Context: an optimization exercise on an open-source flow, tuned for small area. The choices shown serve that exercise and are no tape-out recipe. At most, simulation tests tie the RTL to the original design; equivalence was not proved. The series may have gaps, and a smaller design here may also do less where the tests do not look. No functional check of the RTL was part of run 8.

**Run 1: metal 3**

Scale: 3 px per µm.
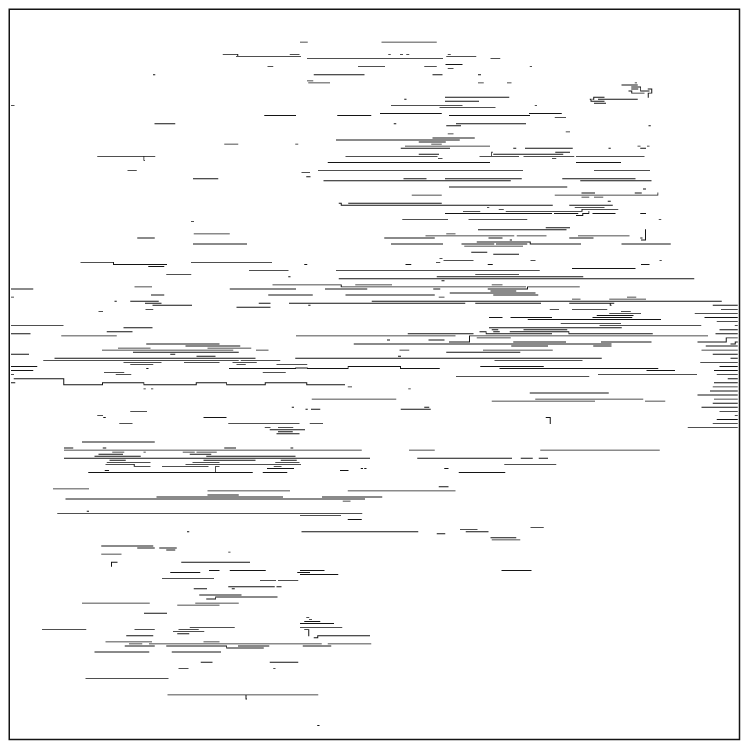
**Run 1: M2 wires**

Scale: 3 px per µm.
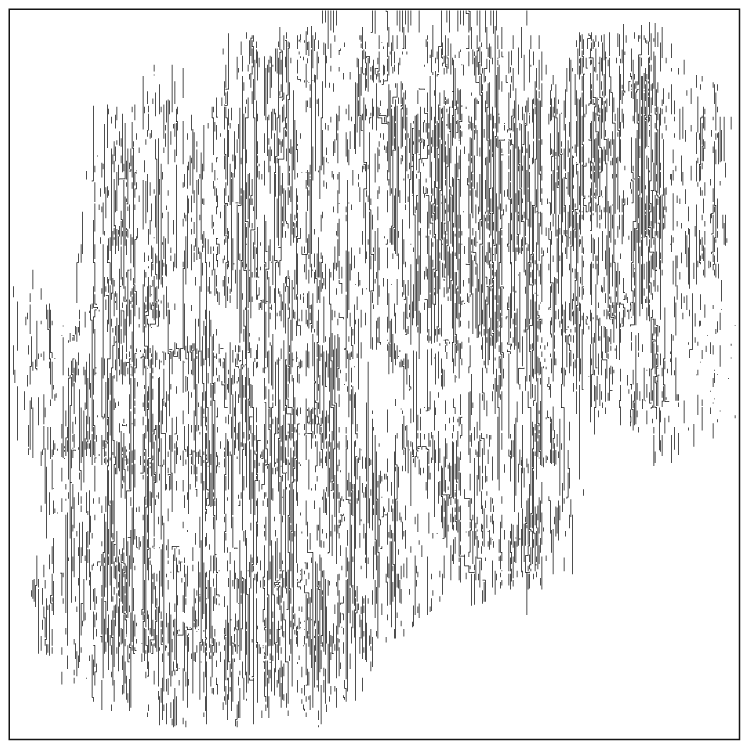
**Run 1: placement by cell class**

Scale: 2 px per µm. Fill, decap, tap and diode cells in gray.
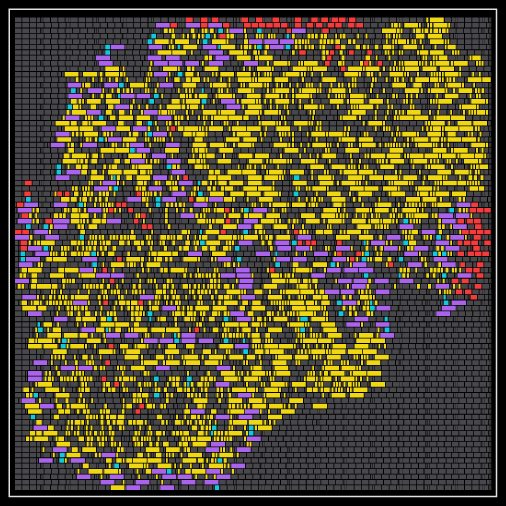
## flow/design.v in outline (module list and top-level ports)
// module synapse: 2138 lines
module synapse #(
    parameter DW = 16, T_DW = 4
)(
    input wire clk,
    input wire rst,
    input wire en,
    input wire [DW - 1 : 0] weights_w,
    input wire write_enable,
    output reg [DW - 1 : 0] weights_r,
    input wire read_enable,
    input wire pre_spiking,
    output reg signed [DW - 1 : 0] spking_value,
    output reg post_en,
    input wire update_en,
    input wire signed [DW - 1 : 0] learning_rate
);
  // ...
==> flow/run.sh <==
#!/bin/bash
# synth_recipe.tcl (not shown) runs the flow's synth.tcl, then flattens the netlist and writes it again
# the make line also repeats each setting of config.mk as NAME=value (left out here)
make -C /OpenROAD-flow-scripts/flow DESIGN_CONFIG=/design/flow/config.mk WORK_HOME=/design/flow/orfs CLKGATE_MAP_FILE= SYNTH_SCRIPT=/design/flow/synth_recipe.tcl finish
==> flow/config.mk <==
export PLATFORM = sky130hd
export DESIGN_NAME = synapse
export DESIGN_NICKNAME = synapse
export VERILOG_FILES = /design/flow/design.v
export SDC_FILE = /design/flow/constraint.sdc
export NUM_CORES = 4
export LEC_CHECK = 0
export ABC_AREA = 1
export CAP_MARGIN = 0
export CORE_MARGIN = 2
export CORE_UTILIZATION = 40
export CTS_BUF_LIST = sky130_fd_sc_hd__clkbuf_4
export SLEW_MARGIN = 0
==> flow/constraint.sdc <==
create_clock -name core_clock -period 10.0 [get_ports {clk}]
set_input_delay 2.0000 -clock core_clock [delete_from_list [all_inputs] [get_ports {clk}]]
set_output_delay 2.0000 -clock core_clock [all_outputs]
set_load 0.01 [all_outputs]
==> out/metrics.cfg, run 1 <==
[status]
outcome = complete, no violations

[clock_tree]
post_cts_buffers = 0
tritoncts = built
cts-root-buf = clkbuf_4
postCtsResizedCells = 0
cts_max_path_buffers = 3

[timing]
slew_headroom_pct = 35.4
fin_tns_setup_ns = 0
fin_hold_ws_ns = 0.461
setup_viol_count_final = 0
slew_viol_final = 0
fmax_mhz = 107

[global_routing]
grt_use_met1_pct = 34.1
grtUsageMet2_pct = 38.2
antenna_found_initial = 2

[worst_setup_path]
cpMaxStageDelayCell = fa_1
arrival_ns = 10.01
r2r_slack_ns = 0.67
critPathLaunchType = flop
cp.depth = 35
cp_common_cell = fa_1
criticalPathCategory = reg2reg

[synth]
ys_ff_latch = 204
synthesis.area_um2 = 22800
synthArstFlopShare_pct = 0
synth_nets = 3399
yosys_most_used_dff = dfxtp_1
yosysWarnings = 1
synth_area_leaders = fa_1 35%, dfxtp_1 18%, nand2_1 9.7%, inv_1 9.1%, o21ai_0 6.2%
synthTopCellsByCount = 593 x nand2_1, 554 x inv_1, 398 x fa_1
synth_area_leader_cell = fa_1
synth_top_area_share_pct = 34.9

[detailed_routing]
vias = 19097
drt_iter0_drc = 1798
routed_via_density = 5.10

[floorplanning]
dieArea_um2 = 59000
die_w_um = 243
core_um2 = 56400

[final_layout]
layout.cells.most_common = nand2_1
layout_common_cells = 593 x nand2_1, 553 x inv_1, 398 x fa_1, 283 x o21ai_0, 278 x nor2_1

[hold_path]
hp-class = reg2reg
holdPathStages = 2

[placement]
placed_area_um2 = 24400
gp_congestion = 0.978
pre_cts_slack_ns = 0.598
portBuffers = 71
placed_cells = 3636

-- 'metal 3' (at the start) --
The wires run mostly horizontal. 264 nets have wire on it.
met3 GRT Util: 6.40%
Routed WL: 72600 µm

-- 'M2 wires' (at the start) --
The layer holds 44% of the routed length. 2806 nets have wire on it. The longest straight run is 86.0 µm. The wires run mostly vertical.

-- 'placement by cell class' (at the start) --
other buffers and delay cells: shown in red, cells 122, share of their area 4.5%. combinational and other logic: shown in yellow, cells 2554, share of their area 75%. clock drivers and dummy loads: shown in cyan, cells 111, share of their area 3.2%. flops: shown in purple, cells 204, share of their area 17%.
Final Instance Area: 25200 µm²
FP Rows: 87
Final Core Density: 44.6%
sequential share of cell area: 16.2%

-- run 1: cell type report --
cell class | instances | area, µm² | share of cell area [%]
Sequential cell | 204 | 4090 | 16.2
Tap cell | 756 | 946 | 3.76
Clock inverter | 24 | 110 | 0.438
Clock buffer | 87 | 653 | 2.60
Inverter | 567 | 2130 | 8.47
Antenna cell | 1 | 2.50 | 0.00994
Timing Repair Buffer | 122 | 1090 | 4.35
Multi-Input combinational cell | 1987 | 16100 | 64.1
-- run 1: per-layer routing --
layer | wire length [µm] | vias up
li1 | - | 8854
met1 | 31200 | 9301
met2 | 31900 | 769
met3 | 6400 | 171
met4 | 3150 | 2
met5 | 13 | -
-- run 1: cell families (layout without fill, tap and decap cells) --
logic type / after synthesis / count (layout) / share of synthesized area (%)
flip-flops: 204 / 204 / 17.9
multiplexers: 12 / 12 / 0.526
AO/OA/AOI/OAI: 433 / 433 / 10.2
AND/OR/NAND/NOR: 949 / 949 / 16.3
XOR/XNOR: 117 / 117 / 4.49
buffers and inverters: 693 / 800 / 11.4
other: 0 / 1 / 0
adder cells (fa/ha/maj): 476 / 476 / 39.2
## Run 2: what changed since run 1
==> flow/flow/run.sh (new file) <==
#!/bin/bash
set -euo pipefail
R=orfs/results/${FLOW_PLATFORM:-sky130hd}/synapse/base
bash standard.sh synth > std_synth.log 2>&1
cp $R/1_2_yosys.v synth_standard.v
if python3 flow/polarity.py synth_standard.v synth_polarity.v > polarity.log 2>&1 \
   && bash flow/cec.sh synth_standard.v synth_polarity.v "${FLOW_TOP:-synapse}" > cec.log 2>&1 \
   && grep -q "Networks are equivalent" cec.log; then
  sleep 1
  cp synth_polarity.v $R/1_2_yosys.v
  echo "using the polarity-optimised netlist" >> polarity.log
else
  echo "keeping the standard netlist" >> polarity.log
fi
bash standard.sh > std_layout.log 2>&1
==> flow/flow/cec.sh (new file) <==
#!/bin/bash
# cec.sh A.v B.v TOP: combinational equivalence of two mapped netlists with
# the same registers (register outputs and inputs are cut points), ABC cec.
set -euo pipefail
L=${FLOW_HOME:-/OpenROAD-flow-scripts/flow}/platforms/sky130hd/lib/sky130_fd_sc_hd__tt_025C_1v80.lib
D=$(mktemp -d -p .)
for x in A B; do
  f=$1; [ $x = B ] && f=$2
  yosys -q -l cec_yosys_$x.log -p "
read_liberty -ignore_miss_func $L
read_verilog $f
hierarchy -top $3
flatten; proc; opt_clean
techmap; opt_clean
setundef -zero
write_blif $D/$x.blif
"
done
yosys-abc -c "cec $D/A.blif $D/B.blif"
rm -rf $D
==> flow/flow/polarity.py (new file) <==
"""Polarity optimisation of a mapped sky130 netlist.

A full adder is self-dual: FA(~a, ~b, ~c) = (~sum, ~cout).  Synthesis leaves
many inverters between full-adder cells.  This script chooses, for every
fa cell, whether it works on true or complemented signals so that as few
inverters as possible are needed, then rebuilds the inverters.  The logic
function of the netlist is unchanged; registers and ports are untouched.

usage: polarity.py IN.v OUT.v"""
import re
import sys
import random

src = open(sys.argv[1]).read()

cell_re = re.compile(r'^(\s*)(sky130_fd_sc_hd__(\w+))\s+(\S+)\s*\((.*?)\);\n', re.S | re.M)
pin_re = re.compile(r'\.(\w+)\(([^()]*)\)')
OUTPINS = {"X", "Y", "Q", "Q_N", "SUM", "COUT", "HI", "LO"}

cells = []   # dict: type, name, pins{pin: net}, span
for m in cell_re.finditer(src):
    pins = {p: n.strip() for p, n in pin_re.findall(m.group(5))}
    cells.append(dict(type=m.group(3), name=m.group(4), pins=pins, span=m.span(), indent=m.group(1),
                      full=m.group(2)))

assign_re = re.compile(r'^\s*assign\s+(.+?)\s*=\s*(.+?)\s*;\s*$', re.M)
assigns = [(m.group(1).strip(), m.group(2).strip(), m.span()) for m in assign_re.finditer(src)]

def esc(n):
    return n + " " if n.startswith("\\") else n


def is_const(n):
    return bool(re.match(r"^\d+'[bh][01xz]+$", n))

driver = {}
for i, c in enumerate(cells):
    for p, n in c['pins'].items():
        if p in OUTPINS:
            driver[n] = (i, p)

# inverters that may be rebuilt: inv_* whose output net is used only by cell pins
pinned = set()
for lhs, rhs, _ in assigns:
    pinned.add(lhs)
    pinned.add(rhs)
port_names = set()
for m in re.finditer(r'^\s*(input|output|inout)\s+(?:\[[^\]]*\]\s*)?([^;]+);', src, re.M):
    for nm in m.group(2).split(','):
        port_names.add(nm.strip())
def base_name(n):
    return re.sub(r'\s*\[\d+\]$', '', n)
removable = set()
for i, c in enumerate(cells):
    if c['type'].startswith('inv_'):
        y = c['pins']['Y']
        if y not in pinned and base_name(y) not in port_names:
            removable.add(i)

def resolve(n):
    """(root net, parity): n == root ^ parity through removable inverters."""
    par = 0
    seen = 0
    while n in driver and driver[n][0] in removable and seen < 100:
        n = cells[driver[n][0]]['pins']['A']
        par ^= 1
        seen += 1
    return n, par

fas = [i for i, c in enumerate(cells) if c['type'].startswith('fa_')]
fa_index = {i: k for k, i in enumerate(fas)}
FA_IN = ("A", "B", "CIN")

# consumers: (cell index or ('assign', k), pin, root, parity, fa_k or None)
cons_by_root = {}
consumers = []
for i, c in enumerate(cells):
    if i in removable:
        continue
    for p, n in c['pins'].items():
        if p in OUTPINS or is_const(n) or n == '':
            continue
        r, par = resolve(n)
        fk = fa_index.get(i) if p in FA_IN else None
        consumers.append((i, p, r, par, fk))
        cons_by_root.setdefault(r, []).append(len(consumers) - 1)
for k, (lhs, rhs, _) in enumerate(assigns):
    if is_const(rhs):
        continue
    r, par = resolve(rhs)
    consumers.append((('assign', k), None, r, par, None))
    cons_by_root.setdefault(r, []).append(len(consumers) - 1)

flip = [0] * len(fas)

def avail(r):
    d = driver.get(r)
    if d is not None and d[0] in fa_index:
        return flip[fa_index[d[0]]]
    return 0

def root_cost(r):
    a = avail(r)
    for ci in cons_by_root.get(r, ()):
        _, _, _, par, fk = consumers[ci]
        need = par ^ (flip[fk] if fk is not None else 0)
        if need != a:
            return 1
    return 0

# roots touched by each fa: its output roots and its input roots
fa_roots = []
for k, i in enumerate(fas):
    c = cells[i]
    rs = set()
    for p in ("SUM", "COUT"):
        if p in c['pins']:
            rs.add(c['pins'][p])
    for p in FA_IN:
        n = c['pins'][p]
        if not is_const(n):
            rs.add(resolve(n)[0])
    fa_roots.append(rs)

def total():
    return sum(root_cost(r) for r in cons_by_root)

before = sum(1 for i in removable)
improved = True
it = 0
while improved and it < 50:
    improved = False
    it += 1
    order = list(range(len(fas)))
    random.Random(it).shuffle(order)
    for k in order:
        rs = fa_roots[k]
        c0 = sum(root_cost(r) for r in rs)
        flip[k] ^= 1
        c1 = sum(root_cost(r) for r in rs)
        if c1 < c0:
            improved = True
        else:
            flip[k] ^= 1
after = total()
sys.stderr.write("polarity: %d fa cells, %d flipped, inverters %d -> %d\n" % (len(fas), sum(flip), before, after))

# rebuild
new_inv = {}   # root -> net name carrying ~avail
new_cells = []
ninv = 0
def net_for(r, need):
    global ninv
    a = avail(r)
    if need == a:
        return r
    if r not in new_inv:
        ninv += 1
        nm = "polinv_%d_" % ninv
        new_inv[r] = nm
        new_cells.append("  sky130_fd_sc_hd__inv_1 polinv_cell_%d_ (\n    .A(%s),\n    .Y(%s)\n  );\n" % (ninv, esc(r), nm))
    return new_inv[r]

edits = []  # (start, end, text)
for i in removable:
    edits.append((cells[i]['span'][0], cells[i]['span'][1], ""))
# new pin connections
newpins = {}
for ci, (i, p, r, par, fk) in enumerate(consumers):
    need = par ^ (flip[fk] if fk is not None else 0)
    nm = net_for(r, need)
    if isinstance(i, tuple):
        k = i[1]
        lhs, rhs, span = assigns[k]
        if nm != rhs:
            edits.append((span[0], span[1], "\n  assign %s = %s;" % (esc(lhs), esc(nm)) if src[span[0]] == '\n' else "  assign %s = %s;" % (esc(lhs), esc(nm))))
    else:
        newpins.setdefault(i, {})[p] = nm
for k, i in enumerate(fas):
    if flip[k]:
        for p in FA_IN:
            n = cells[i]['pins'][p]
            if is_const(n):
                newpins.setdefault(i, {})[p] = "1'h1" if n.endswith("0") else "1'h0"
for i, pm in newpins.items():
    c = cells[i]
    pins = dict(c['pins'])
    changed = False
    for p, n in pm.items():
        if pins[p] != n:
            pins[p] = n
            changed = True
    if changed:
        text = "%s%s %s (\n%s\n%s);\n" % (c['indent'], c['full'], c['name'],
                                          ",\n".join("    .%s(%s)" % (p, esc(n)) for p, n in pins.items()), c['indent'])
        edits.append((c['span'][0], c['span'][1], text))

edits.sort()
out = []
pos = 0
for s, e, t in edits:
    assert s >= pos, "overlapping edits"
    out.append(src[pos:s])
    out.append(t)
    pos = e
out.append(src[pos:])
res = "".join(out)
# declare the new nets and add the new cells before endmodule
decl = "".join("  wire %s;\n" % nm for nm in new_inv.values())
idx = res.rfind("endmodule")
res = res[:idx] + decl + "".join(new_cells) + res[idx:]
open(sys.argv[2], "w").write(res)
==> flow/standard.sh (new file) <==
#!/bin/bash
# synth_recipe.tcl (not shown) runs the flow's synth.tcl, then flattens the netlist and writes it again
# the make line also repeats each setting of config.mk as NAME=value (left out here)
make -C /OpenROAD-flow-scripts/flow DESIGN_CONFIG=/design/flow/config.mk WORK_HOME=/design/flow/orfs CLKGATE_MAP_FILE= SYNTH_SCRIPT=/design/flow/synth_recipe.tcl "${@:-finish}"
removed: flow/run.sh
==> run 2 against run 1 <==
  * Synthesized cell count fell by 7.7%
  * Highest routed layer unchanged
  * Non-clock buffer count down 1
  * Area after synthesis down 3.7%
  * Critical path depth down 2
  * Sequential cell count unchanged
  * Routed wire length fell by 4.1%
  * Global-route usage is 0.11 points higher
  * Critical endpoint unchanged
  * Critical path type unchanged
  * Still clean
  * Utilization rose by 0.15 points
  * Maximum frequency down 2.8%
  * Sequential share of layout area is 0.62 points higher
  * Largest cell class unchanged
==> out/metrics.cfg, run 2 <==
[global_routing]
met3_usage_pct = 6.09
antenna_found_initial = 1
grtUsageMet2_pct = 38.4
grt_use_met1_pct = 35.1

[hold_path]
holdPathStages = 2
hp-class = reg2reg

[clock_tree]
cts_max_path_buffers = 3
cts-root-buf = clkbuf_4
tritoncts = built

[placement]
portBuffers = 71
gp_congestion = 0.932

[detailed_routing]
drt_iter0_drc = 1588
routed.top_layer = met5
met1_length_um = 30300
routed_via_density = 5.34

[worst_setup_path]
critPathLaunchType = flop
arrival_ns = 10.29
cp.depth = 33
cpMaxStageDelayCell = fa_1
criticalPathCategory = reg2reg

[floorplanning]
core_um2 = 54100
die_w_um = 239
dieArea_um2 = 56900

[final_layout]
utilization_pct = 44.8
layout_common_cells = 593 x nand2_1, 394 x fa_1, 332 x inv_1, 283 x o21ai_0, 278 x nor2_1
layout.cells.most_common = nand2_1

[status]
outcome = complete, no violations

[timing]
setup_viol_count_final = 0
period_needed_ns = 9.60
fin_hold_ws_ns = 0.464
slew_viol_final = 0
slew_headroom_pct = 23.8

[synth]
yosysWarnings = 1
synthesis.area_um2 = 22000
synth_nets = 3177

run 2: repair_timing:
action / 4_1_cts / 5_1_grt
hold buffers: 0 / 0
setup buffers: 0 / 1
resized for setup: 0 / 9
setup endpoints to repair: 0 / 4
run 2: final cells by class:
class | instances | area, µm²
fill | 5375 | 29900
multi-input combinational | 1987 | 16200
sequential | 204 | 4090
inverter | 345 | 1290
timing repair buffer | 121 | 1100
tap | 696 | 871
clock buffer | 77 | 578
clock inverter | 30 | 135
antenna | 2 | 5.00
run 2: stage by stage:
step / std cells / area, µm²
detailed placement: 3352 / 23500
global placement: 3352 / 23500
floorplan: 2662 / 22000
finish: 3462 / 24200
global route: 3461 / 24200
CTS: 3459 / 24200
**Run 2: nets reached from selected ports**

Scale: 3 px per µm.
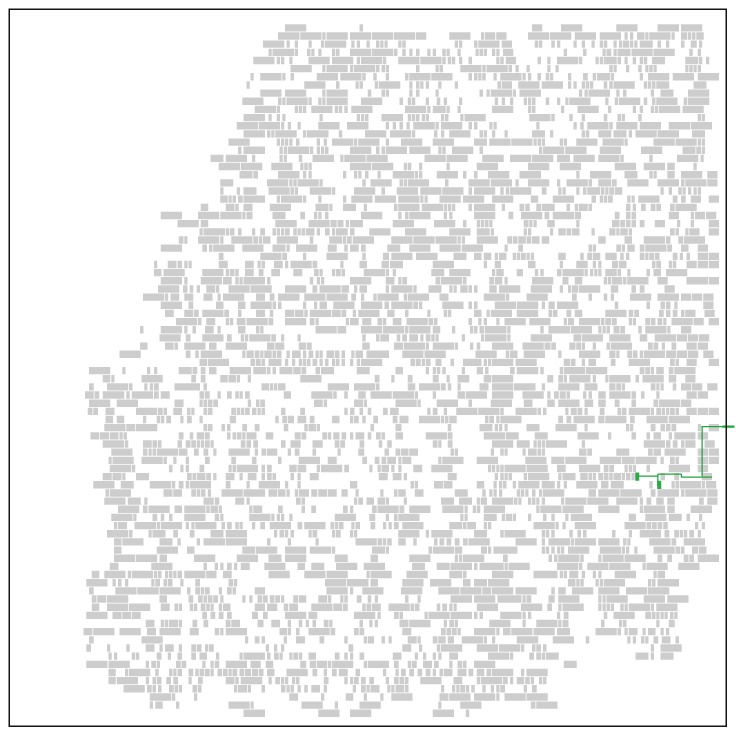
`update_en`: shown in green, bits 1, direction input, edge east, end cells 2, buffers 1, wire 52.8 µm.

**Run 2: placement by cell class**

Scale: 2 px per µm. Fill, decap, tap and diode cells in gray.
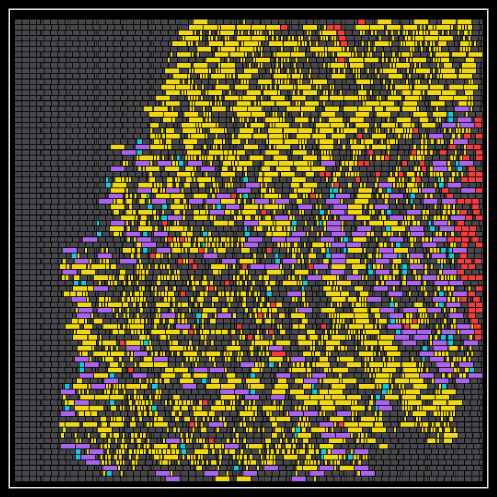
combinational and other logic: shown in yellow, cells 2332, share of their area 75%. flops: shown in purple, cells 204, share of their area 17%. other buffers and delay cells: shown in red, cells 121, share of their area 4.7%. clock drivers and dummy loads: shown in cyan, cells 107, share of their area 3.1%.

**Run 2: M2 wires**

Scale: 3 px per µm.
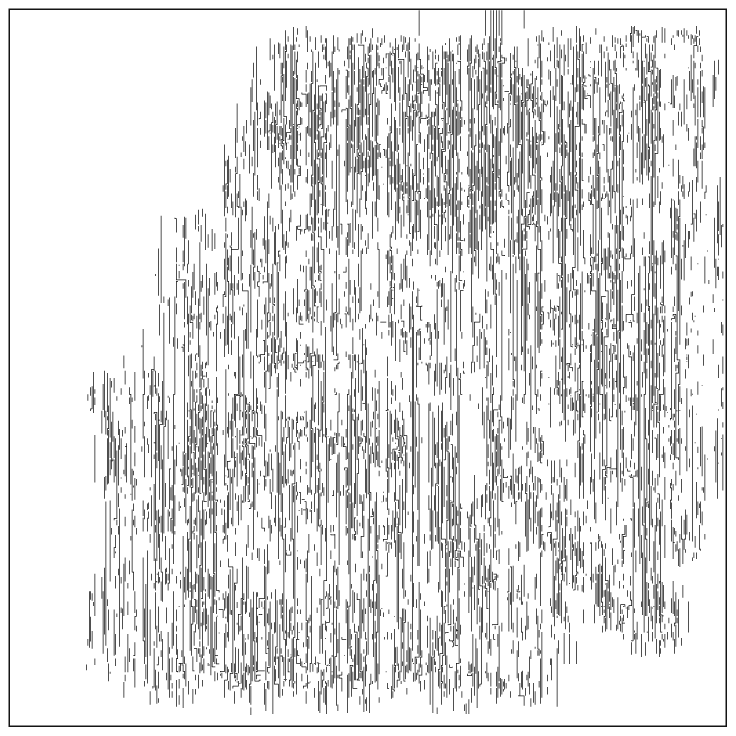
The longest straight run is 108 µm. The layer holds 44% of the routed length. The wires run mostly vertical. The layer carries 30.7 mm of wire. 2673 nets have wire on it.
Routed WL: 69600 µm
Vias: 18473

## Run 3: what changed since run 2
==> flow/flow/polarity.py (replaced) <==
"""Polarity optimisation of a mapped sky130 netlist.

A full adder is self-dual: FA(~a, ~b, ~c) = (~sum, ~cout).  Synthesis leaves
many inverters between full-adder cells.  This script chooses, for every fa
cell, whether it works on true or complemented signals, and for some simple
gates whether they drive the true or the complemented value (xor2 <-> xnor2,
nand2 <-> and2, ...), so that the inverters plus the gate changes cost the
least area; then it rebuilds the inverters.  The logic function is
unchanged; registers and ports are untouched.

usage: polarity.py IN.v OUT.v"""
import re
import sys
import random

src = open(sys.argv[1]).read()

cell_re = re.compile(r'^(\s*)sky130_fd_sc_hd__(\w+)\s+(\S+)\s*\((.*?)\);\n', re.S | re.M)
pin_re = re.compile(r'\.(\w+)\(([^()]*)\)')
OUTPINS = {"X", "Y", "Q", "Q_N", "SUM", "COUT", "HI", "LO"}
INV_AREA = 3.7536
# gate -> (complementary gate, its output pin, area change)
DUAL = {}
def dual(a, pa, area_a, b, pb, area_b):
    DUAL[a] = (b, pb, area_b - area_a, pa)
    DUAL[b] = (a, pa, area_a - area_b, pb)
dual("xor2_1", "X", 8.7584, "xnor2_1", "Y", 8.7584)
dual("nand2_1", "Y", 3.7536, "and2_1", "X", 6.256)
dual("nor2_1", "Y", 3.7536, "or2_1", "X", 6.256)
dual("a21oi_1", "Y", 5.0048, "a21o_1", "X", 7.5072)
dual("o21ai_0", "Y", 5.0048, "o21a_1", "X", 7.5072)
dual("nand3_1", "Y", 5.0048, "and3_1", "X", 6.256)
dual("nor3_1", "Y", 5.0048, "or3_1", "X", 6.256)


def esc(n):
    return n + " " if n.startswith("\\") else n


def is_const(n):
    return bool(re.match(r"^\d+'[bh][01xz]+$", n))


cells = []
for m in cell_re.finditer(src):
    pins = [(p, n.strip()) for p, n in pin_re.findall(m.group(4))]
    cells.append(dict(type=m.group(2), name=m.group(3), pins=pins, span=m.span(), indent=m.group(1)))

assign_re = re.compile(r'^\s*assign\s+(.+?)\s*=\s*(.+?)\s*;\s*$', re.M)
assigns = [(m.group(1).strip(), m.group(2).strip(), m.span()) for m in assign_re.finditer(src)]

driver = {}
for i, c in enumerate(cells):
    for p, n in c['pins']:
        if p in OUTPINS:
            driver[n] = (i, p)

pinned = set()
for lhs, rhs, _ in assigns:
    pinned.add(lhs)
    pinned.add(rhs)
port_names = set()
for m in re.finditer(r'^\s*(input|output|inout)\s+(?:\[[^\]]*\]\s*)?([^;]+);', src, re.M):
    for nm in m.group(2).split(','):
        port_names.add(nm.strip())


def base_name(n):
    return re.sub(r'\s*\[\d+\]$', '', n)


def is_port(n):
    return base_name(n) in port_names or n in port_names


removable = set()
for i, c in enumerate(cells):
    if c['type'].startswith('inv_'):
        y = dict(c['pins'])['Y']
        if y not in pinned and not is_port(y):
            removable.add(i)


def resolve(n):
    par = 0
    for _ in range(100):
        if n in driver and driver[n][0] in removable:
            n = dict(cells[driver[n][0]]['pins'])['A']
            par ^= 1
        else:
            break
    return n, par


# flippable objects: fa cells (inputs and outputs flip) and dual gates (output flips)
FA_IN = ("A", "B", "CIN")
objs = []            # (cell index, kind)
obj_of = {}
for i, c in enumerate(cells):
    if i in removable:
        continue
    if c['type'].startswith('fa_'):
        obj_of[i] = len(objs)
        objs.append((i, 'fa'))
    elif c['type'] in DUAL:
        outn = [n for p, n in c['pins'] if p in OUTPINS][0]
        if outn not in pinned and not is_port(outn):
            obj_of[i] = len(objs)
            objs.append((i, 'gate'))
flip = [0] * len(objs)
flip_cost = [0.0 if k == 'fa' else DUAL[cells[i]['type']][2] for i, k in objs]

consumers = []
cons_by_root = {}
for i, c in enumerate(cells):
    if i in removable:
        continue
    for p, n in c['pins']:
        if p in OUTPINS or is_const(n) or n == '':
            continue
        r, par = resolve(n)
        fk = obj_of.get(i) if (p in FA_IN and c['type'].startswith('fa_')) else None
        consumers.append((i, p, r, par, fk))
        cons_by_root.setdefault(r, []).append(len(consumers) - 1)
for k, (lhs, rhs, _) in enumerate(assigns):
    if is_const(rhs):
        continue
    r, par = resolve(rhs)
    consumers.append((('assign', k), None, r, par, None))
    cons_by_root.setdefault(r, []).append(len(consumers) - 1)


def avail(r):
    d = driver.get(r)
    if d is not None and d[0] in obj_of:
        return flip[obj_of[d[0]]]
    return 0


def root_cost(r):
    a = avail(r)
    for ci in cons_by_root.get(r, ()):
        _, _, _, par, fk = consumers[ci]
        if par ^ (flip[fk] if fk is not None else 0) != a:
            return INV_AREA
    return 0.0


obj_roots = []
for i, kind in objs:
    c = cells[i]
    rs = set(n for p, n in c['pins'] if p in OUTPINS)
    if kind == 'fa':
        for p, n in c['pins']:
            if p in FA_IN and not is_const(n):
                rs.add(resolve(n)[0])
    obj_roots.append([r for r in rs if r in cons_by_root or r in driver])


def total():
    return sum(root_cost(r) for r in cons_by_root) + sum(f * c for f, c in zip(flip, flip_cost))


def local_search(rng, temp0):
    cur = total()
    best, best_flip = cur, list(flip)
    steps = 40 * len(objs)
    for s in range(steps):
        temp = temp0 * (1 - s / steps)
        k = rng.randrange(len(objs))
        rs = obj_roots[k]
        c0 = sum(root_cost(r) for r in rs) + flip[k] * flip_cost[k]
        flip[k] ^= 1
        c1 = sum(root_cost(r) for r in rs) + flip[k] * flip_cost[k]
        d = c1 - c0
        if d < -1e-9 or (temp > 0 and rng.random() < pow(2.718, -max(d, 0) / temp)):
            cur += d
            if cur < best - 1e-9:
                best, best_flip = cur, list(flip)
        else:
            flip[k] ^= 1
    return best, best_flip


start = len(removable) * INV_AREA
best_all, best_flip_all = total(), list(flip)
for seed in range(6):
    rng = random.Random(seed)
    for k in range(len(objs)):
        flip[k] = 0 if seed == 0 else rng.randrange(2)
    b, bf = local_search(rng, 0.0 if seed == 0 else 4.0)
    if b < best_all:
        best_all, best_flip_all = b, bf
flip[:] = best_flip_all
nflip_fa = sum(f for f, (i, k) in zip(flip, objs) if k == 'fa')
nflip_g = sum(f for f, (i, k) in zip(flip, objs) if k == 'gate')
sys.stderr.write("polarity: %d fa, %d gates; flipped %d fa, %d gates; inverter+gate area %.1f -> %.1f\n"
                 % (sum(1 for o in objs if o[1] == 'fa'), sum(1 for o in objs if o[1] == 'gate'),
                    nflip_fa, nflip_g, start, total()))

# rebuild
new_inv = {}
new_cells = []
counter = [0]


def net_for(r, need):
    if need == avail(r):
        return r
    if r not in new_inv:
        counter[0] += 1
        nm = "polinv_%d_" % counter[0]
        new_inv[r] = nm
        new_cells.append("  sky130_fd_sc_hd__inv_1 polinv_cell_%d_ (\n    .A(%s),\n    .Y(%s)\n  );\n"
                         % (counter[0], esc(r), nm))
    return new_inv[r]


edits = []
for i in removable:
    edits.append((cells[i]['span'][0], cells[i]['span'][1], ""))
newpins = {}
for (i, p, r, par, fk) in consumers:
    need = par ^ (flip[fk] if fk is not None else 0)
    nm = net_for(r, need)
    if isinstance(i, tuple):
        lhs, rhs, span = assigns[i[1]]
        if nm != rhs:
            lead = "\n" if src[span[0]] == "\n" else ""
            edits.append((span[0], span[1], "%s  assign %s = %s;" % (lead, esc(lhs), esc(nm))))
    else:
        newpins.setdefault(i, {})[p] = nm
for k, (i, kind) in enumerate(objs):
    if flip[k] and kind == 'fa':
        for p, n in cells[i]['pins']:
            if p in FA_IN and is_const(n):
                newpins.setdefault(i, {})[p] = "1'h1" if n.endswith("0") else "1'h0"
for i in set(newpins) | set(i for k, (i, kind) in enumerate(objs) if flip[k] and kind == 'gate'):
    c = cells[i]
    typ = c['type']
    pins = list(c['pins'])
    pm = newpins.get(i, {})
    pins = [(p, pm.get(p, n)) for p, n in pins]
    k = obj_of.get(i)
    if k is not None and flip[k] and objs[k][1] == 'gate':
        ntyp, npin, _, opin = DUAL[typ]
        pins = [((npin if p == opin else p), n) for p, n in pins]
        typ = ntyp
    if typ == c['type'] and pins == c['pins']:
        continue
    text = "%ssky130_fd_sc_hd__%s %s (\n%s\n%s);\n" % (
        c['indent'], typ, c['name'], ",\n".join("    .%s(%s)" % (p, esc(n)) for p, n in pins), c['indent'])
    edits.append((c['span'][0], c['span'][1], text))

edits.sort()
out = []
pos = 0
for s, e, t in edits:
    assert s >= pos, "overlapping edits"
    out.append(src[pos:s])
    out.append(t)
    pos = e
out.append(src[pos:])
res = "".join(out)
decl = "".join("  wire %s;\n" % nm for nm in new_inv.values())
idx = res.rfind("endmodule")
res = res[:idx] + decl + "".join(new_cells) + res[idx:]
open(sys.argv[2], "w").write(res)
--- a/flow/config.mk
+++ b/flow/config.mk
@@ -9,5 +9,8 @@
 export CAP_MARGIN = 0
 export CORE_MARGIN = 2
-export CORE_UTILIZATION = 40
-export CTS_BUF_LIST = sky130_fd_sc_hd__clkbuf_4
+export CORE_UTILIZATION = 55
+export CTS_BUF_LIST = sky130_fd_sc_hd__clkbuf_8
+export CTS_CLUSTER_DIAMETER = 60
+export CTS_CLUSTER_SIZE = 20
+export PLACE_DENSITY = 0.7
 export SLEW_MARGIN = 0
==> run 3 against run 2 <==
  * Still clean on timing, DRC and antenna
  * Area after synthesis shrank 0.11%
  * Utilization grew 16 points
  * Critical path depth is the same
  * Worst hold slack gained 0.0020 ns
  * Critical endpoint unchanged
==> out/metrics.cfg, run 3 <==
[floorplanning]
dieArea_um2 = 41600
core_um2 = 39500
die_w_um = 204

[timing]
fmax_mhz = 105
slew_headroom_pct = 28.4
slew_viol_final = 0
setup_viol_count_final = 0
fin_hold_ws_ns = 0.466
period_needed_ns = 9.56

[clock_tree]
cts_buffers = 23
cts-root-buf = clkbuf_8
cts_max_path_buffers = 3
cts.clk_slew.worst_paths_ns = 0.12
tritoncts = built

[final_layout]
fin_area_um2 = 23900
layout_common_cells = 509 x nand2_1, 392 x fa_1, 272 x o21ai_0, 263 x nor2_1, 254 x inv_1
nFillCells = 3498
utilization_pct = 60.4

[placement]
placed_area_um2 = 23200
gp_congestion = 1.02
portBuffers = 71
placed_cells = 3099
pre_cts_slack_ns = 0.0735

[detailed_routing]
routed_via_density = 5.75

[synth]
synth_nets = 3098
synthesis.area_um2 = 22000
yosysWarnings = 1

[global_routing]
antenna_found_initial = 1

[status]
outcome = complete, no violations

[hold_path]
hp-class = reg2reg
holdPathStages = 1

[worst_setup_path]
cpMaxStageDelayCell = fa_1
criticalPathCategory = reg2reg
arrival_ns = 10.06
cp_common_cell = fa_1

run 3: metal layers:
| layer | part of all wire [%] | GRT usage, % | vias up |
|---|---|---|---|
| met1 | 43 | 48.2 | 8822 |
| met2 | 42 | 47.2 | 959 |
| met4 | 4.0 | 11.1 | 0 |
| met3 | 11 | 8.80 | 169 |
| li1 | - | - | 8119 |
| met5 | 0 | 0 | - |
run 3: what timing repair did:
action / in CTS / in global routing
hold buffers: 0 / 0
hold endpoints to repair: 0 / 0
setup endpoints to repair: 0 / 5
buffers inserted: 0 / 2
resized for setup: 0 / 13
run 3: final cells by class:
cell class,count,area (µm²),area share [%]
multi-input combinational,1987,16400,68.9
timing repair buffer,119,1100,4.59
tap,525,657,2.75
sequential,204,4090,17.1
clock inverter,17,272,1.14
clock buffer,23,317,1.33
inverter,266,998,4.18
run 3: critical path, delay by kind of cell, from the launching register on:
kind / cells / cell delay [ns]
buffers and inverters: 4 / 0.29
AND/OR/NAND/NOR: 7 / 0.51
flip-flops: 1 / 0.38
AO/OA/AOI/OAI: 4 / 0.80
adder cells (fa/ha/maj): 18 / 7.47
**Run 3: M2 wires**

Scale: 4 px per µm.
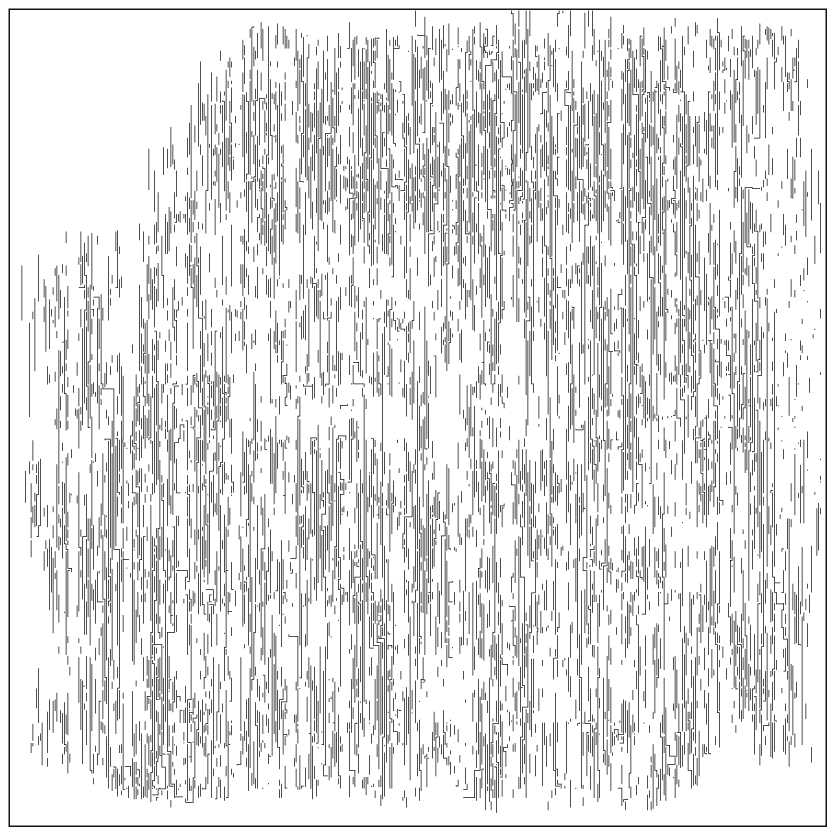
The wires run mostly vertical. The longest straight run is 76.7 µm. The layer holds 42% of the routed length. 2591 nets have wire on it.
met2 Track Usage GR: 47.2%
Vias: 18069
Routed WL: 66200 µm

**Run 3: metal 3**

Scale: 4 px per µm.
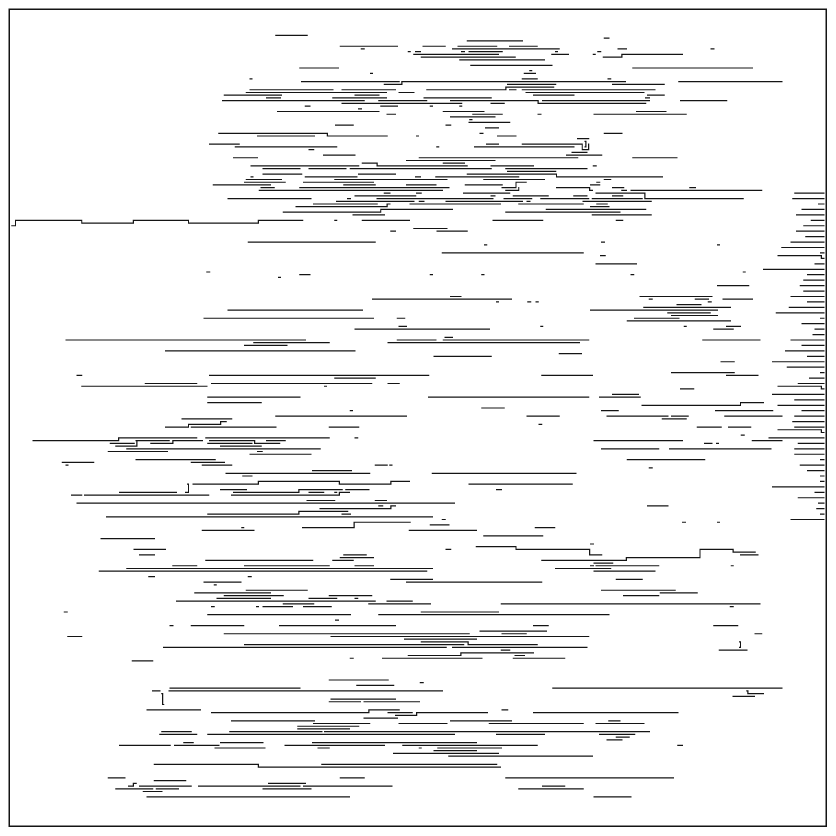
The layer holds 11% of the routed length. The longest straight run is 94.3 µm.

**Run 3: placement by cell class**

Scale: 2 px per µm. Fill, decap, tap and diode cells in gray.
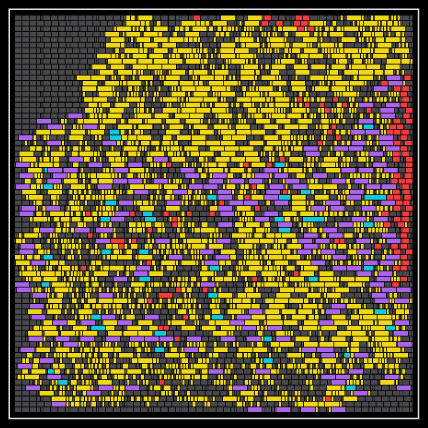
other buffers and delay cells: shown in red, cells 119, share of their area 4.7%. combinational and other logic: shown in yellow, cells 2253, share of their area 75%. flops: shown in purple, cells 204, share of their area 18%. clock drivers and dummy loads: shown in cyan, cells 40, share of their area 2.5%.
FP Rows: 73
sequential share of cell area: 17.1%

## Run 4: what changed since run 3
--- a/flow/config.mk
+++ b/flow/config.mk
@@ -9,8 +9,5 @@
 export CAP_MARGIN = 0
 export CORE_MARGIN = 2
-export CORE_UTILIZATION = 55
-export CTS_BUF_LIST = sky130_fd_sc_hd__clkbuf_8
-export CTS_CLUSTER_DIAMETER = 60
-export CTS_CLUSTER_SIZE = 20
-export PLACE_DENSITY = 0.7
+export CORE_UTILIZATION = 40
+export CTS_BUF_LIST = sky130_fd_sc_hd__clkbuf_4
 export SLEW_MARGIN = 0
==> run 4 against run 3 <==
  * Still clean on timing, DRC and antenna
  * Worst hold slack got worse by 0.0053 ns
  * Register-to-register slack about the same
  * Clock skew increased by 0.038 ns
  * Global-route usage decreased by 7.8 points
  * Critical path type unchanged
==> out/metrics.cfg, run 4 <==
[worst_setup_path]
arrival_ns = 10.25
criticalPathCategory = reg2reg
cp_common_cell = fa_1
critPathLaunchType = flop
cpMaxStageDelayCell = fa_1

[hold_path]
hp-class = reg2reg

[clock_tree]
cts_buffers = 57
cts.clk_slew.worst_paths_ns = 0.07
cts-root-buf = clkbuf_4
tritoncts = built
holdBufCountCts = 0
post_cts_buffers = 0
cts_max_path_buffers = 3
postCtsResizedCells = 0

[timing]
period_needed_ns = 9.55
slew_headroom_pct = 21.3
fin_tns_setup_ns = 0
fmax_mhz = 105
slew_viol_final = 0
fin_hold_ws_ns = 0.460
skew_ns = 0.0637

[detailed_routing]
drt_iter0_drc = 1777
routed_via_density = 5.38
vias = 18183
routed_wl_um = 69100

[global_routing]
antenna_found_initial = 2
globalRouteTotalUtil_pct = 25.1

[status]
outcome = complete, no violations

[final_layout]
seqCellArea_um2 = 4090
layout.cells.most_common = nand2_1
layout_common_cells = 509 x nand2_1, 398 x fa_1, 273 x o21ai_0, 264 x nor2_1, 254 x inv_1
multi_input_area_um2 = 16400

[placement]
placed_cells = 3270
pre_cts_slack_ns = 0.136
gp_congestion = 0.932

[floorplanning]
dieArea_um2 = 56800
die_w_um = 238

[synth]
synthesis.area_um2 = 22000

-- run 4: critical path, delay by kind of cell (launching register included) --
family | cells | cell delay (ns)
adder cells (fa/ha/maj) | 18 | 7.62
AO/OA/AOI/OAI | 4 | 0.69
flip-flops | 1 | 0.36
buffers and inverters | 3 | 0.25
AND/OR/NAND/NOR | 7 | 0.57
-- run 4: per-layer routing --
layer	vias to the layer above	track usage, %	wire [µm]
li1	8245	-	-
met1	9022	36.4	31300
met2	771	37.8	30200
met3	145	4.47	5340
met4	0	8.43	2260
met5	-	0	0
-- run 4: cell type report --
class                           instances  share of cell area, %
Timing Repair Buffer                  117                   4.47
Tap cell                              696                   3.60
Multi-Input combinational cell       1987                   67.9
Inverter                              266                   4.13
Antenna cell                            1                 0.0103
Clock inverter                         27                  0.481
Clock buffer                           81                   2.51
Sequential cell                       204                   16.9
-- run 4: per-stage QoR --
| step | cell area, µm² |
|---|---|
| final | 24200 |
| after global routing | 24200 |
| after CTS | 24200 |
| after detailed placement | 23500 |
| after global placement | 23500 |
| after floorplan | 22000 |
**Run 4: nets reached from selected ports**

Scale: 3 px per µm.
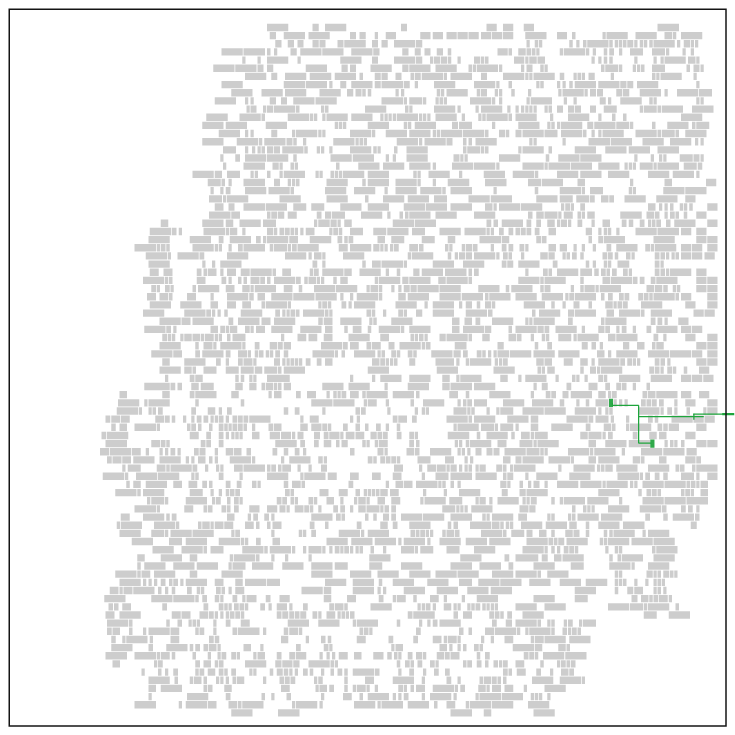
`update_en`: shown in green, bits 1, direction input, edge east, end cells 2, buffers 1, wire 59.5 µm.
IO buf count: 71
num ports: 72

**Run 4: placement by cell class**

Scale: 2 px per µm. Fill, decap, tap and diode cells in gray.
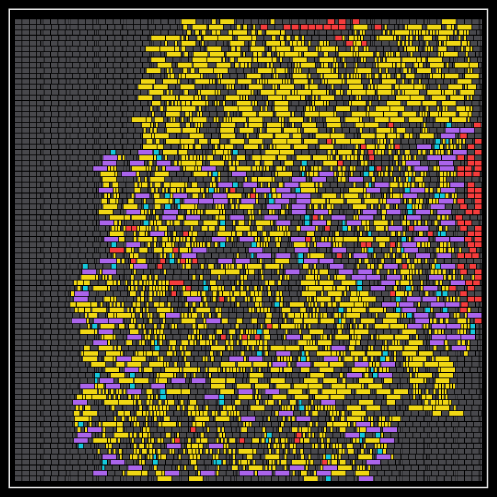
other buffers and delay cells: shown in red, cells 117, share of their area 4.6%. flops: shown in purple, cells 204, share of their area 18%. clock drivers and dummy loads: shown in cyan, cells 108, share of their area 3.1%. combinational and other logic: shown in yellow, cells 2253, share of their area 75%.
Final Core Density: 44.8%
core area: 54000 µm²
sequential share of cell area: 16.9%
Final Instance Area: 24200 µm²

**Run 4: metal 3**

Scale: 3 px per µm.
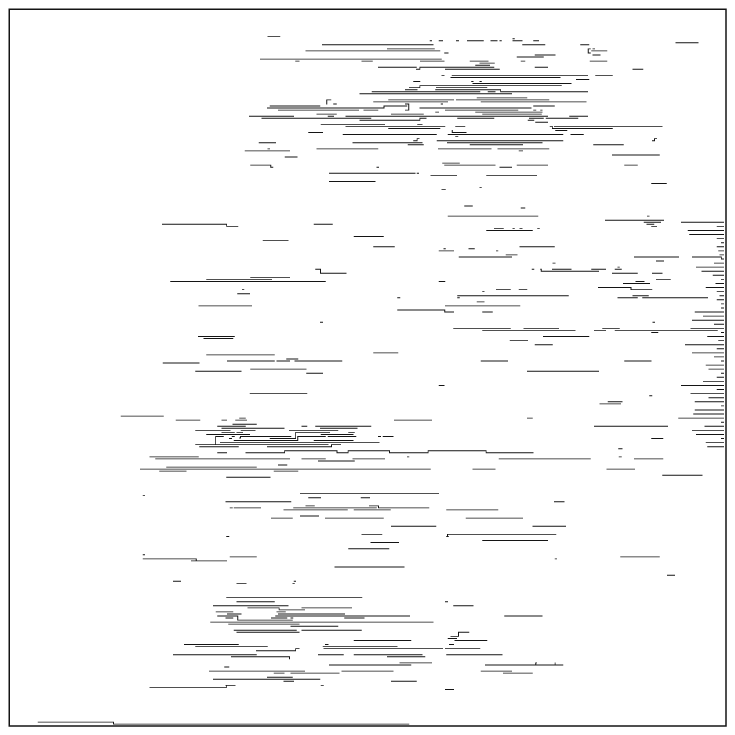
275 nets have wire on it. The layer carries 5340 µm of wire. The layer holds 7.7% of the routed length.

## Run 5: what changed since run 4
==> flow/flow/run.sh (replaced) <==
#!/bin/bash
# Own layout flow: the standard flow, with two extra steps after the
# standard synthesis, each kept only if ABC's cec finds the result
# equivalent to the standard netlist (registers as cut points):
#  1. polarity.py re-chooses the polarity of the full-adder cells (a full
#     adder is self-dual) and of some simple gates to drop inverters;
#  2. resyn.sh re-maps the logic between the adders and registers with an
#     area-oriented ABC script.
# Each tool's output goes to a log file of its own in this folder.
set -euo pipefail
R=orfs/results/${FLOW_PLATFORM:-sky130hd}/synapse/base
TOP=${FLOW_TOP:-synapse}
bash standard.sh synth > std_synth.log 2>&1
cp $R/1_2_yosys.v synth_standard.v
cur=synth_standard.v
if python3 flow/polarity.py $cur synth_polarity.v > polarity.log 2>&1 \
   && bash flow/cec.sh synth_standard.v synth_polarity.v $TOP > cec_polarity.log 2>&1 \
   && grep -q "Networks are equivalent" cec_polarity.log; then
  cur=synth_polarity.v
fi
if bash flow/resyn.sh $cur synth_resyn.v $TOP > resyn.log 2>&1 \
   && bash flow/cec.sh synth_standard.v synth_resyn.v $TOP > cec_resyn.log 2>&1 \
   && grep -q "Networks are equivalent" cec_resyn.log; then
  cur=synth_resyn.v
fi
echo "netlist used: $cur" > netlist_used.log
if [[ $cur != synth_standard.v ]]; then
  sleep 1
  cp $cur $R/1_2_yosys.v
fi
bash standard.sh > std_layout.log 2>&1
--- a/flow/flow/cec.sh
+++ b/flow/flow/cec.sh
@@ -7,5 +7,5 @@
 for x in A B; do
   f=$1; [ $x = B ] && f=$2
-  yosys -q -l cec_yosys_$x.log -p "
+  yosys -q -l cec_yosys_${2%.v}_$x.log -p "
 read_liberty -ignore_miss_func $L
 read_verilog $f
--- a/flow/flow/polarity.py
+++ b/flow/flow/polarity.py
@@ -76,5 +76,5 @@
 removable = set()
 for i, c in enumerate(cells):
-    if c['type'].startswith('inv_'):
+    if c['type'].startswith(('inv_', 'clkinv_')):
         y = dict(c['pins'])['Y']
         if y not in pinned and not is_port(y):
@@ -203,4 +203,8 @@
 new_cells = []
 counter = [0]
+tag = 0
+while "pol%d_" % tag in src:
+    tag += 1
+PFX = "pol%d_" % tag
 
 
@@ -210,8 +214,8 @@
     if r not in new_inv:
         counter[0] += 1
-        nm = "polinv_%d_" % counter[0]
+        nm = "%sinv_%d_" % (PFX, counter[0])
         new_inv[r] = nm
-        new_cells.append("  sky130_fd_sc_hd__inv_1 polinv_cell_%d_ (\n    .A(%s),\n    .Y(%s)\n  );\n"
-                         % (counter[0], esc(r), nm))
+        new_cells.append("  sky130_fd_sc_hd__inv_1 %scell_%d_ (\n    .A(%s),\n    .Y(%s)\n  );\n"
+                         % (PFX, counter[0], esc(r), nm))
     return new_inv[r]
 
==> flow/flow/resyn.abc (new file) <==
strash
dc2
dch -f
map -a
mfs2
strash
dch -f
map -a
topo
dnsize
==> flow/flow/resyn.sh (new file) <==
#!/bin/bash
# resyn.sh IN.v OUT.v TOP: re-map the combinational logic of a mapped netlist
# with an area-oriented ABC script. Full adders, half adders, flip-flops and
# tie cells are kept as they are (so every register keeps its cell and name);
# the logic between them is read as the library's cell functions and mapped
# again onto the platform's cells, leaving out its don't-use cells.
set -euo pipefail
FH=${FLOW_HOME:-/OpenROAD-flow-scripts/flow}
L=$FH/platforms/sky130hd/lib/sky130_fd_sc_hd__tt_025C_1v80.lib
DU=$(sed -n '/^export DONT_USE_CELLS += /,/^#/p' $FH/platforms/sky130hd/config.mk \
     | grep -o "sky130_fd_sc_hd__[a-z0-9_]*" | sed 's/^/-dont_use /' | tr '\n' ' ')
printf 'set_driving_cell sky130_fd_sc_hd__buf_1\nset_load 5\n' > resyn_abc.constr
yosys -q -l resyn_yosys.log -p "
read_liberty -ignore_miss_func $L
setattr -mod -set keep_hierarchy 1 sky130_fd_sc_hd__fa_1 sky130_fd_sc_hd__ha_1 sky130_fd_sc_hd__dfxtp_1 sky130_fd_sc_hd__conb_1
read_verilog $1
hierarchy -top $3
flatten
opt_clean
abc -D 10000 -liberty $L $DU -constr resyn_abc.constr -script flow/resyn.abc
opt_clean -purge
select $3
write_verilog -noattr -selected $2
"
==> run 5 against run 4 <==
  * Still clean on timing, DRC and antenna
  * Via count is 5.3% lower
  * Largest cell class unchanged
==> out/metrics.cfg, run 5 <==
[clock_tree]
cts.clk_slew.worst_paths_ns = 0.06
postCtsResizedCells = 1
post_cts_buffers = 0
tritoncts = built
cts_buffers = 58
cts_max_path_buffers = 3

[floorplanning]
die_w_um = 232
io_pins = 72
dieArea_um2 = 53800

[status]
outcome = complete, no violations

[placement]
gp_congestion = 0.949
portBuffers = 71
placed_cells = 3135

[worst_setup_path]
cpMaxStageDelayCell = fa_1
critPathBufInv = 2
critical-path-top-delay-family = adder cells
critPathLaunchType = flop
r2r_slack_ns = 0.40
cp.depth = 28
criticalPathCategory = reg2reg

[timing]
fin_tns_setup_ns = 0
setup_viol_count_final = 0
fmax_mhz = 104
period_needed_ns = 9.60
slew_viol_final = 0
fin_hold_ws_ns = 0.460
slew_headroom_pct = 35.3
skew_ns = 0.0678

[final_layout]
layout.cells.most_common = fa_1
nFillCells = 5101
layout_common_cells = 396 x fa_1, 365 x nand2_1, 360 x nor2_1, 282 x clkinv_1, 230 x o21ai_0
finalNonFillerCells = 3238

[detailed_routing]
vias = 17224
drt_iter0_drc = 1253
routed_via_density = 5.32
routed_wl_um = 65300

[global_routing]
antenna_found_initial = 2
globalRouteTotalUtil_pct = 25.2

[synth]
synthesis.area_um2 = 20800
synth_nets = 2834
yosysWarnings = 1

[hold_path]
holdPathStages = 2
hp-class = reg2reg

[run 5: routing by layer]
layer / vias up / share of wire, % / GRT usage, %
li1: 7926 / - / -
met4: 0 / 4.1 / 10.8
met2: 707 / 48 / 42.1
met5: - / 0 / 0
met3: 126 / 7.5 / 4.83
met1: 8465 / 41 / 31.8
[run 5: cell type report]
type                       instances  area, µm²  share of cell area, %
antenna                            1       2.50                 0.0106
clock inverter                    22        124                  0.524
multi-input combinational       1845      15800                   66.6
inverter                         270       1020                   4.29
tap                              680        851                   3.60
sequential                       204       4090                   17.3
timing repair buffer             139       1250                   5.27
clock buffer                      77        578                   2.44
[run 5: worst min-delay path: cells and delay by family (launching register included)]
family                 cells  cell delay, ns
AOI/OAI and AO/OA          1            0.06
DFF                        1            0.30
buffers and inverters      1            0.05
[run 5: per-stage QoR]
step                area (µm²)
floorplan                20800
global placement         22900
detailed placement       22900
CTS                      23600
global route             23700
finish                   23700
**Run 5: nets reached from selected ports**

Scale: 3 px per µm.
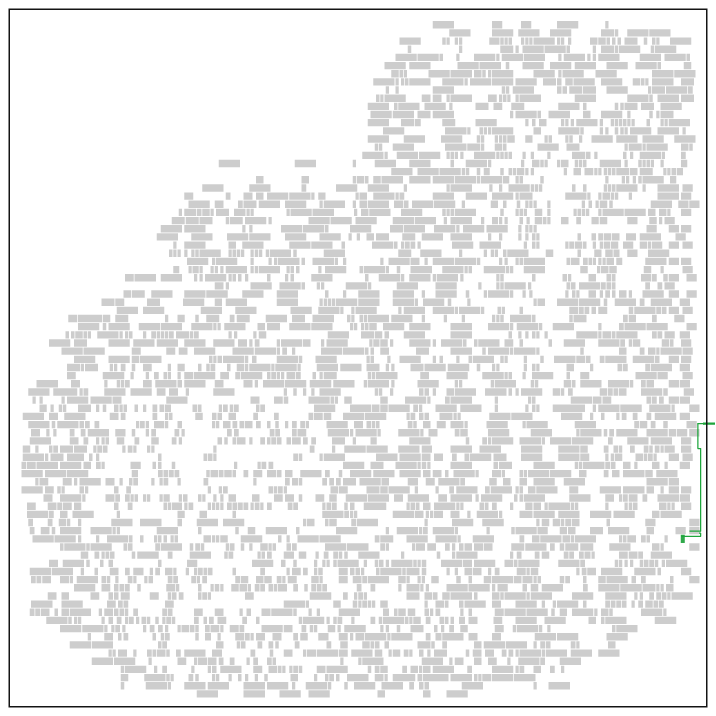
`update_en`: shown in green, bits 1, direction input, edge east, end cells 1, buffers 1, wire 50.5 µm.

**Run 5: M2 wires**

Scale: 3 px per µm.
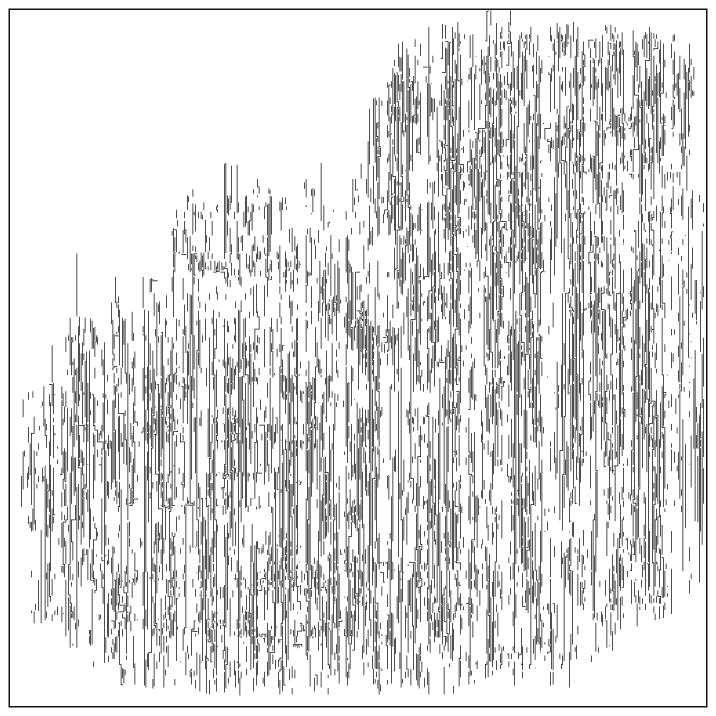
The layer carries 31.2 mm of wire. The layer holds 48% of the routed length. The longest straight run is 125 µm.

**Run 5: placement by cell class**

Scale: 2 px per µm. Fill, decap, tap and diode cells in gray.
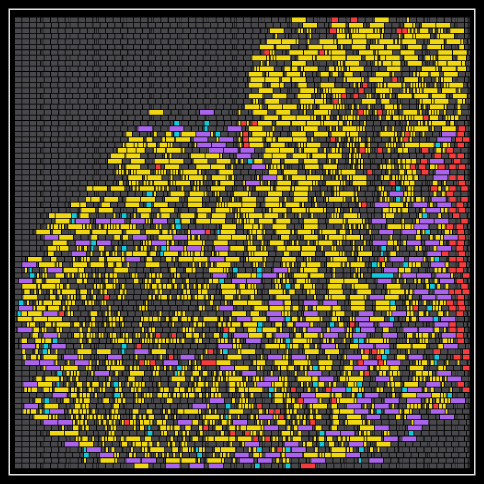
flops: shown in purple, cells 204, share of their area 18%. other buffers and delay cells: shown in red, cells 139, share of their area 5.5%. clock drivers and dummy loads: shown in cyan, cells 99, share of their area 3.1%. combinational and other logic: shown in yellow, cells 2115, share of their area 74%.
Final Instance Area: 23700 µm²
Final Core Density: 46.0%
sequential share of cell area: 17.3%
FP Rows: 83
core area: 51400 µm²

## Run 6: what changed since run 5
--- a/flow/config.mk
+++ b/flow/config.mk
@@ -9,5 +9,9 @@
 export CAP_MARGIN = 0
 export CORE_MARGIN = 2
-export CORE_UTILIZATION = 40
-export CTS_BUF_LIST = sky130_fd_sc_hd__clkbuf_4
+export CORE_UTILIZATION = 55
+export CTS_BUF_LIST = sky130_fd_sc_hd__clkbuf_8
+export CTS_CLUSTER_DIAMETER = 60
+export CTS_CLUSTER_SIZE = 16
+export GPL_TIMING_DRIVEN = 0
+export PLACE_DENSITY = 0.7
 export SLEW_MARGIN = 0
==> run 6 against run 5 <==
  * Still clean on timing, DRC and antenna
  * Utilization increased by 16 points
  * Via count down 1.3%
  * Maximum frequency about the same
  * Sequential share of layout area increased by 0.40 points
  * Clock skew decreased by 0.0029 ns
  * Routed wire length decreased by 5.8%
  * First-iteration DRC count grew 8.1%
  * Sequential cell count did not move
  * Largest cell class unchanged
  * Area after synthesis is the same
  * Critical path depth unchanged
  * Cell count is 8.5% lower
==> out/metrics.cfg, run 6 <==
[final_layout]
multi_input_area_um2 = 15900
insertedDiodeCount = 0
layout_common_cells = 394 x fa_1, 365 x nand2_1, 344 x nor2_1, 253 x clkinv_1, 228 x o21ai_0
largestClassByArea = multi-input combinational cells
multi_input_area_share_pct = 68.5
finalNonFillerCells = 2964
nonClkBufAreaFrac_pct = 4.02
clockBufferCount = 28
nFlopsAndLatches = 204
buffers = 91
n_all_inverters = 270
multi_input_cells = 1845
nFillCells = 3237
clkCellAreaFrac_pct = 2.41
seqCellArea_um2 = 4100

[global_routing]
globalRouteTotalUtil_pct = 32.6
antenna_found_initial = 0

[worst_setup_path]
arrival_ns = 10.04
cp.depth = 28
r2r_slack_ns = 0.40
cp_common_cell = fa_1
critical-path-top-delay-family = adder cells
critPathBufInv = 1
critPathLaunchType = flop
cpMaxStageDelayCell = fa_2

[clock_tree]
cts.clk_slew.worst_paths_ns = 0.10
cts_max_path_buffers = 3
cts-root-buf = clkbuf_8
holdBufCountCts = 0
tritoncts = built

[placement]
placed_cells = 2908
portBuffers = 71
pre_cts_slack_ns = -3.56
gp_congestion = 0.989

[detailed_routing]
vias = 17005
routed_via_density = 5.74
routed_wl_um = 61500
drt_iter0_drc = 1355

[hold_path]
hp-class = reg2reg
holdPathStages = 2

[synth]
synth_nets = 2834
yosysWarnings = 1
synthesis.area_um2 = 20800

[floorplanning]
tap_cells = 511
dieArea_um2 = 39400
die_w_um = 198

[timing]
slew_headroom_pct = 17.7
fin_tns_setup_ns = 0
fmax_mhz = 104
period_needed_ns = 9.60
setup_viol_count_final = 0
slew_viol_final = 0

[status]
outcome = complete, no violations

run 6: changes by cell type in the layout (fill, tap and decap cells not counted), moves of 8 or more:
cell / change
clkinv_1: -29
nor2_2: +8
clkinvlp_4: +9
nor2_1: -16
clkbuf_8: +28
nor2_4: +8
clkbuf_4: -77
buf_4: -55
run 6: repair_timing:
action | in CTS | in global routing
pin swaps | 4 | 6
setup buffers | 9 | 4
setup endpoints to repair | 73 | 29
endpoints found under the hold margin | 0 | 0
gates resized for setup | 32 | 39
run 6: worst min-delay path, cell delays in order (launching register included):
cell and delay (ns):
dfxtp_1 0.31, clkinv_1 0.06, a21oi_1 0.05
run 6: routing by layer:
metal,vias to the layer above,track usage [%],routed length [µm]
met5,-,0,0
met4,0,14.7,2960
met3,152,7.48,6030
met2,814,50.3,27500
met1,8333,44.3,24900
li1,7706,-,-
**Run 6: metal 3**

Scale: 4 px per µm.
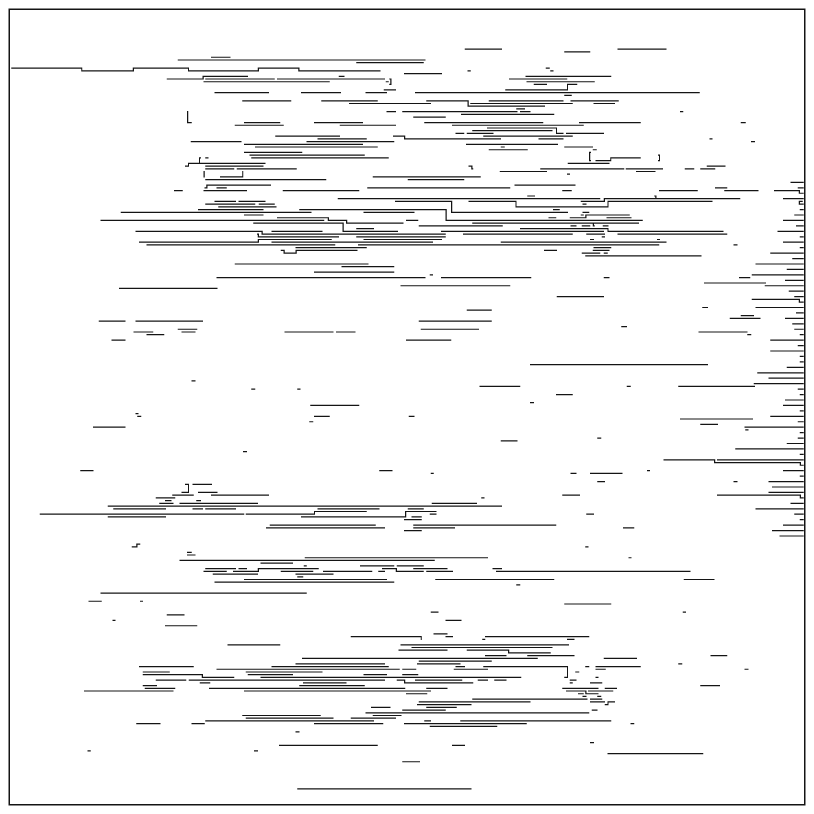
The longest straight run is 98.2 µm. The wires run mostly horizontal. 297 nets have wire on it. The layer carries 6030 µm of wire. The layer holds 9.8% of the routed length.

**Run 6: nets reached from selected ports**

Scale: 4 px per µm.
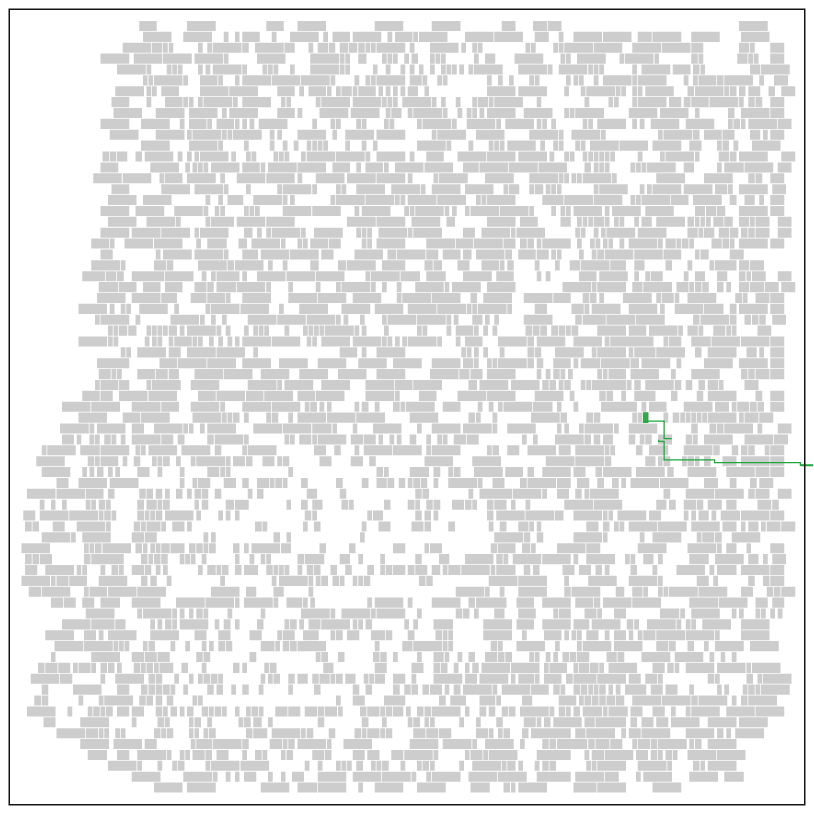
`update_en`: shown in green, bits 1, direction input, edge east, end cells 1, buffers 1, wire 53.7 µm.

**Run 6: placement by cell class**

Scale: 2 px per µm. Fill, decap, tap and diode cells in gray.
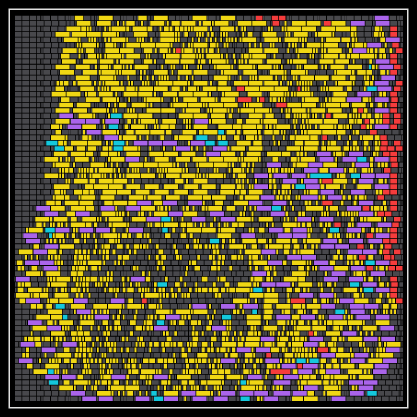
combinational and other logic: shown in yellow, cells 2115, share of their area 75%. other buffers and delay cells: shown in red, cells 91, share of their area 4.1%. clock drivers and dummy loads: shown in cyan, cells 43, share of their area 2.5%. flops: shown in purple, cells 204, share of their area 18%.
sequential share of cell area: 17.7%
FP Rows: 71
core area: 37500 µm²
Final Instance Area: 23200 µm²
Final Core Density: 61.8%

## Run 7: what changed since run 6
--- a/flow/config.mk
+++ b/flow/config.mk
@@ -13,5 +13,4 @@
 export CTS_CLUSTER_DIAMETER = 60
 export CTS_CLUSTER_SIZE = 16
-export GPL_TIMING_DRIVEN = 0
 export PLACE_DENSITY = 0.7
 export SLEW_MARGIN = 0
==> run 7 against run 6 <==
  * Global-route usage rose by 2.3 points
  * Non-clock buffer count up 50
  * Setup slack better by 0.041 ns
  * Via count grew 1.1%
  * Register-to-register slack better by 0.04 ns
  * Still clean
  * Die area stayed put
  * Clock skew is 0.0057 ns lower
==> out/metrics.cfg, run 7 <==
[status]
outcome = complete, no violations

[worst_setup_path]
cp_common_cell = fa_1
worst_setup_path_end_kind = flop
reg2reg_depth = 28
r2r_slack_ns = 0.44
cpMaxStageDelayCell = fa_1
criticalPathCategory = reg2reg
arrival_ns = 10.04

[hold_path]
holdPathStages = 2
hp-class = reg2reg

[detailed_routing]
drt_iter0_drc = 1676
met1_length_um = 27500
met2WireLength_um = 29100
routed.top_layer = met4
routed_via_density = 5.70

[synth]
synth_nets = 2834
synthesis.area_um2 = 20800
yosysWarnings = 1

[global_routing]
busiest_layer = met2
antenna_found_initial = 0
globalRouteTotalUtil_pct = 34.9

[timing]
fmax_mhz = 105
slew_viol_final = 0
setup_viol_count_final = 0
slew_headroom_pct = 10.7
fin_hold_ws_ns = 0.453

[placement]
portBuffers = 71
placed_cells = 2971

[final_layout]
layout.cells.most_common = fa_1
layout_common_cells = 398 x fa_1, 365 x nor2_1, 365 x nand2_1, 267 x clkinv_1, 230 x o21ai_0

[floorplanning]
core_um2 = 37500
die_w_um = 198
io_pins = 72
num_rows = 71

[clock_tree]
cts-root-buf = clkbuf_8
cts.clk_slew.worst_paths_ns = 0.09
tritoncts = built
cts_buffers = 25
cts_max_path_buffers = 3

run 7: cell type report:
cell class	count	area [µm²]
clock inverters	19	221
clock buffers	26	358
repair buffers	141	1270
multi-input cells	1845	15700
inverters	270	1020
flip-flops and latches	204	4090
fillers	3430	14200
well taps	511	639
run 7: critical path: cells and delay by family (launching register included):
kind | cells | cell delay, ns
adder cells (fa/ha/maj) | 18 | 7.49
buffers and inverters | 2 | 0.15
AND/OR/NAND/NOR | 1 | 0.17
AO/OA/AOI/OAI | 7 | 1.16
flip-flops | 1 | 0.40
run 7: what timing repair did:
item	4_1_cts	5_1_grt
resized for setup	0	2
endpoints found under the hold margin	0	0
setup endpoints to repair	0	1
setup buffers	0	0
hold buffers	0	0
run 7: metrics by stage:
step	worst slack [ns]	utilization, %	area (µm²)
after floorplan	-0.0296	-	20800
after global placement	0.363	60.6	22700
after detailed placement	0.230	60.6	22700
after CTS	0.197	62.2	23300
after global routing	0.00411	62.2	23300
final	0.442	62.2	23300
**Run 7: nets reached from selected ports**

Scale: 4 px per µm.
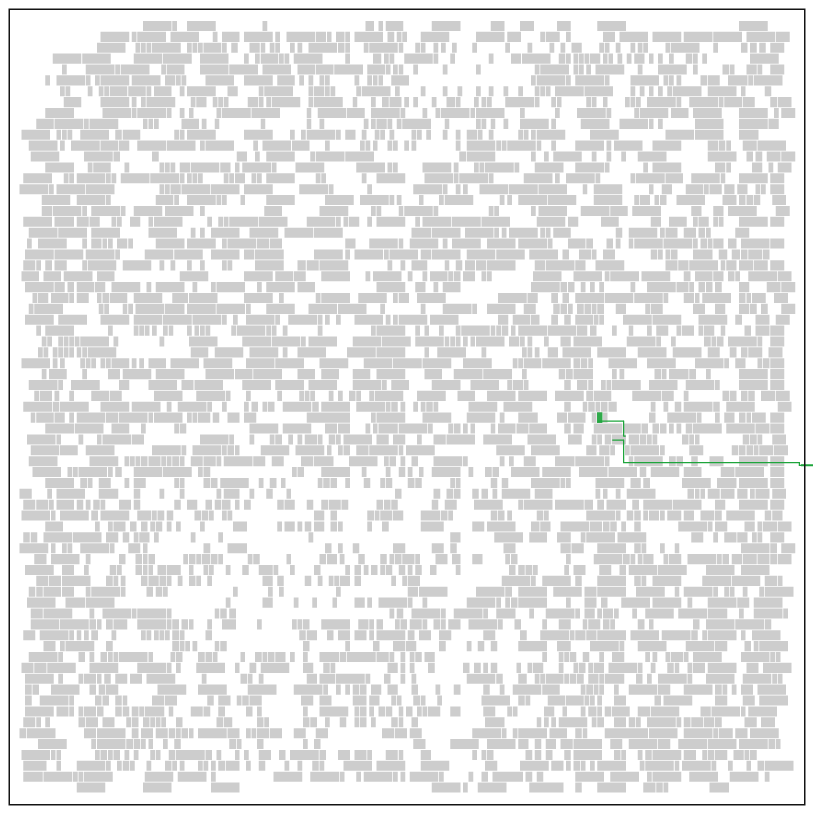
`update_en`: shown in green, bits 1, direction input, edge east, end cells 1, buffers 1, wire 64.5 µm.

**Run 7: M2 wires**

Scale: 4 px per µm.
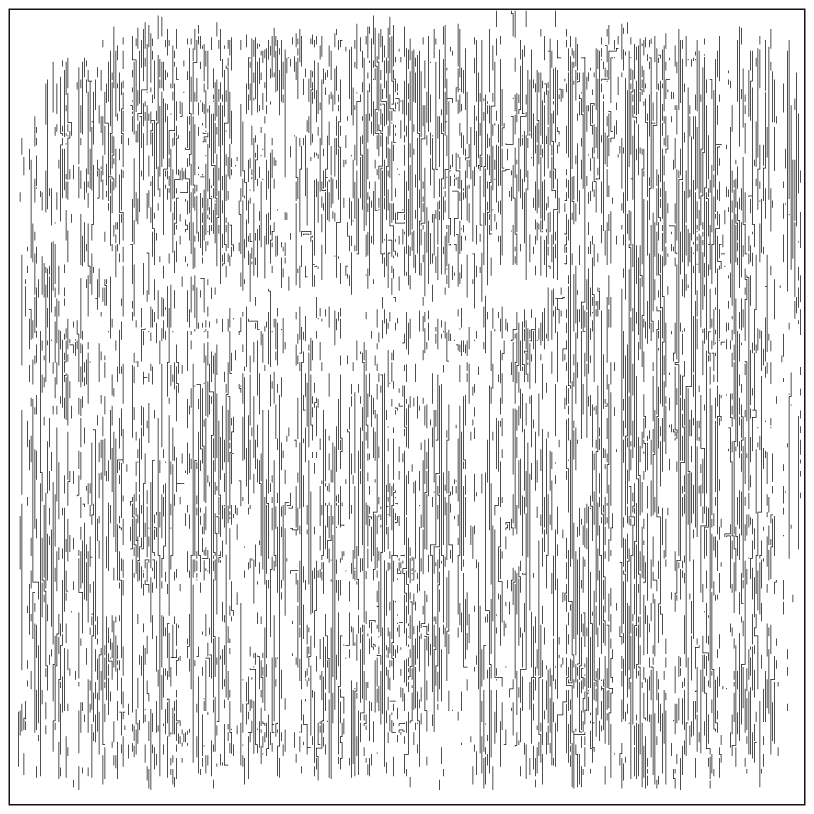
The layer carries 29.1 mm of wire. 2519 nets have wire on it. The longest straight run is 87.7 µm. The layer holds 44% of the routed length.
met2 Track Usage GR: 54.3%
Vias: 17196
Routed WL: 65600 µm

**Run 7: metal 3**

Scale: 4 px per µm.
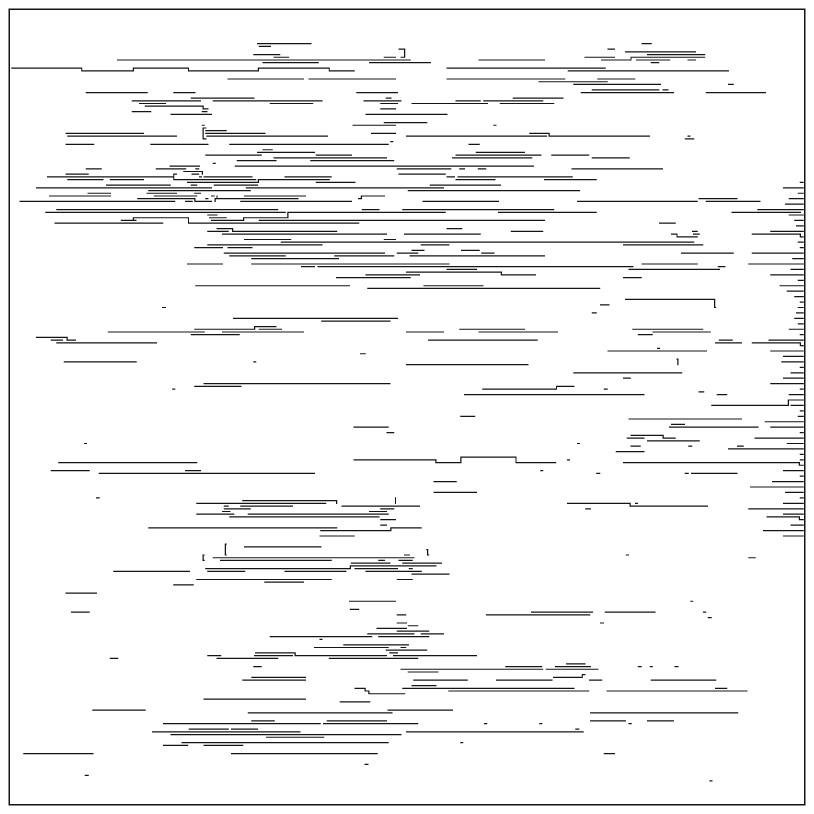
The longest straight run is 103 µm. The layer carries 6310 µm of wire. The wires run mostly horizontal.
met3 GRT Util: 6.99%

## Run 8: large edit since run 7, in outline
flow/design.v: 2141 -> 2082 lines; modules unchanged: 0
  synapse: edited, 2138 -> 2079 lines
==> run 8 against run 7 <==
  * Final area increased by 1.2%
  * Global-route usage fell by 1.7 points
  * Critical endpoint unchanged
  * Register-to-register slack worse by 0.08 ns
  * Sequential cell count stayed put
  * Maximum frequency down 0.87%
  * Die area is 1.3% higher
  * Via count up 0.86%
  * Utilization up 0.44 points
  * Clock skew fell by 0.032 ns
==> out/metrics.cfg, run 8 <==
[detailed_routing]
routed.top_layer = met4
routed_via_density = 5.62
drt_iter0_drc = 1197
vias = 17344
met2WireLength_um = 30900
routed_wl_um = 62500

[final_layout]
clockBufferCount = 27
insertedDiodeCount = 0
layout_common_cells = 447 x nand2_1, 394 x fa_1, 331 x clkinv_1, 328 x nor2_1, 203 x dfxtp_1
multi_input_cells = 1854
multi_input_area_share_pct = 67.0
nonClkBufAreaFrac_pct = 5.15
multi_input_area_um2 = 15800
buffers = 137
finalNonFillerCells = 3084
nFlopsAndLatches = 204

[worst_setup_path]
criticalPathCategory = reg2reg
cpMaxStageDelayCell = fa_1
arrival_ns = 10.12
critPathLaunchType = flop
cp_common_cell = fa_1
r2r_slack_ns = 0.36

[clock_tree]
cts_max_path_buffers = 3
cts_buffers = 25
cts-root-buf = clkbuf_8
post_cts_buffers = 0
holdBufCountCts = 0
postCtsResizedCells = 0
cts.clk_slew.worst_paths_ns = 0.09
tritoncts = built

[floorplanning]
num_rows = 71
tap_cells = 511
io_pins = 72

[global_routing]
globalRouteTotalUtil_pct = 33.2
busiest_layer = met2
grtUsageMet2_pct = 57.5

[hold_path]
holdPathStages = 2
hp-class = reg2reg

[timing]
setup_viol_count_final = 0
fmax_mhz = 104
skew_ns = 0.0269

[placement]
portBuffers = 71
placed_cells = 3040
gp_congestion = 0.978

[synth]
synthesis.area_um2 = 21100

[status]
outcome = complete, no violations

==> run 8: cell count changes in the layout (fill, tap and decap cells not counted), sizes merged, moves of 19 or more <==
| cell | previous run | this run |
|---|---|---|
| nand2 | 365 | 447 |
| clkinv | 273 | 341 |
| o21ai | 230 | 183 |
| nor2 | 365 | 334 |
| a21oi | 139 | 120 |
==> run 8: per-stage QoR <==
step,cell area (µm²),worst slack (ns)
after floorplan,21100,0.169
after global placement,23000,0.213
after detailed placement,23000,0.167
after CTS,23600,0.166
after global routing,23600,-0.0178
final,23600,0.358
==> run 8: worst max-delay path: cells and delay by family, from the launching register on <==
family                   cells  cell delay (ns)
buffers and inverters        6             0.54
flip-flops                   1             0.35
adder cells (fa/ha/maj)     18             7.41
AO/OA/AOI/OAI                8             1.09
AND/OR/NAND/NOR              1             0.11
**Run 8: metal 3**

Scale: 4 px per µm.
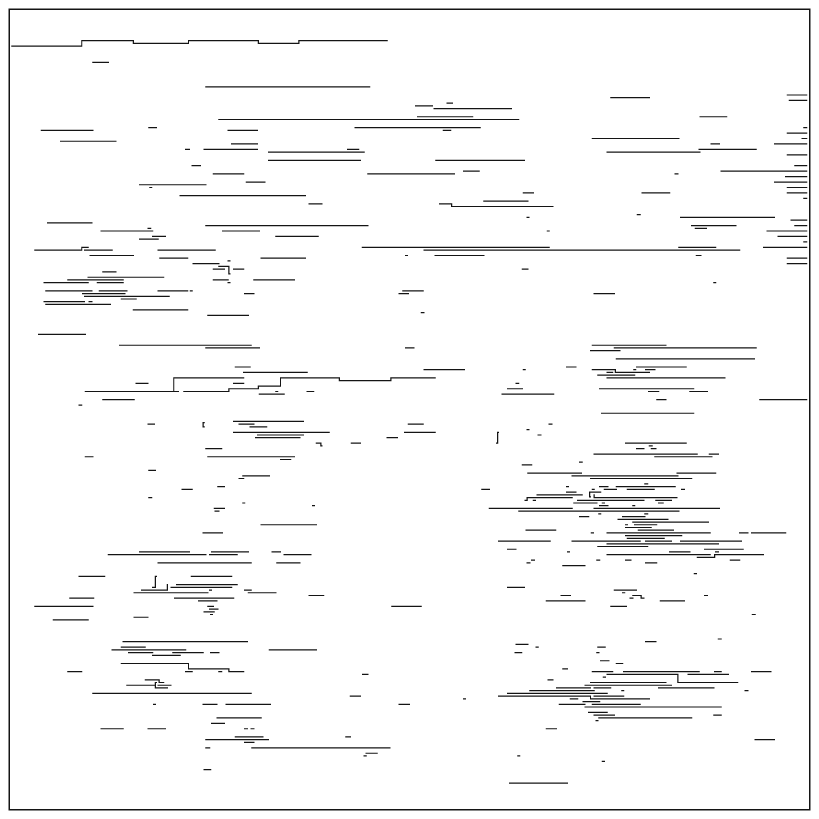
229 nets have wire on it. The longest straight run is 78.9 µm. The layer holds 5.7% of the routed length.

**Run 8: M2 wires**

Scale: 4 px per µm.
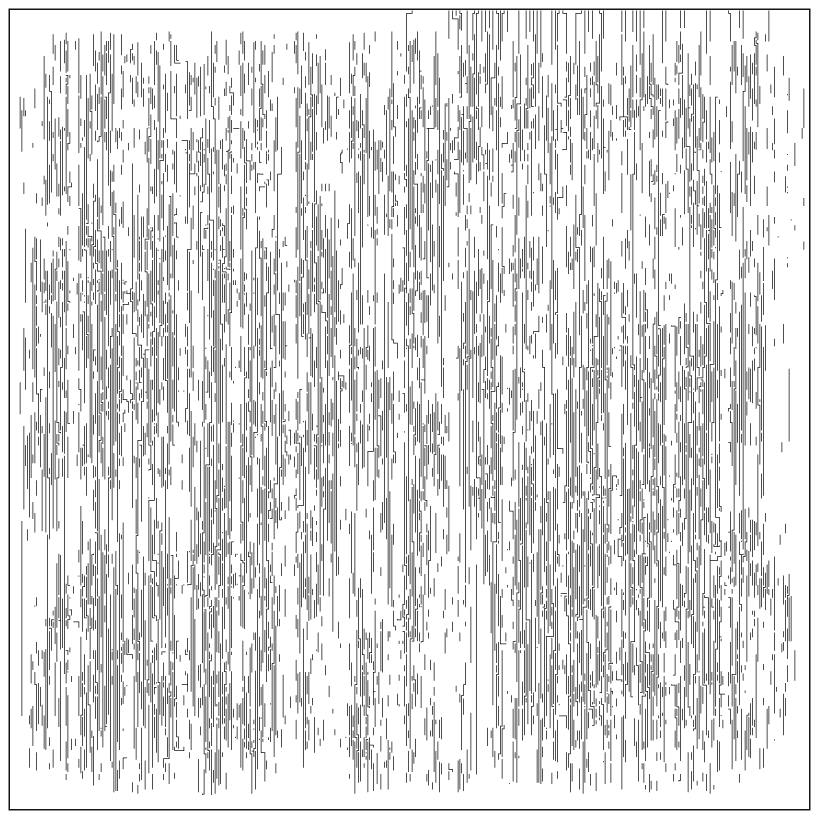
The longest straight run is 84.7 µm. The layer holds 49% of the routed length. The layer carries 30.9 mm of wire. The wires run mostly vertical.

**Run 8: placement by cell class**

Scale: 2 px per µm. Fill, decap, tap and diode cells in gray.
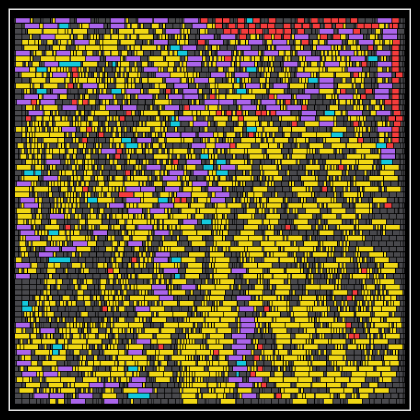
clock drivers and dummy loads: shown in cyan, cells 44, share of their area 2.6%. combinational and other logic: shown in yellow, cells 2188, share of their area 74%. other buffers and delay cells: shown in red, cells 137, share of their area 5.3%. flops: shown in purple, cells 204, share of their area 18%.
core area: 37700 µm²
Final Core Density: 62.6%
Final Instance Area: 23600 µm²
sequential share of cell area: 17.3%

## Run 9: large edit since run 8, in outline
flow/design.v: 2082 -> 1783 lines; modules unchanged: 0
  synapse: edited, 2079 -> 1780 lines
==> run 9 against run 8 <==
  * Area after synthesis fell by 6.2%
  * Utilization down 0.11 points
  * Via count shrank 2.7%
  * Critical path type unchanged
  * First-iteration DRC count rose by 9.4%
  * Routed wire length shrank 8.2%
  * Clock-buffer cell count shrank 1
  * Largest cell class unchanged
  * Synthesized cell count is 6.4% lower
  * Non-clock buffer count down 6
  * Register-to-register slack improved by 0.05 ns
==> out/metrics.cfg, run 9 <==
[global_routing]
grt_use_met1_pct = 39.1
antenna_found_initial = 0
busiest_layer = met2

[clock_tree]
cts_buffers = 26
tritoncts = built
cts-root-buf = clkbuf_8
cts_max_path_buffers = 3

[worst_setup_path]
worst_setup_path_end_kind = flop
cpMaxStageDelayCell = fa_1
critical-path-top-delay-family = adder cells
critPathLaunchType = flop
critPathBufInv = 2
arrival_ns = 10.04
cp_common_cell = fa_1

[final_layout]
layout.cells.most_common = nand2_1
finalNonFillerCells = 2877
multi_input_area_um2 = 14800

[floorplanning]
io_pins = 72
dieArea_um2 = 37500

[placement]
gp_congestion = 0.965
portBuffers = 71

[status]
outcome = complete, no violations

[timing]
fin_tns_setup_ns = 0
slew_viol_final = 0
fin_hold_ws_ns = 0.459
skew_ns = 0.0724
fmax_mhz = 104

[detailed_routing]
wl_met3_um = 3400
routed_via_density = 5.87

run 9: cell count changes in the layout (fill, tap and decap cells not counted), sizes merged, moves of 9 or more:
cell,before,now
clkinv,341,259
mux2i,27,18
o22ai,4,125
nand2,447,318
nor2,334,206
a21oi,120,148
o21ai,183,206
xor2,100,231
fa,398,290
nand3,33,22
run 9: metrics by stage:
stage	worst slack, ns	utilization [%]
after floorplan	0.0954	-
after global placement	0.460	60.7
final	0.410	62.5
after CTS	0.208	62.4
after detailed placement	0.305	60.7
after global routing	-0.00798	62.5
run 9: what timing repair did:
| item | CTS | global route |
|---|---|---|
| resized for setup | 0 | 4 |
| buffers inserted | 0 | 2 |
| hold buffers | 0 | 0 |
| endpoints found under the setup margin | 0 | 2 |
run 9: worst min-delay path, cell delays in order (launching register included):
cell and delay, ns:
dfxtp_1 0.31, clkinv_1 0.05, a211oi_1 0.05
run 9: cell type report:
cell class,instances,area share (%)
inverters,253,4.29
multi-input cells,1783,66.7
flip-flops and latches,204,18.4
repair buffers,131,5.21
clock buffers,26,1.61
clock inverters,19,1.18
well taps,461,2.60
**Run 9: metal 3**

Scale: 4 px per µm.
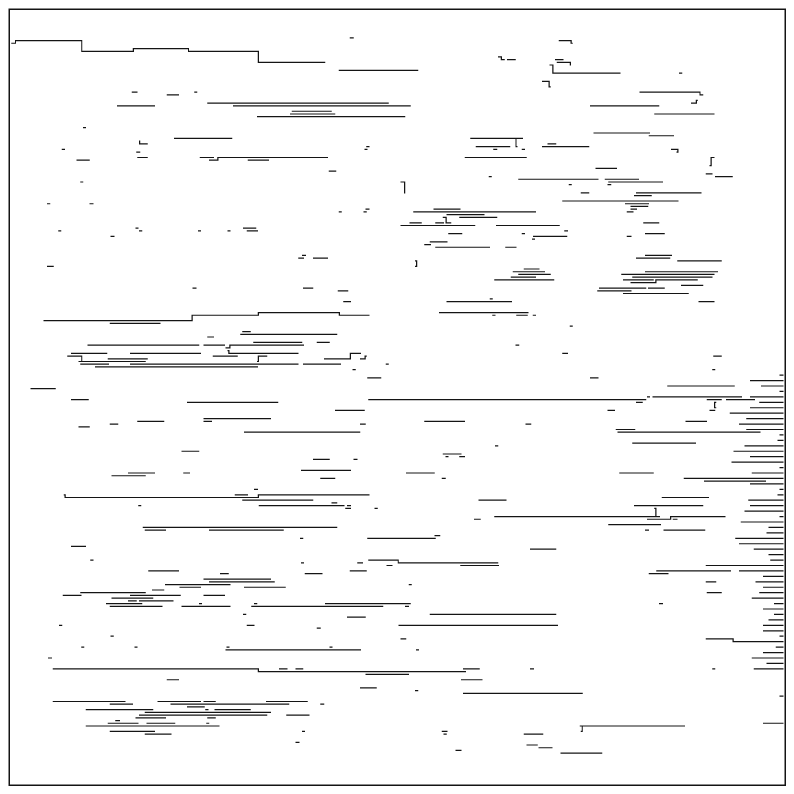
The layer holds 5.9% of the routed length. The layer carries 3400 µm of wire. 257 nets have wire on it.
Routed WL: 57400 µm
Vias: 16875
met3 GRT Util: 3.79%

**Run 9: nets reached from selected ports**

Scale: 4 px per µm.
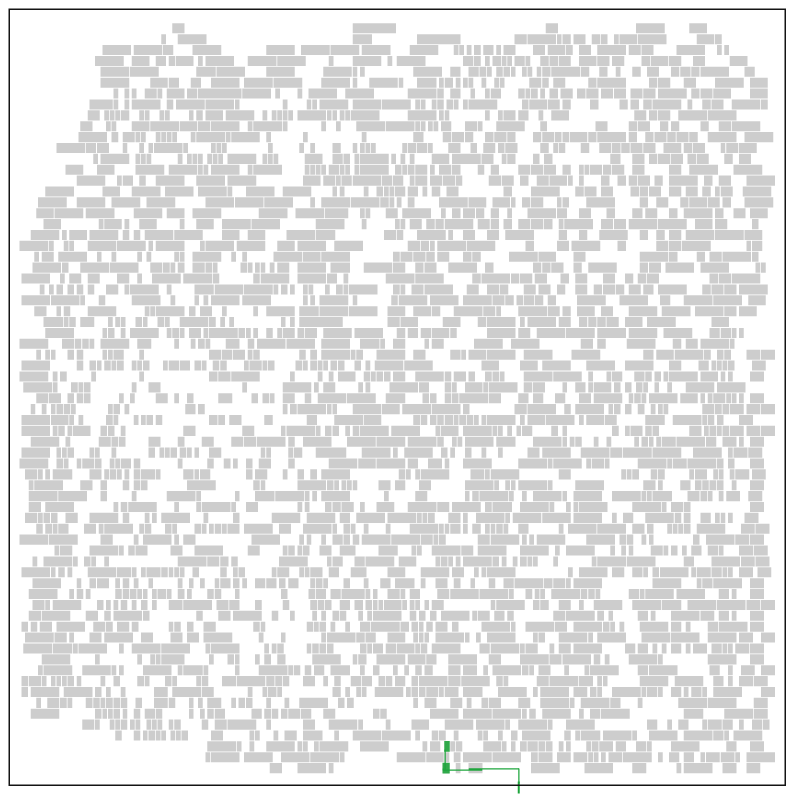
`update_en`: shown in green, bits 1, direction input, edge south, end cells 2, buffers 1, wire 31.1 µm.

**Run 9: placement by cell class**

Scale: 2 px per µm. Fill, decap, tap and diode cells in gray.
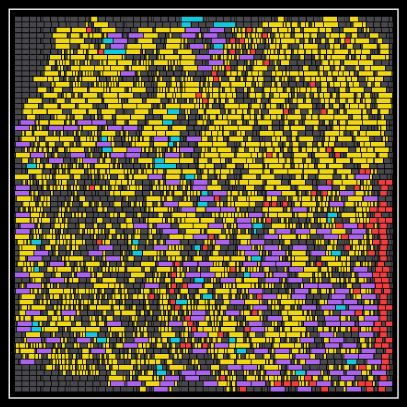
combinational and other logic: shown in yellow, cells 2036, share of their area 73%. flops: shown in purple, cells 204, share of their area 19%. other buffers and delay cells: shown in red, cells 131, share of their area 5.4%. clock drivers and dummy loads: shown in cyan, cells 45, share of their area 2.9%.
sequential share of cell area: 18.4%
core area: 35500 µm²
FP Rows: 69

## Run 10: what changed since run 9
--- a/flow/config.mk
+++ b/flow/config.mk
@@ -10,7 +10,7 @@
 export CORE_MARGIN = 2
 export CORE_UTILIZATION = 55
-export CTS_BUF_LIST = sky130_fd_sc_hd__clkbuf_8
-export CTS_CLUSTER_DIAMETER = 60
-export CTS_CLUSTER_SIZE = 16
+export CTS_BUF_LIST = sky130_fd_sc_hd__clkbuf_16
+export CTS_CLUSTER_DIAMETER = 80
+export CTS_CLUSTER_SIZE = 30
 export PLACE_DENSITY = 0.7
 export SLEW_MARGIN = 0
==> run 10 against run 9 <==
  * Sequential share of layout area rose by 0.058 points
  * Utilization fell by 0.22 points
  * Cell count fell by 0.59%
  * Critical path depth did not move
  * Still clean
  * Final area fell by 0.34%
  * Highest routed layer unchanged
  * Critical endpoint unchanged
  * Die area did not move
  * First-iteration DRC count fell by 0.76%
  * Worst hold slack got worse by 0.0018 ns
==> out/metrics.cfg, run 10 <==
[final_layout]
layout.cells.most_common = nand2_1
insertedDiodeCount = 0
layout_common_cells = 318 x nand2_1, 290 x fa_1, 252 x clkinv_1, 231 x xor2_1, 206 x o21ai_0

[status]
outcome = complete, no violations

[clock_tree]
cts.clk_slew.worst_paths_ns = 0.09
cts_max_path_buffers = 3
cts_buffers = 17
cts-root-buf = clkbuf_16
post_cts_buffers = 0
postCtsResizedCells = 0
holdBufCountCts = 0

[worst_setup_path]
cp.depth = 29
critPathBufInv = 2
arrival_ns = 9.90
reg2reg_depth = 29
critPathLaunchType = flop
critical-path-top-delay-family = adder cells
criticalPathCategory = reg2reg
worst_setup_path_end_kind = flop
cp_common_cell = fa_1

[detailed_routing]
met2WireLength_um = 27600
met1_length_um = 22700
wl_met3_um = 3330
routed_via_density = 5.86
drc = 0
routed.top_layer = met4
drt_iter0_drc = 1300

[timing]
slew_viol_final = 0
period_needed_ns = 9.53
setup_viol_count_final = 0
fin_tns_setup_ns = 0
slew_headroom_pct = 25.5
fmax_mhz = 105
skew_ns = 0.0441
fin_hold_ws_ns = 0.457

[synth]
synthesis.area_um2 = 19800
yosysWarnings = 1

[global_routing]
antenna_found_initial = 0
globalRouteTotalUtil_pct = 31.2
busiest_layer = met2
grt_use_met1_pct = 39.2

[floorplanning]
dieArea_um2 = 37500
io_pins = 72
core_um2 = 35500

[placement]
portBuffers = 71
gp_congestion = 0.965

[hold_path]
holdPathStages = 2
hp-class = reg2reg

[run 10: tightest hold or removal path, delay by kind of cell, from the launching register on]
| kind | cells | cell delay (ns) |
|---|---|---|
| buffers and inverters | 1 | 0.05 |
| DFF | 1 | 0.31 |
| AOI/OAI and AO/OA | 1 | 0.05 |
[run 10: stage by stage]
stage	cell area, µm²	util, %	cells	setup slack [ns]
floorplan	19800	-	2240	0.0954
global placement	21500	60.7	2830	0.460
detailed placement	21500	60.7	2830	0.305
CTS	22100	62.2	2859	0.281
global route	22100	62.3	2860	0.0110
finish	22100	62.3	2860	0.471
[run 10: area by class of cell]
cell class                      count  area, µm²
Sequential cell                   204       4080
Timing Repair Buffer              130       1150
Inverter                          253        951
Clock buffer                       17        425
Fill cell                        3144      13400
Tap cell                          461        577
Multi-Input combinational cell   1783      14800
Clock inverter                     12        128
**Run 10: nets reached from selected ports**

Scale: 4 px per µm.
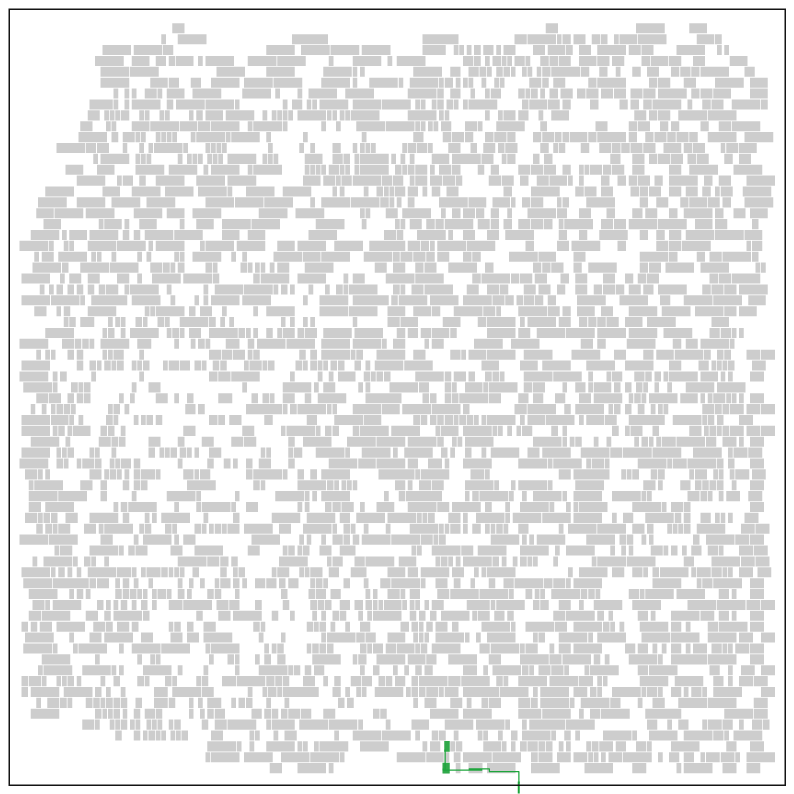
`update_en`: shown in green, bits 1, direction input, edge south, end cells 2, buffers 1, wire 31.1 µm.

**Run 10: metal 3**

Scale: 4 px per µm.
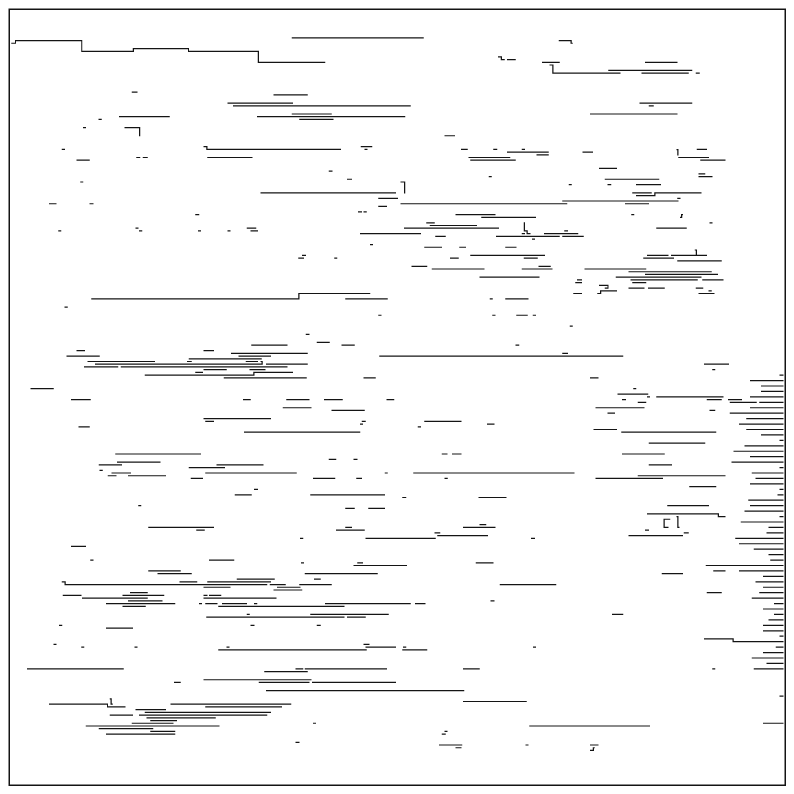
The layer holds 5.8% of the routed length. The wires run mostly horizontal. The layer carries 3330 µm of wire. 266 nets have wire on it.
Vias: 16772
Routed WL: 57200 µm
met3 GRT Util: 3.44%

**Run 10: placement by cell class**

Scale: 2 px per µm. Fill, decap, tap and diode cells in gray.
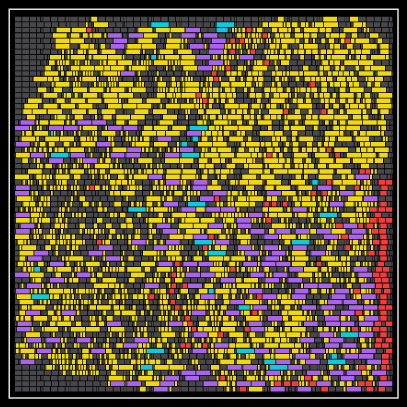
clock drivers and dummy loads: shown in cyan, cells 29, share of their area 2.6%. combinational and other logic: shown in yellow, cells 2036, share of their area 73%. flops: shown in purple, cells 204, share of their area 19%. other buffers and delay cells: shown in red, cells 130, share of their area 5.3%.
Final Core Density: 62.3%
sequential share of cell area: 18.5%
Final Instance Area: 22100 µm²

## Run 11: what changed since run 10
--- a/flow/flow/run.sh
+++ b/flow/flow/run.sh
@@ -6,5 +6,5 @@
 #     adder is self-dual) and of some simple gates to drop inverters;
 #  2. resyn.sh re-maps the logic between the adders and registers with an
-#     area-oriented ABC script.
+#     area-oriented ABC script, twice (the second pass still finds savings).
 # Each tool's output goes to a log file of its own in this folder.
 set -euo pipefail
@@ -19,9 +19,11 @@
   cur=synth_polarity.v
 fi
-if bash flow/resyn.sh $cur synth_resyn.v $TOP > resyn.log 2>&1 \
-   && bash flow/cec.sh synth_standard.v synth_resyn.v $TOP > cec_resyn.log 2>&1 \
-   && grep -q "Networks are equivalent" cec_resyn.log; then
-  cur=synth_resyn.v
-fi
+for pass in 1 2; do
+  if bash flow/resyn.sh $cur synth_resyn$pass.v $TOP > resyn$pass.log 2>&1 \
+     && bash flow/cec.sh synth_standard.v synth_resyn$pass.v $TOP > cec_resyn$pass.log 2>&1 \
+     && grep -q "Networks are equivalent" cec_resyn$pass.log; then
+    cur=synth_resyn$pass.v
+  fi
+done
 echo "netlist used: $cur" > netlist_used.log
 if [[ $cur != synth_standard.v ]]; then
--- a/flow/flow/resyn.sh
+++ b/flow/flow/resyn.sh
@@ -11,5 +11,5 @@
      | grep -o "sky130_fd_sc_hd__[a-z0-9_]*" | sed 's/^/-dont_use /' | tr '\n' ' ')
 printf 'set_driving_cell sky130_fd_sc_hd__buf_1\nset_load 5\n' > resyn_abc.constr
-yosys -q -l resyn_yosys.log -p "
+yosys -q -l resyn_yosys_$(basename $2 .v).log -p "
 read_liberty -ignore_miss_func $L
 setattr -mod -set keep_hierarchy 1 sky130_fd_sc_hd__fa_1 sky130_fd_sc_hd__ha_1 sky130_fd_sc_hd__dfxtp_1 sky130_fd_sc_hd__conb_1
--- a/flow/config.mk
+++ b/flow/config.mk
@@ -9,8 +9,8 @@
 export CAP_MARGIN = 0
 export CORE_MARGIN = 2
-export CORE_UTILIZATION = 55
+export CORE_UTILIZATION = 65
 export CTS_BUF_LIST = sky130_fd_sc_hd__clkbuf_16
 export CTS_CLUSTER_DIAMETER = 80
 export CTS_CLUSTER_SIZE = 30
-export PLACE_DENSITY = 0.7
+export PLACE_DENSITY = 0.8
 export SLEW_MARGIN = 0
==> run 11 against run 10 <==
  * Utilization grew 11 points
  * Cell count shrank 3.7%
  * Die area shrank 16%
  * Via count grew 3.5%
  * Sequential share of layout area grew 0.21 points
  * Routed wire length grew 3.2%
  * Critical path type unchanged
==> out/metrics.cfg, run 11 <==
[final_layout]
insertedDiodeCount = 0
utilization_pct = 73.7
layout.cells.most_common = nand2_1
layout_common_cells = 330 x nand2_1, 290 x fa_1, 236 x clkinv_1, 226 x xor2_1, 216 x o21ai_0
fin_area_um2 = 21900
nFillCells = 2268
finalNonFillerCells = 2753
multi_input_area_um2 = 14700

[synth]
synth_nets = 2622
synthesis.area_um2 = 19600
yosysWarnings = 1

[timing]
fin_tns_setup_ns = 0
slew_viol_final = 0
setup_viol_count_final = 0
period_needed_ns = 9.55
fmax_mhz = 105

[clock_tree]
cts.clk_slew.worst_paths_ns = 0.10
cts_buffers = 15
holdBufCountCts = 0

[detailed_routing]
routed_wl_um = 59000
drc = 0
drt_iter0_drc = 1772

[worst_setup_path]
criticalPathCategory = reg2reg
critPathBufInv = 3
critical-path-top-delay-family = adder cells
critPathLaunchType = flop
worst_setup_path_end_kind = flop

[global_routing]
globalRouteTotalUtil_pct = 38.7

[floorplanning]
num_rows = 63
die_w_um = 178

[hold_path]
holdPathStages = 2
hp-class = reg2reg

[placement]
placed_area_um2 = 21300
placed_cells = 2730

[status]
outcome = complete, no violations

-- run 11: metal layers --
metal	up-vias	wire length, µm	GRT usage (%)
li1	7734	-	-
met4	0	4140	22.7
met2	994	28600	65.4
met3	255	4910	5.59
met5	-	0	0
met1	8369	21400	47.2
-- run 11: per-stage QoR --
| step | worst slack [ns] | hold slack [ns] |
|---|---|---|
| floorplan | 0.0193 | 0.432 |
| global placement | 0.463 | 0.438 |
| detailed placement | 0.311 | 0.444 |
| CTS | 0.283 | 0.470 |
| global route | 0.00693 | 0.491 |
| finish | 0.451 | 0.470 |
-- run 11: layout make-up --
cell class,count,share of cell area [%]
timing repair buffer,131,5.43
clock buffer,15,1.72
clock inverter,8,0.635
tap,390,2.23
sequential,204,18.7
inverter,239,4.12
multi-input combinational,1766,67.2
-- run 11: worst min-delay path, cell delays in order (launching register included) --
cell and delay (ns):
dfxtp_1 0.34, nand2_1 0.05, o21ai_0 0.05
**Run 11: metal 3**

Scale: 4 px per µm.
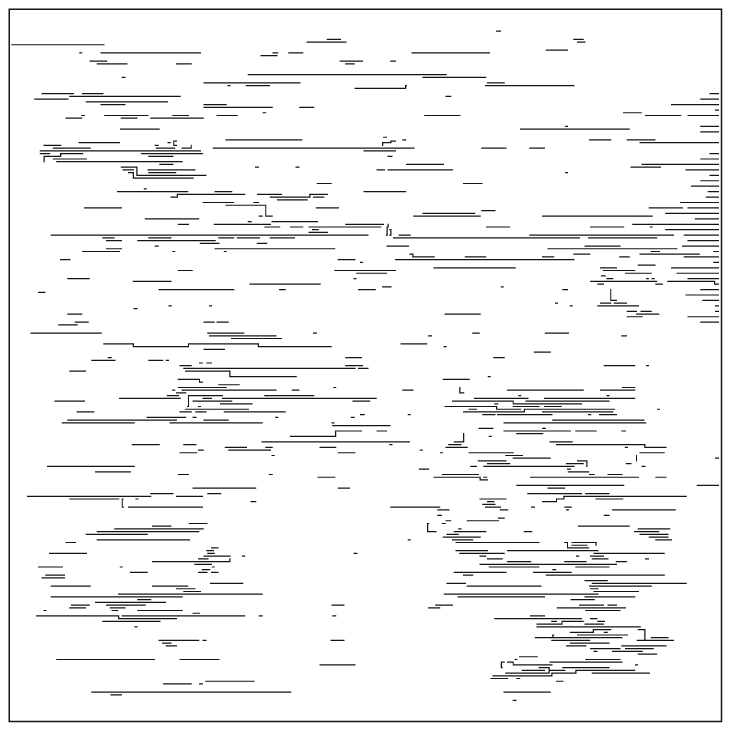
The longest straight run is 79.1 µm. The wires run mostly horizontal. The layer carries 4910 µm of wire. The layer holds 8.3% of the routed length.

**Run 11: placement by cell class**

Scale: 3 px per µm. Fill, decap, tap and diode cells in gray.
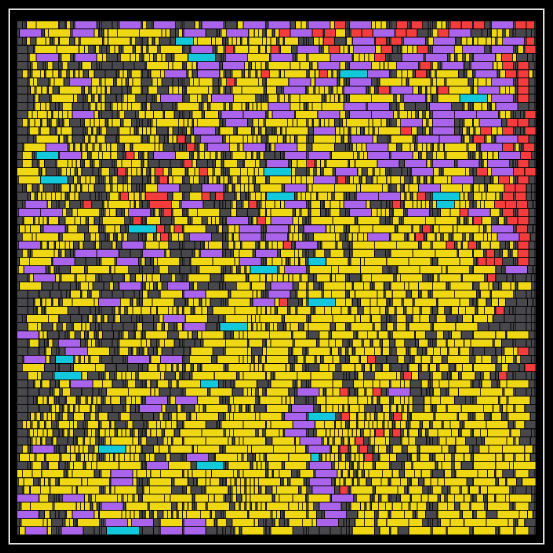
combinational and other logic: shown in yellow, cells 2005, share of their area 73%. other buffers and delay cells: shown in red, cells 131, share of their area 5.6%. clock drivers and dummy loads: shown in cyan, cells 23, share of their area 2.4%. flops: shown in purple, cells 204, share of their area 19%.

**Run 11: nets reached from selected ports**

Scale: 4 px per µm.
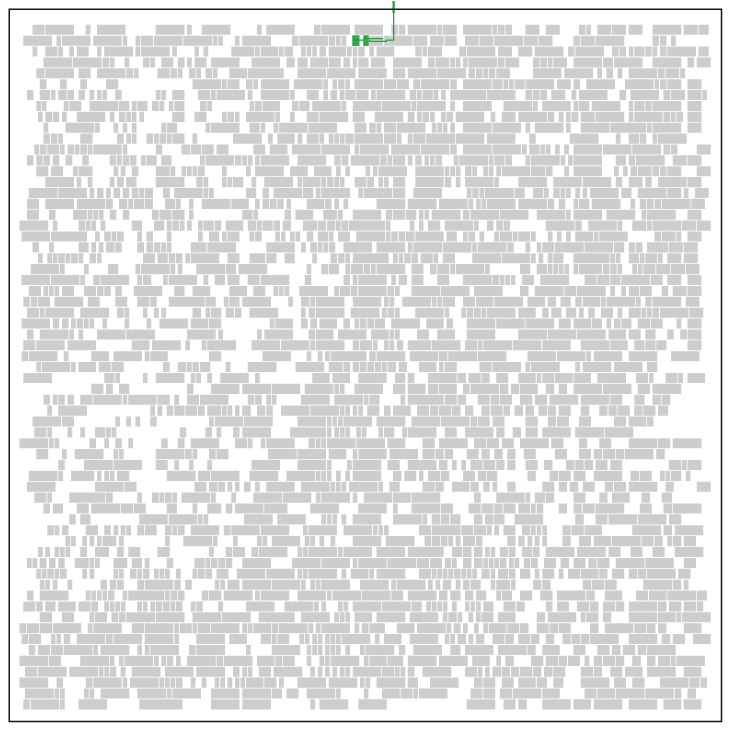
`update_en`: shown in green, bits 1, direction input, edge north, end cells 2, buffers 1, wire 21.6 µm.

## Run 12: what changed since run 11
--- a/flow/config.mk
+++ b/flow/config.mk
@@ -9,8 +9,8 @@
 export CAP_MARGIN = 0
 export CORE_MARGIN = 2
-export CORE_UTILIZATION = 65
+export CORE_UTILIZATION = 55
 export CTS_BUF_LIST = sky130_fd_sc_hd__clkbuf_16
 export CTS_CLUSTER_DIAMETER = 80
 export CTS_CLUSTER_SIZE = 30
-export PLACE_DENSITY = 0.8
+export PLACE_DENSITY = 0.7
 export SLEW_MARGIN = 0
==> run 12 against run 11 <==
  * Cell count rose by 2.7%
  * First-iteration DRC count fell by 33%
  * Routed wire length fell by 2.2%
  * Critical path depth did not move
  * Still clean
  * Maximum frequency rose by 0.25%
  * Worst hold slack got worse by 0.0084 ns
  * Die area rose by 18%
  * Clock skew fell by 0.015 ns
  * Clock-buffer cell count did not move
==> out/metrics.cfg, run 12 <==
[clock_tree]
cts_buffers = 15
cts.clk_slew.worst_paths_ns = 0.09
holdBufCountCts = 0
postCtsResizedCells = 0
cts_max_path_buffers = 3

[detailed_routing]
drt_iter0_drc = 1181
routed_via_density = 5.90

[timing]
fin_tns_setup_ns = 0
setup_viol_count_final = 0
period_needed_ns = 9.52
fmax_mhz = 105
slew_viol_final = 0
fin_hold_ws_ns = 0.462
slew_headroom_pct = 5.64

[floorplanning]
core_um2 = 35300
io_pins = 72
num_rows = 69
dieArea_um2 = 37200

[global_routing]
globalRouteTotalUtil_pct = 32.1

[worst_setup_path]
arrival_ns = 9.89
r2r_slack_ns = 0.48
cp.depth = 29
cp_common_cell = fa_1
criticalPathCategory = reg2reg
critical-path-top-delay-family = adder cells
critPathBufInv = 3

[status]
outcome = complete, no violations

[placement]
portBuffers = 71
placed_area_um2 = 21400

[hold_path]
hp-class = reg2reg
holdPathStages = 2

[synth]
synthesis.area_um2 = 19600
synth_nets = 2622

[final_layout]
insertedDiodeCount = 0
nFillCells = 3092
layout_common_cells = 331 x nand2_1, 290 x fa_1, 237 x clkinv_1, 226 x xor2_1, 216 x o21ai_0
layout.cells.most_common = nand2_1

run 12: metrics by stage:
stage / setup WS, ns / instances
floorplan: 0.0193 / 2209
global placement: 0.502 / 2801
detailed placement: 0.284 / 2801
CTS: 0.264 / 2826
global route: 0.0378 / 2826
finish: 0.475 / 2826
run 12: layer usage:
metal / track usage (%) / part of all wire, %
met1: 39.8 / 40
met2: 55.2 / 49
met5: 0 / 0
met4: 17.4 / 5.9
met3: 2.95 / 5.6
run 12: area by class of cell:
type	instances	area, µm²	area share (%)
inverter	239	900	4.10
tap	461	577	2.63
sequential	204	4080	18.6
clock buffer	15	375	1.71
timing repair buffer	131	1160	5.29
multi-input combinational	1766	14700	66.9
clock inverter	10	161	0.735
**Run 12: nets reached from selected ports**

Scale: 4 px per µm.
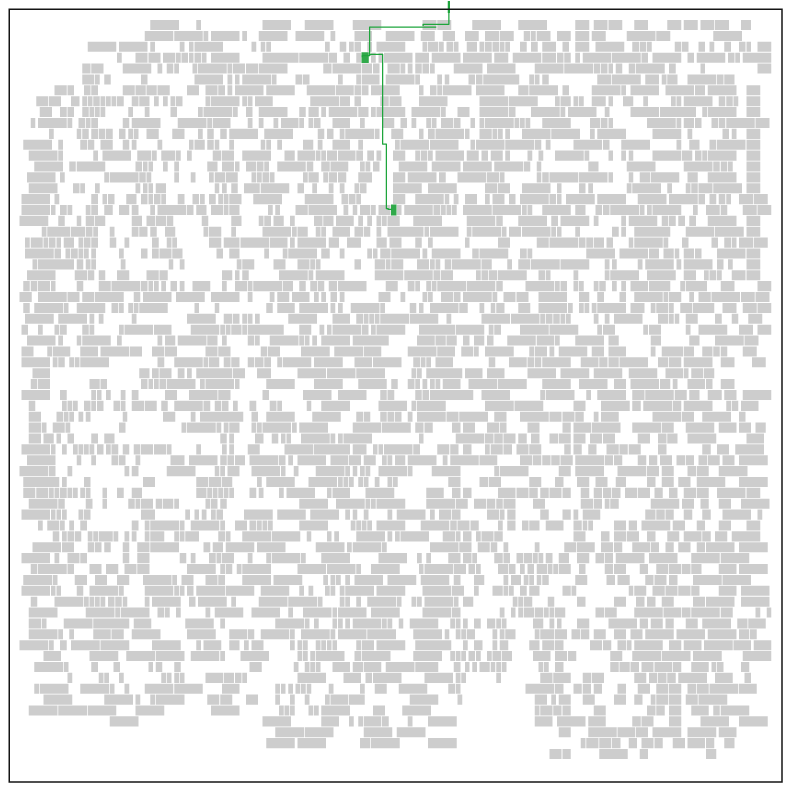
`update_en`: shown in green, bits 1, direction input, edge north, end cells 2, buffers 1, wire 80.6 µm.

**Run 12: metal 3**

Scale: 4 px per µm.
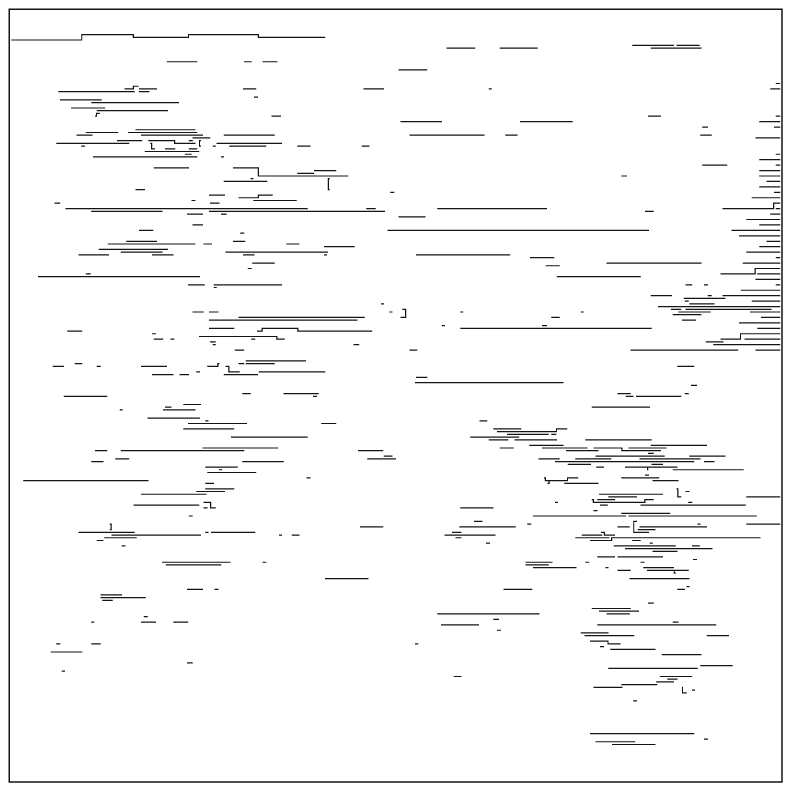
The wires run mostly horizontal. 240 nets have wire on it.
met3 GRT Util: 2.95%
Routed WL: 57700 µm
Vias: 16672

**Run 12: M2 wires**

Scale: 4 px per µm.
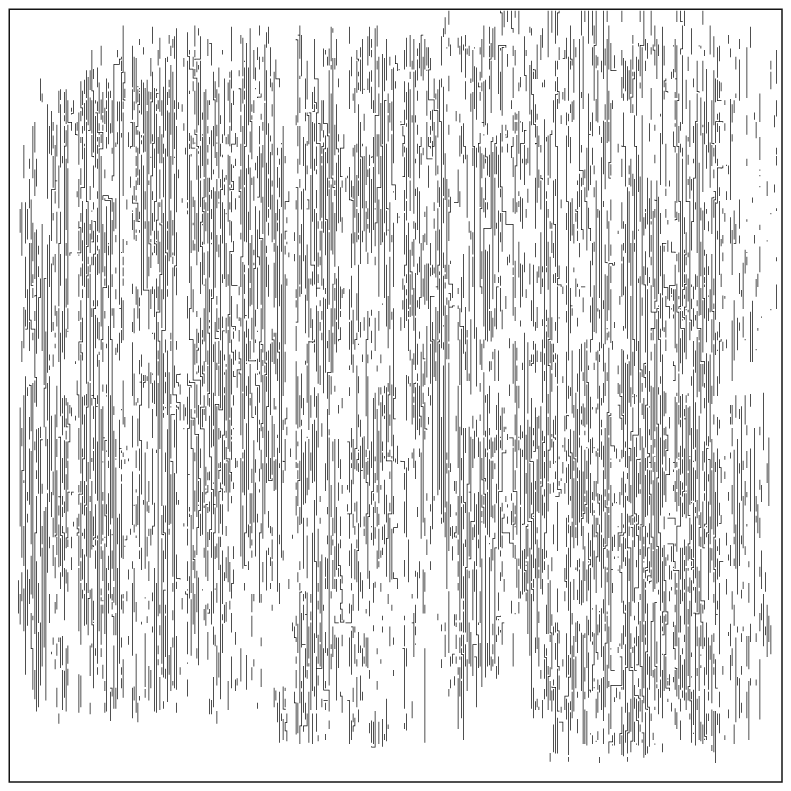
The layer carries 28.2 mm of wire. The longest straight run is 74.5 µm. The layer holds 49% of the routed length.


==> gallery <==
M2 wires.
picture 1
Scale: 3 px per µm.
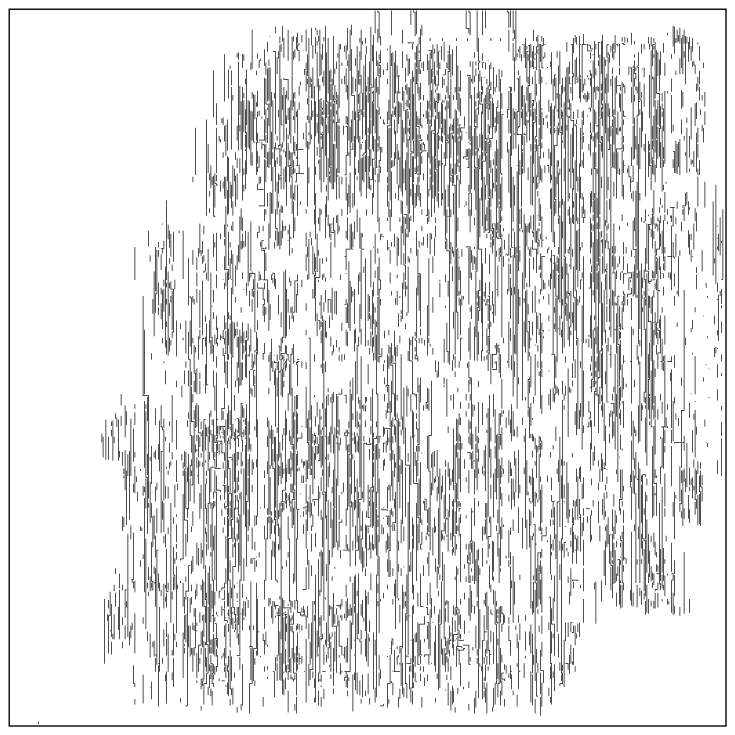
picture 2
Scale: 4 px per µm.
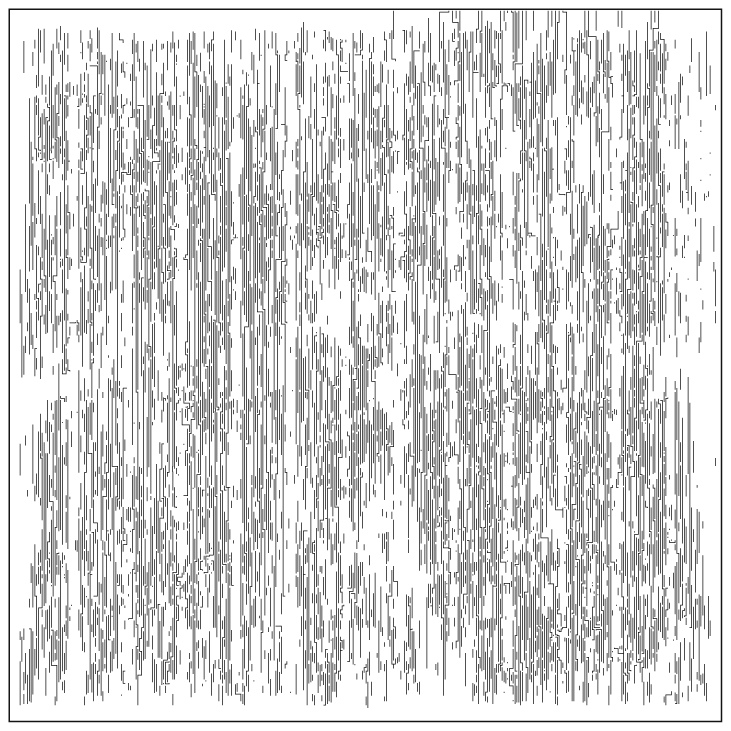
picture 3
Scale: 4 px per µm.
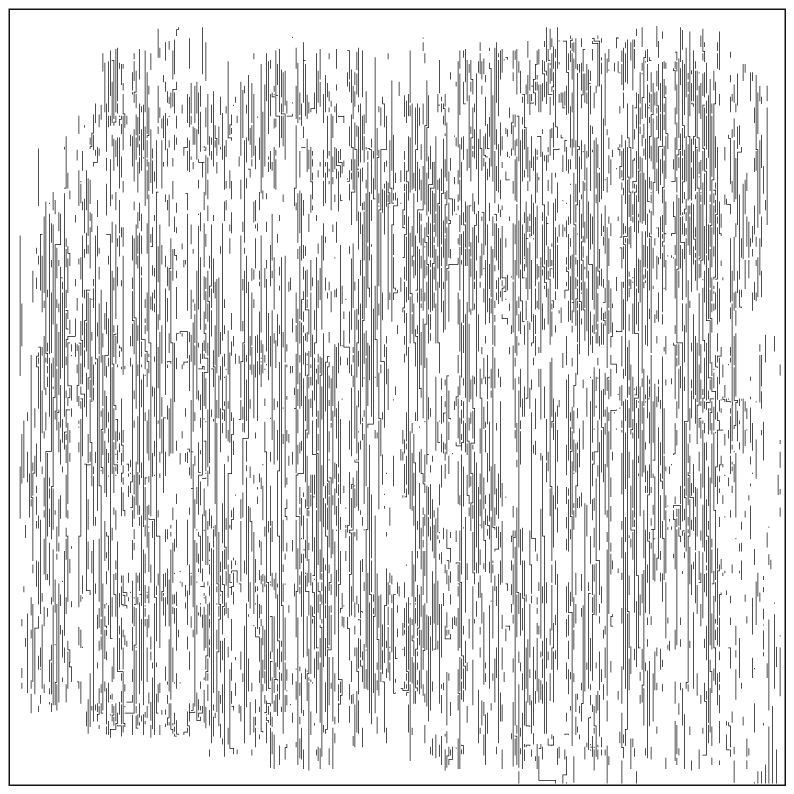
Run 4 is picture 1.
Run 10 is picture 3.
Run 11 is picture 2.
Of these, largest die: picture 1


## Gallery

Nets reached from selected ports.
image #1
Scale: 4 px per µm.
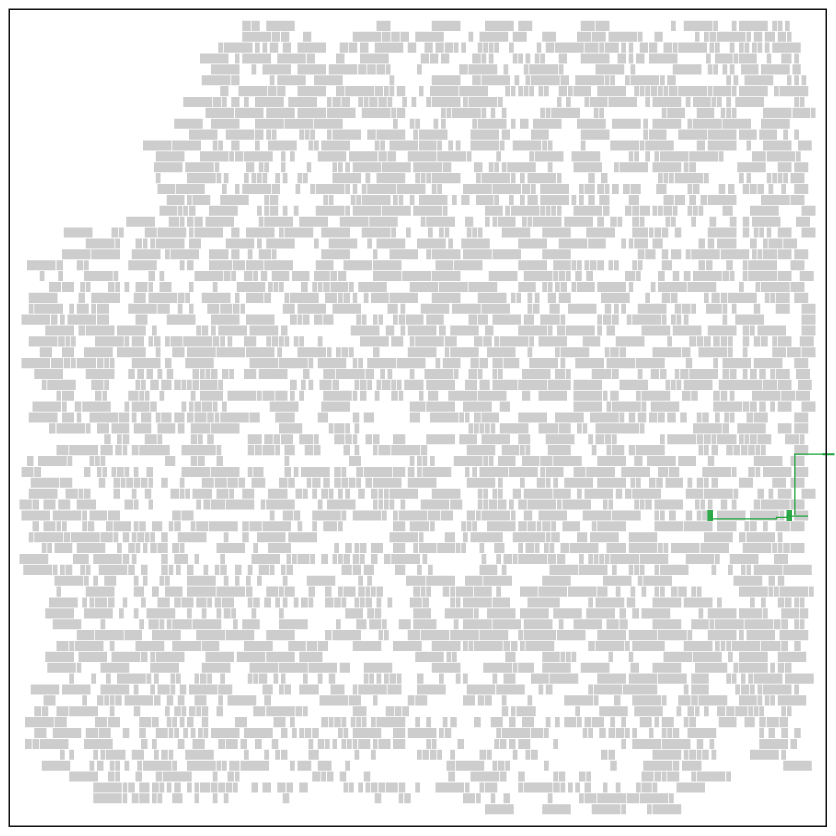
image #2
Scale: 3 px per µm.
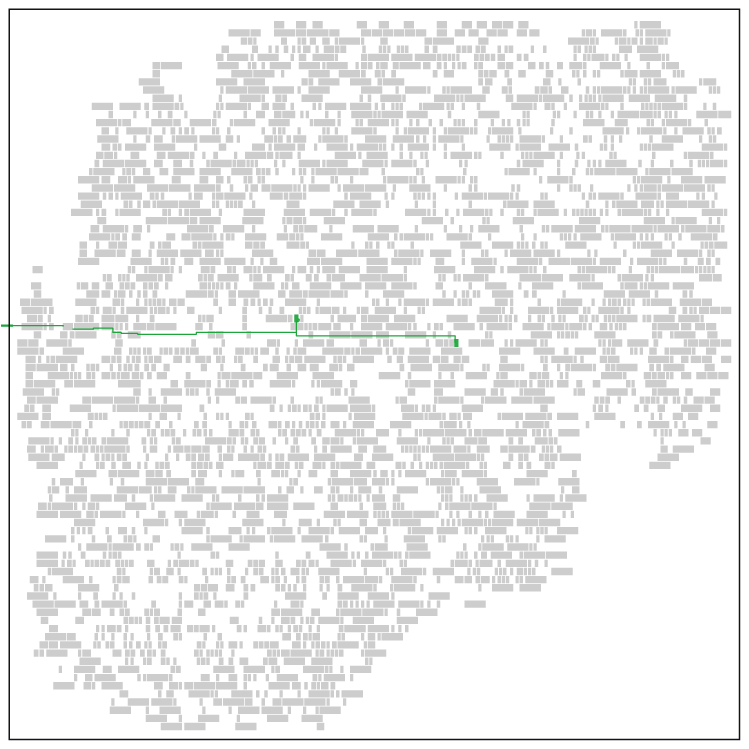
For run 1, see image #2.
For run 3, see image #1.
- largest die: image #2
- most cells: image #2

[separate check: timing with driven ports]
Ports are ideal in the flow. The routed layouts listed here were re-timed in OpenROAD.
Step 1 sets driving cells, clkbuf_16 on the clock port and buf_2 on the other inputs (assumed; they add their load-dependent delay and slew).
Step 2, shift: input delay + t, output delay - t, t = (earliest + latest rising clock arrival at the registers) / 2. This alone moves slack from input paths to output paths.
a / b / c = no drivers / after step 1 / after step 2; a / b = the first two.
run | t, ns | slack for setup (ns) | hold slack, ns
run 1 | 0.846 | 0.669 / 0.669 / 0.669 | 0.461 / 0.461 / 0.461
run 2 | 0.853 | 0.403 / 0.403 / 0.403 | 0.464 / 0.464 / 0.464
run 3 | 0.643 | 0.438 / 0.438 / 0.438 | 0.466 / 0.466 / 0.466
run 4 | 0.836 | 0.446 / 0.446 / 0.446 | 0.460 / 0.460 / 0.460
run 5 | 0.825 | 0.399 / 0.399 / 0.399 | 0.460 / 0.460 / 0.460
run 6 | 0.641 | 0.401 / 0.401 / 0.188 | 0.463 / 0.463 / 0.463
run 7 | 0.660 | 0.442 / 0.442 / 0.274 | 0.453 / 0.453 / 0.453
run 8 | 0.649 | 0.358 / 0.358 / 0.358 | 0.461 / 0.461 / 0.461
run 9 | 0.654 | 0.410 / 0.410 / 0.410 | 0.459 / 0.459 / 0.459
run 10 | 0.554 | 0.471 / 0.471 / 0.471 | 0.457 / 0.457 / 0.457
run 11 | 0.555 | 0.451 / 0.451 / 0.451 | 0.470 / 0.470 / 0.470
run 12 | 0.538 | 0.475 / 0.475 / 0.475 | 0.462 / 0.462 / 0.462
After both steps every run listed still meets setup and hold. For run 6, which loses most, drivers alone change the setup slack by 0.000 ns; drivers and shift together by -0.213 ns.
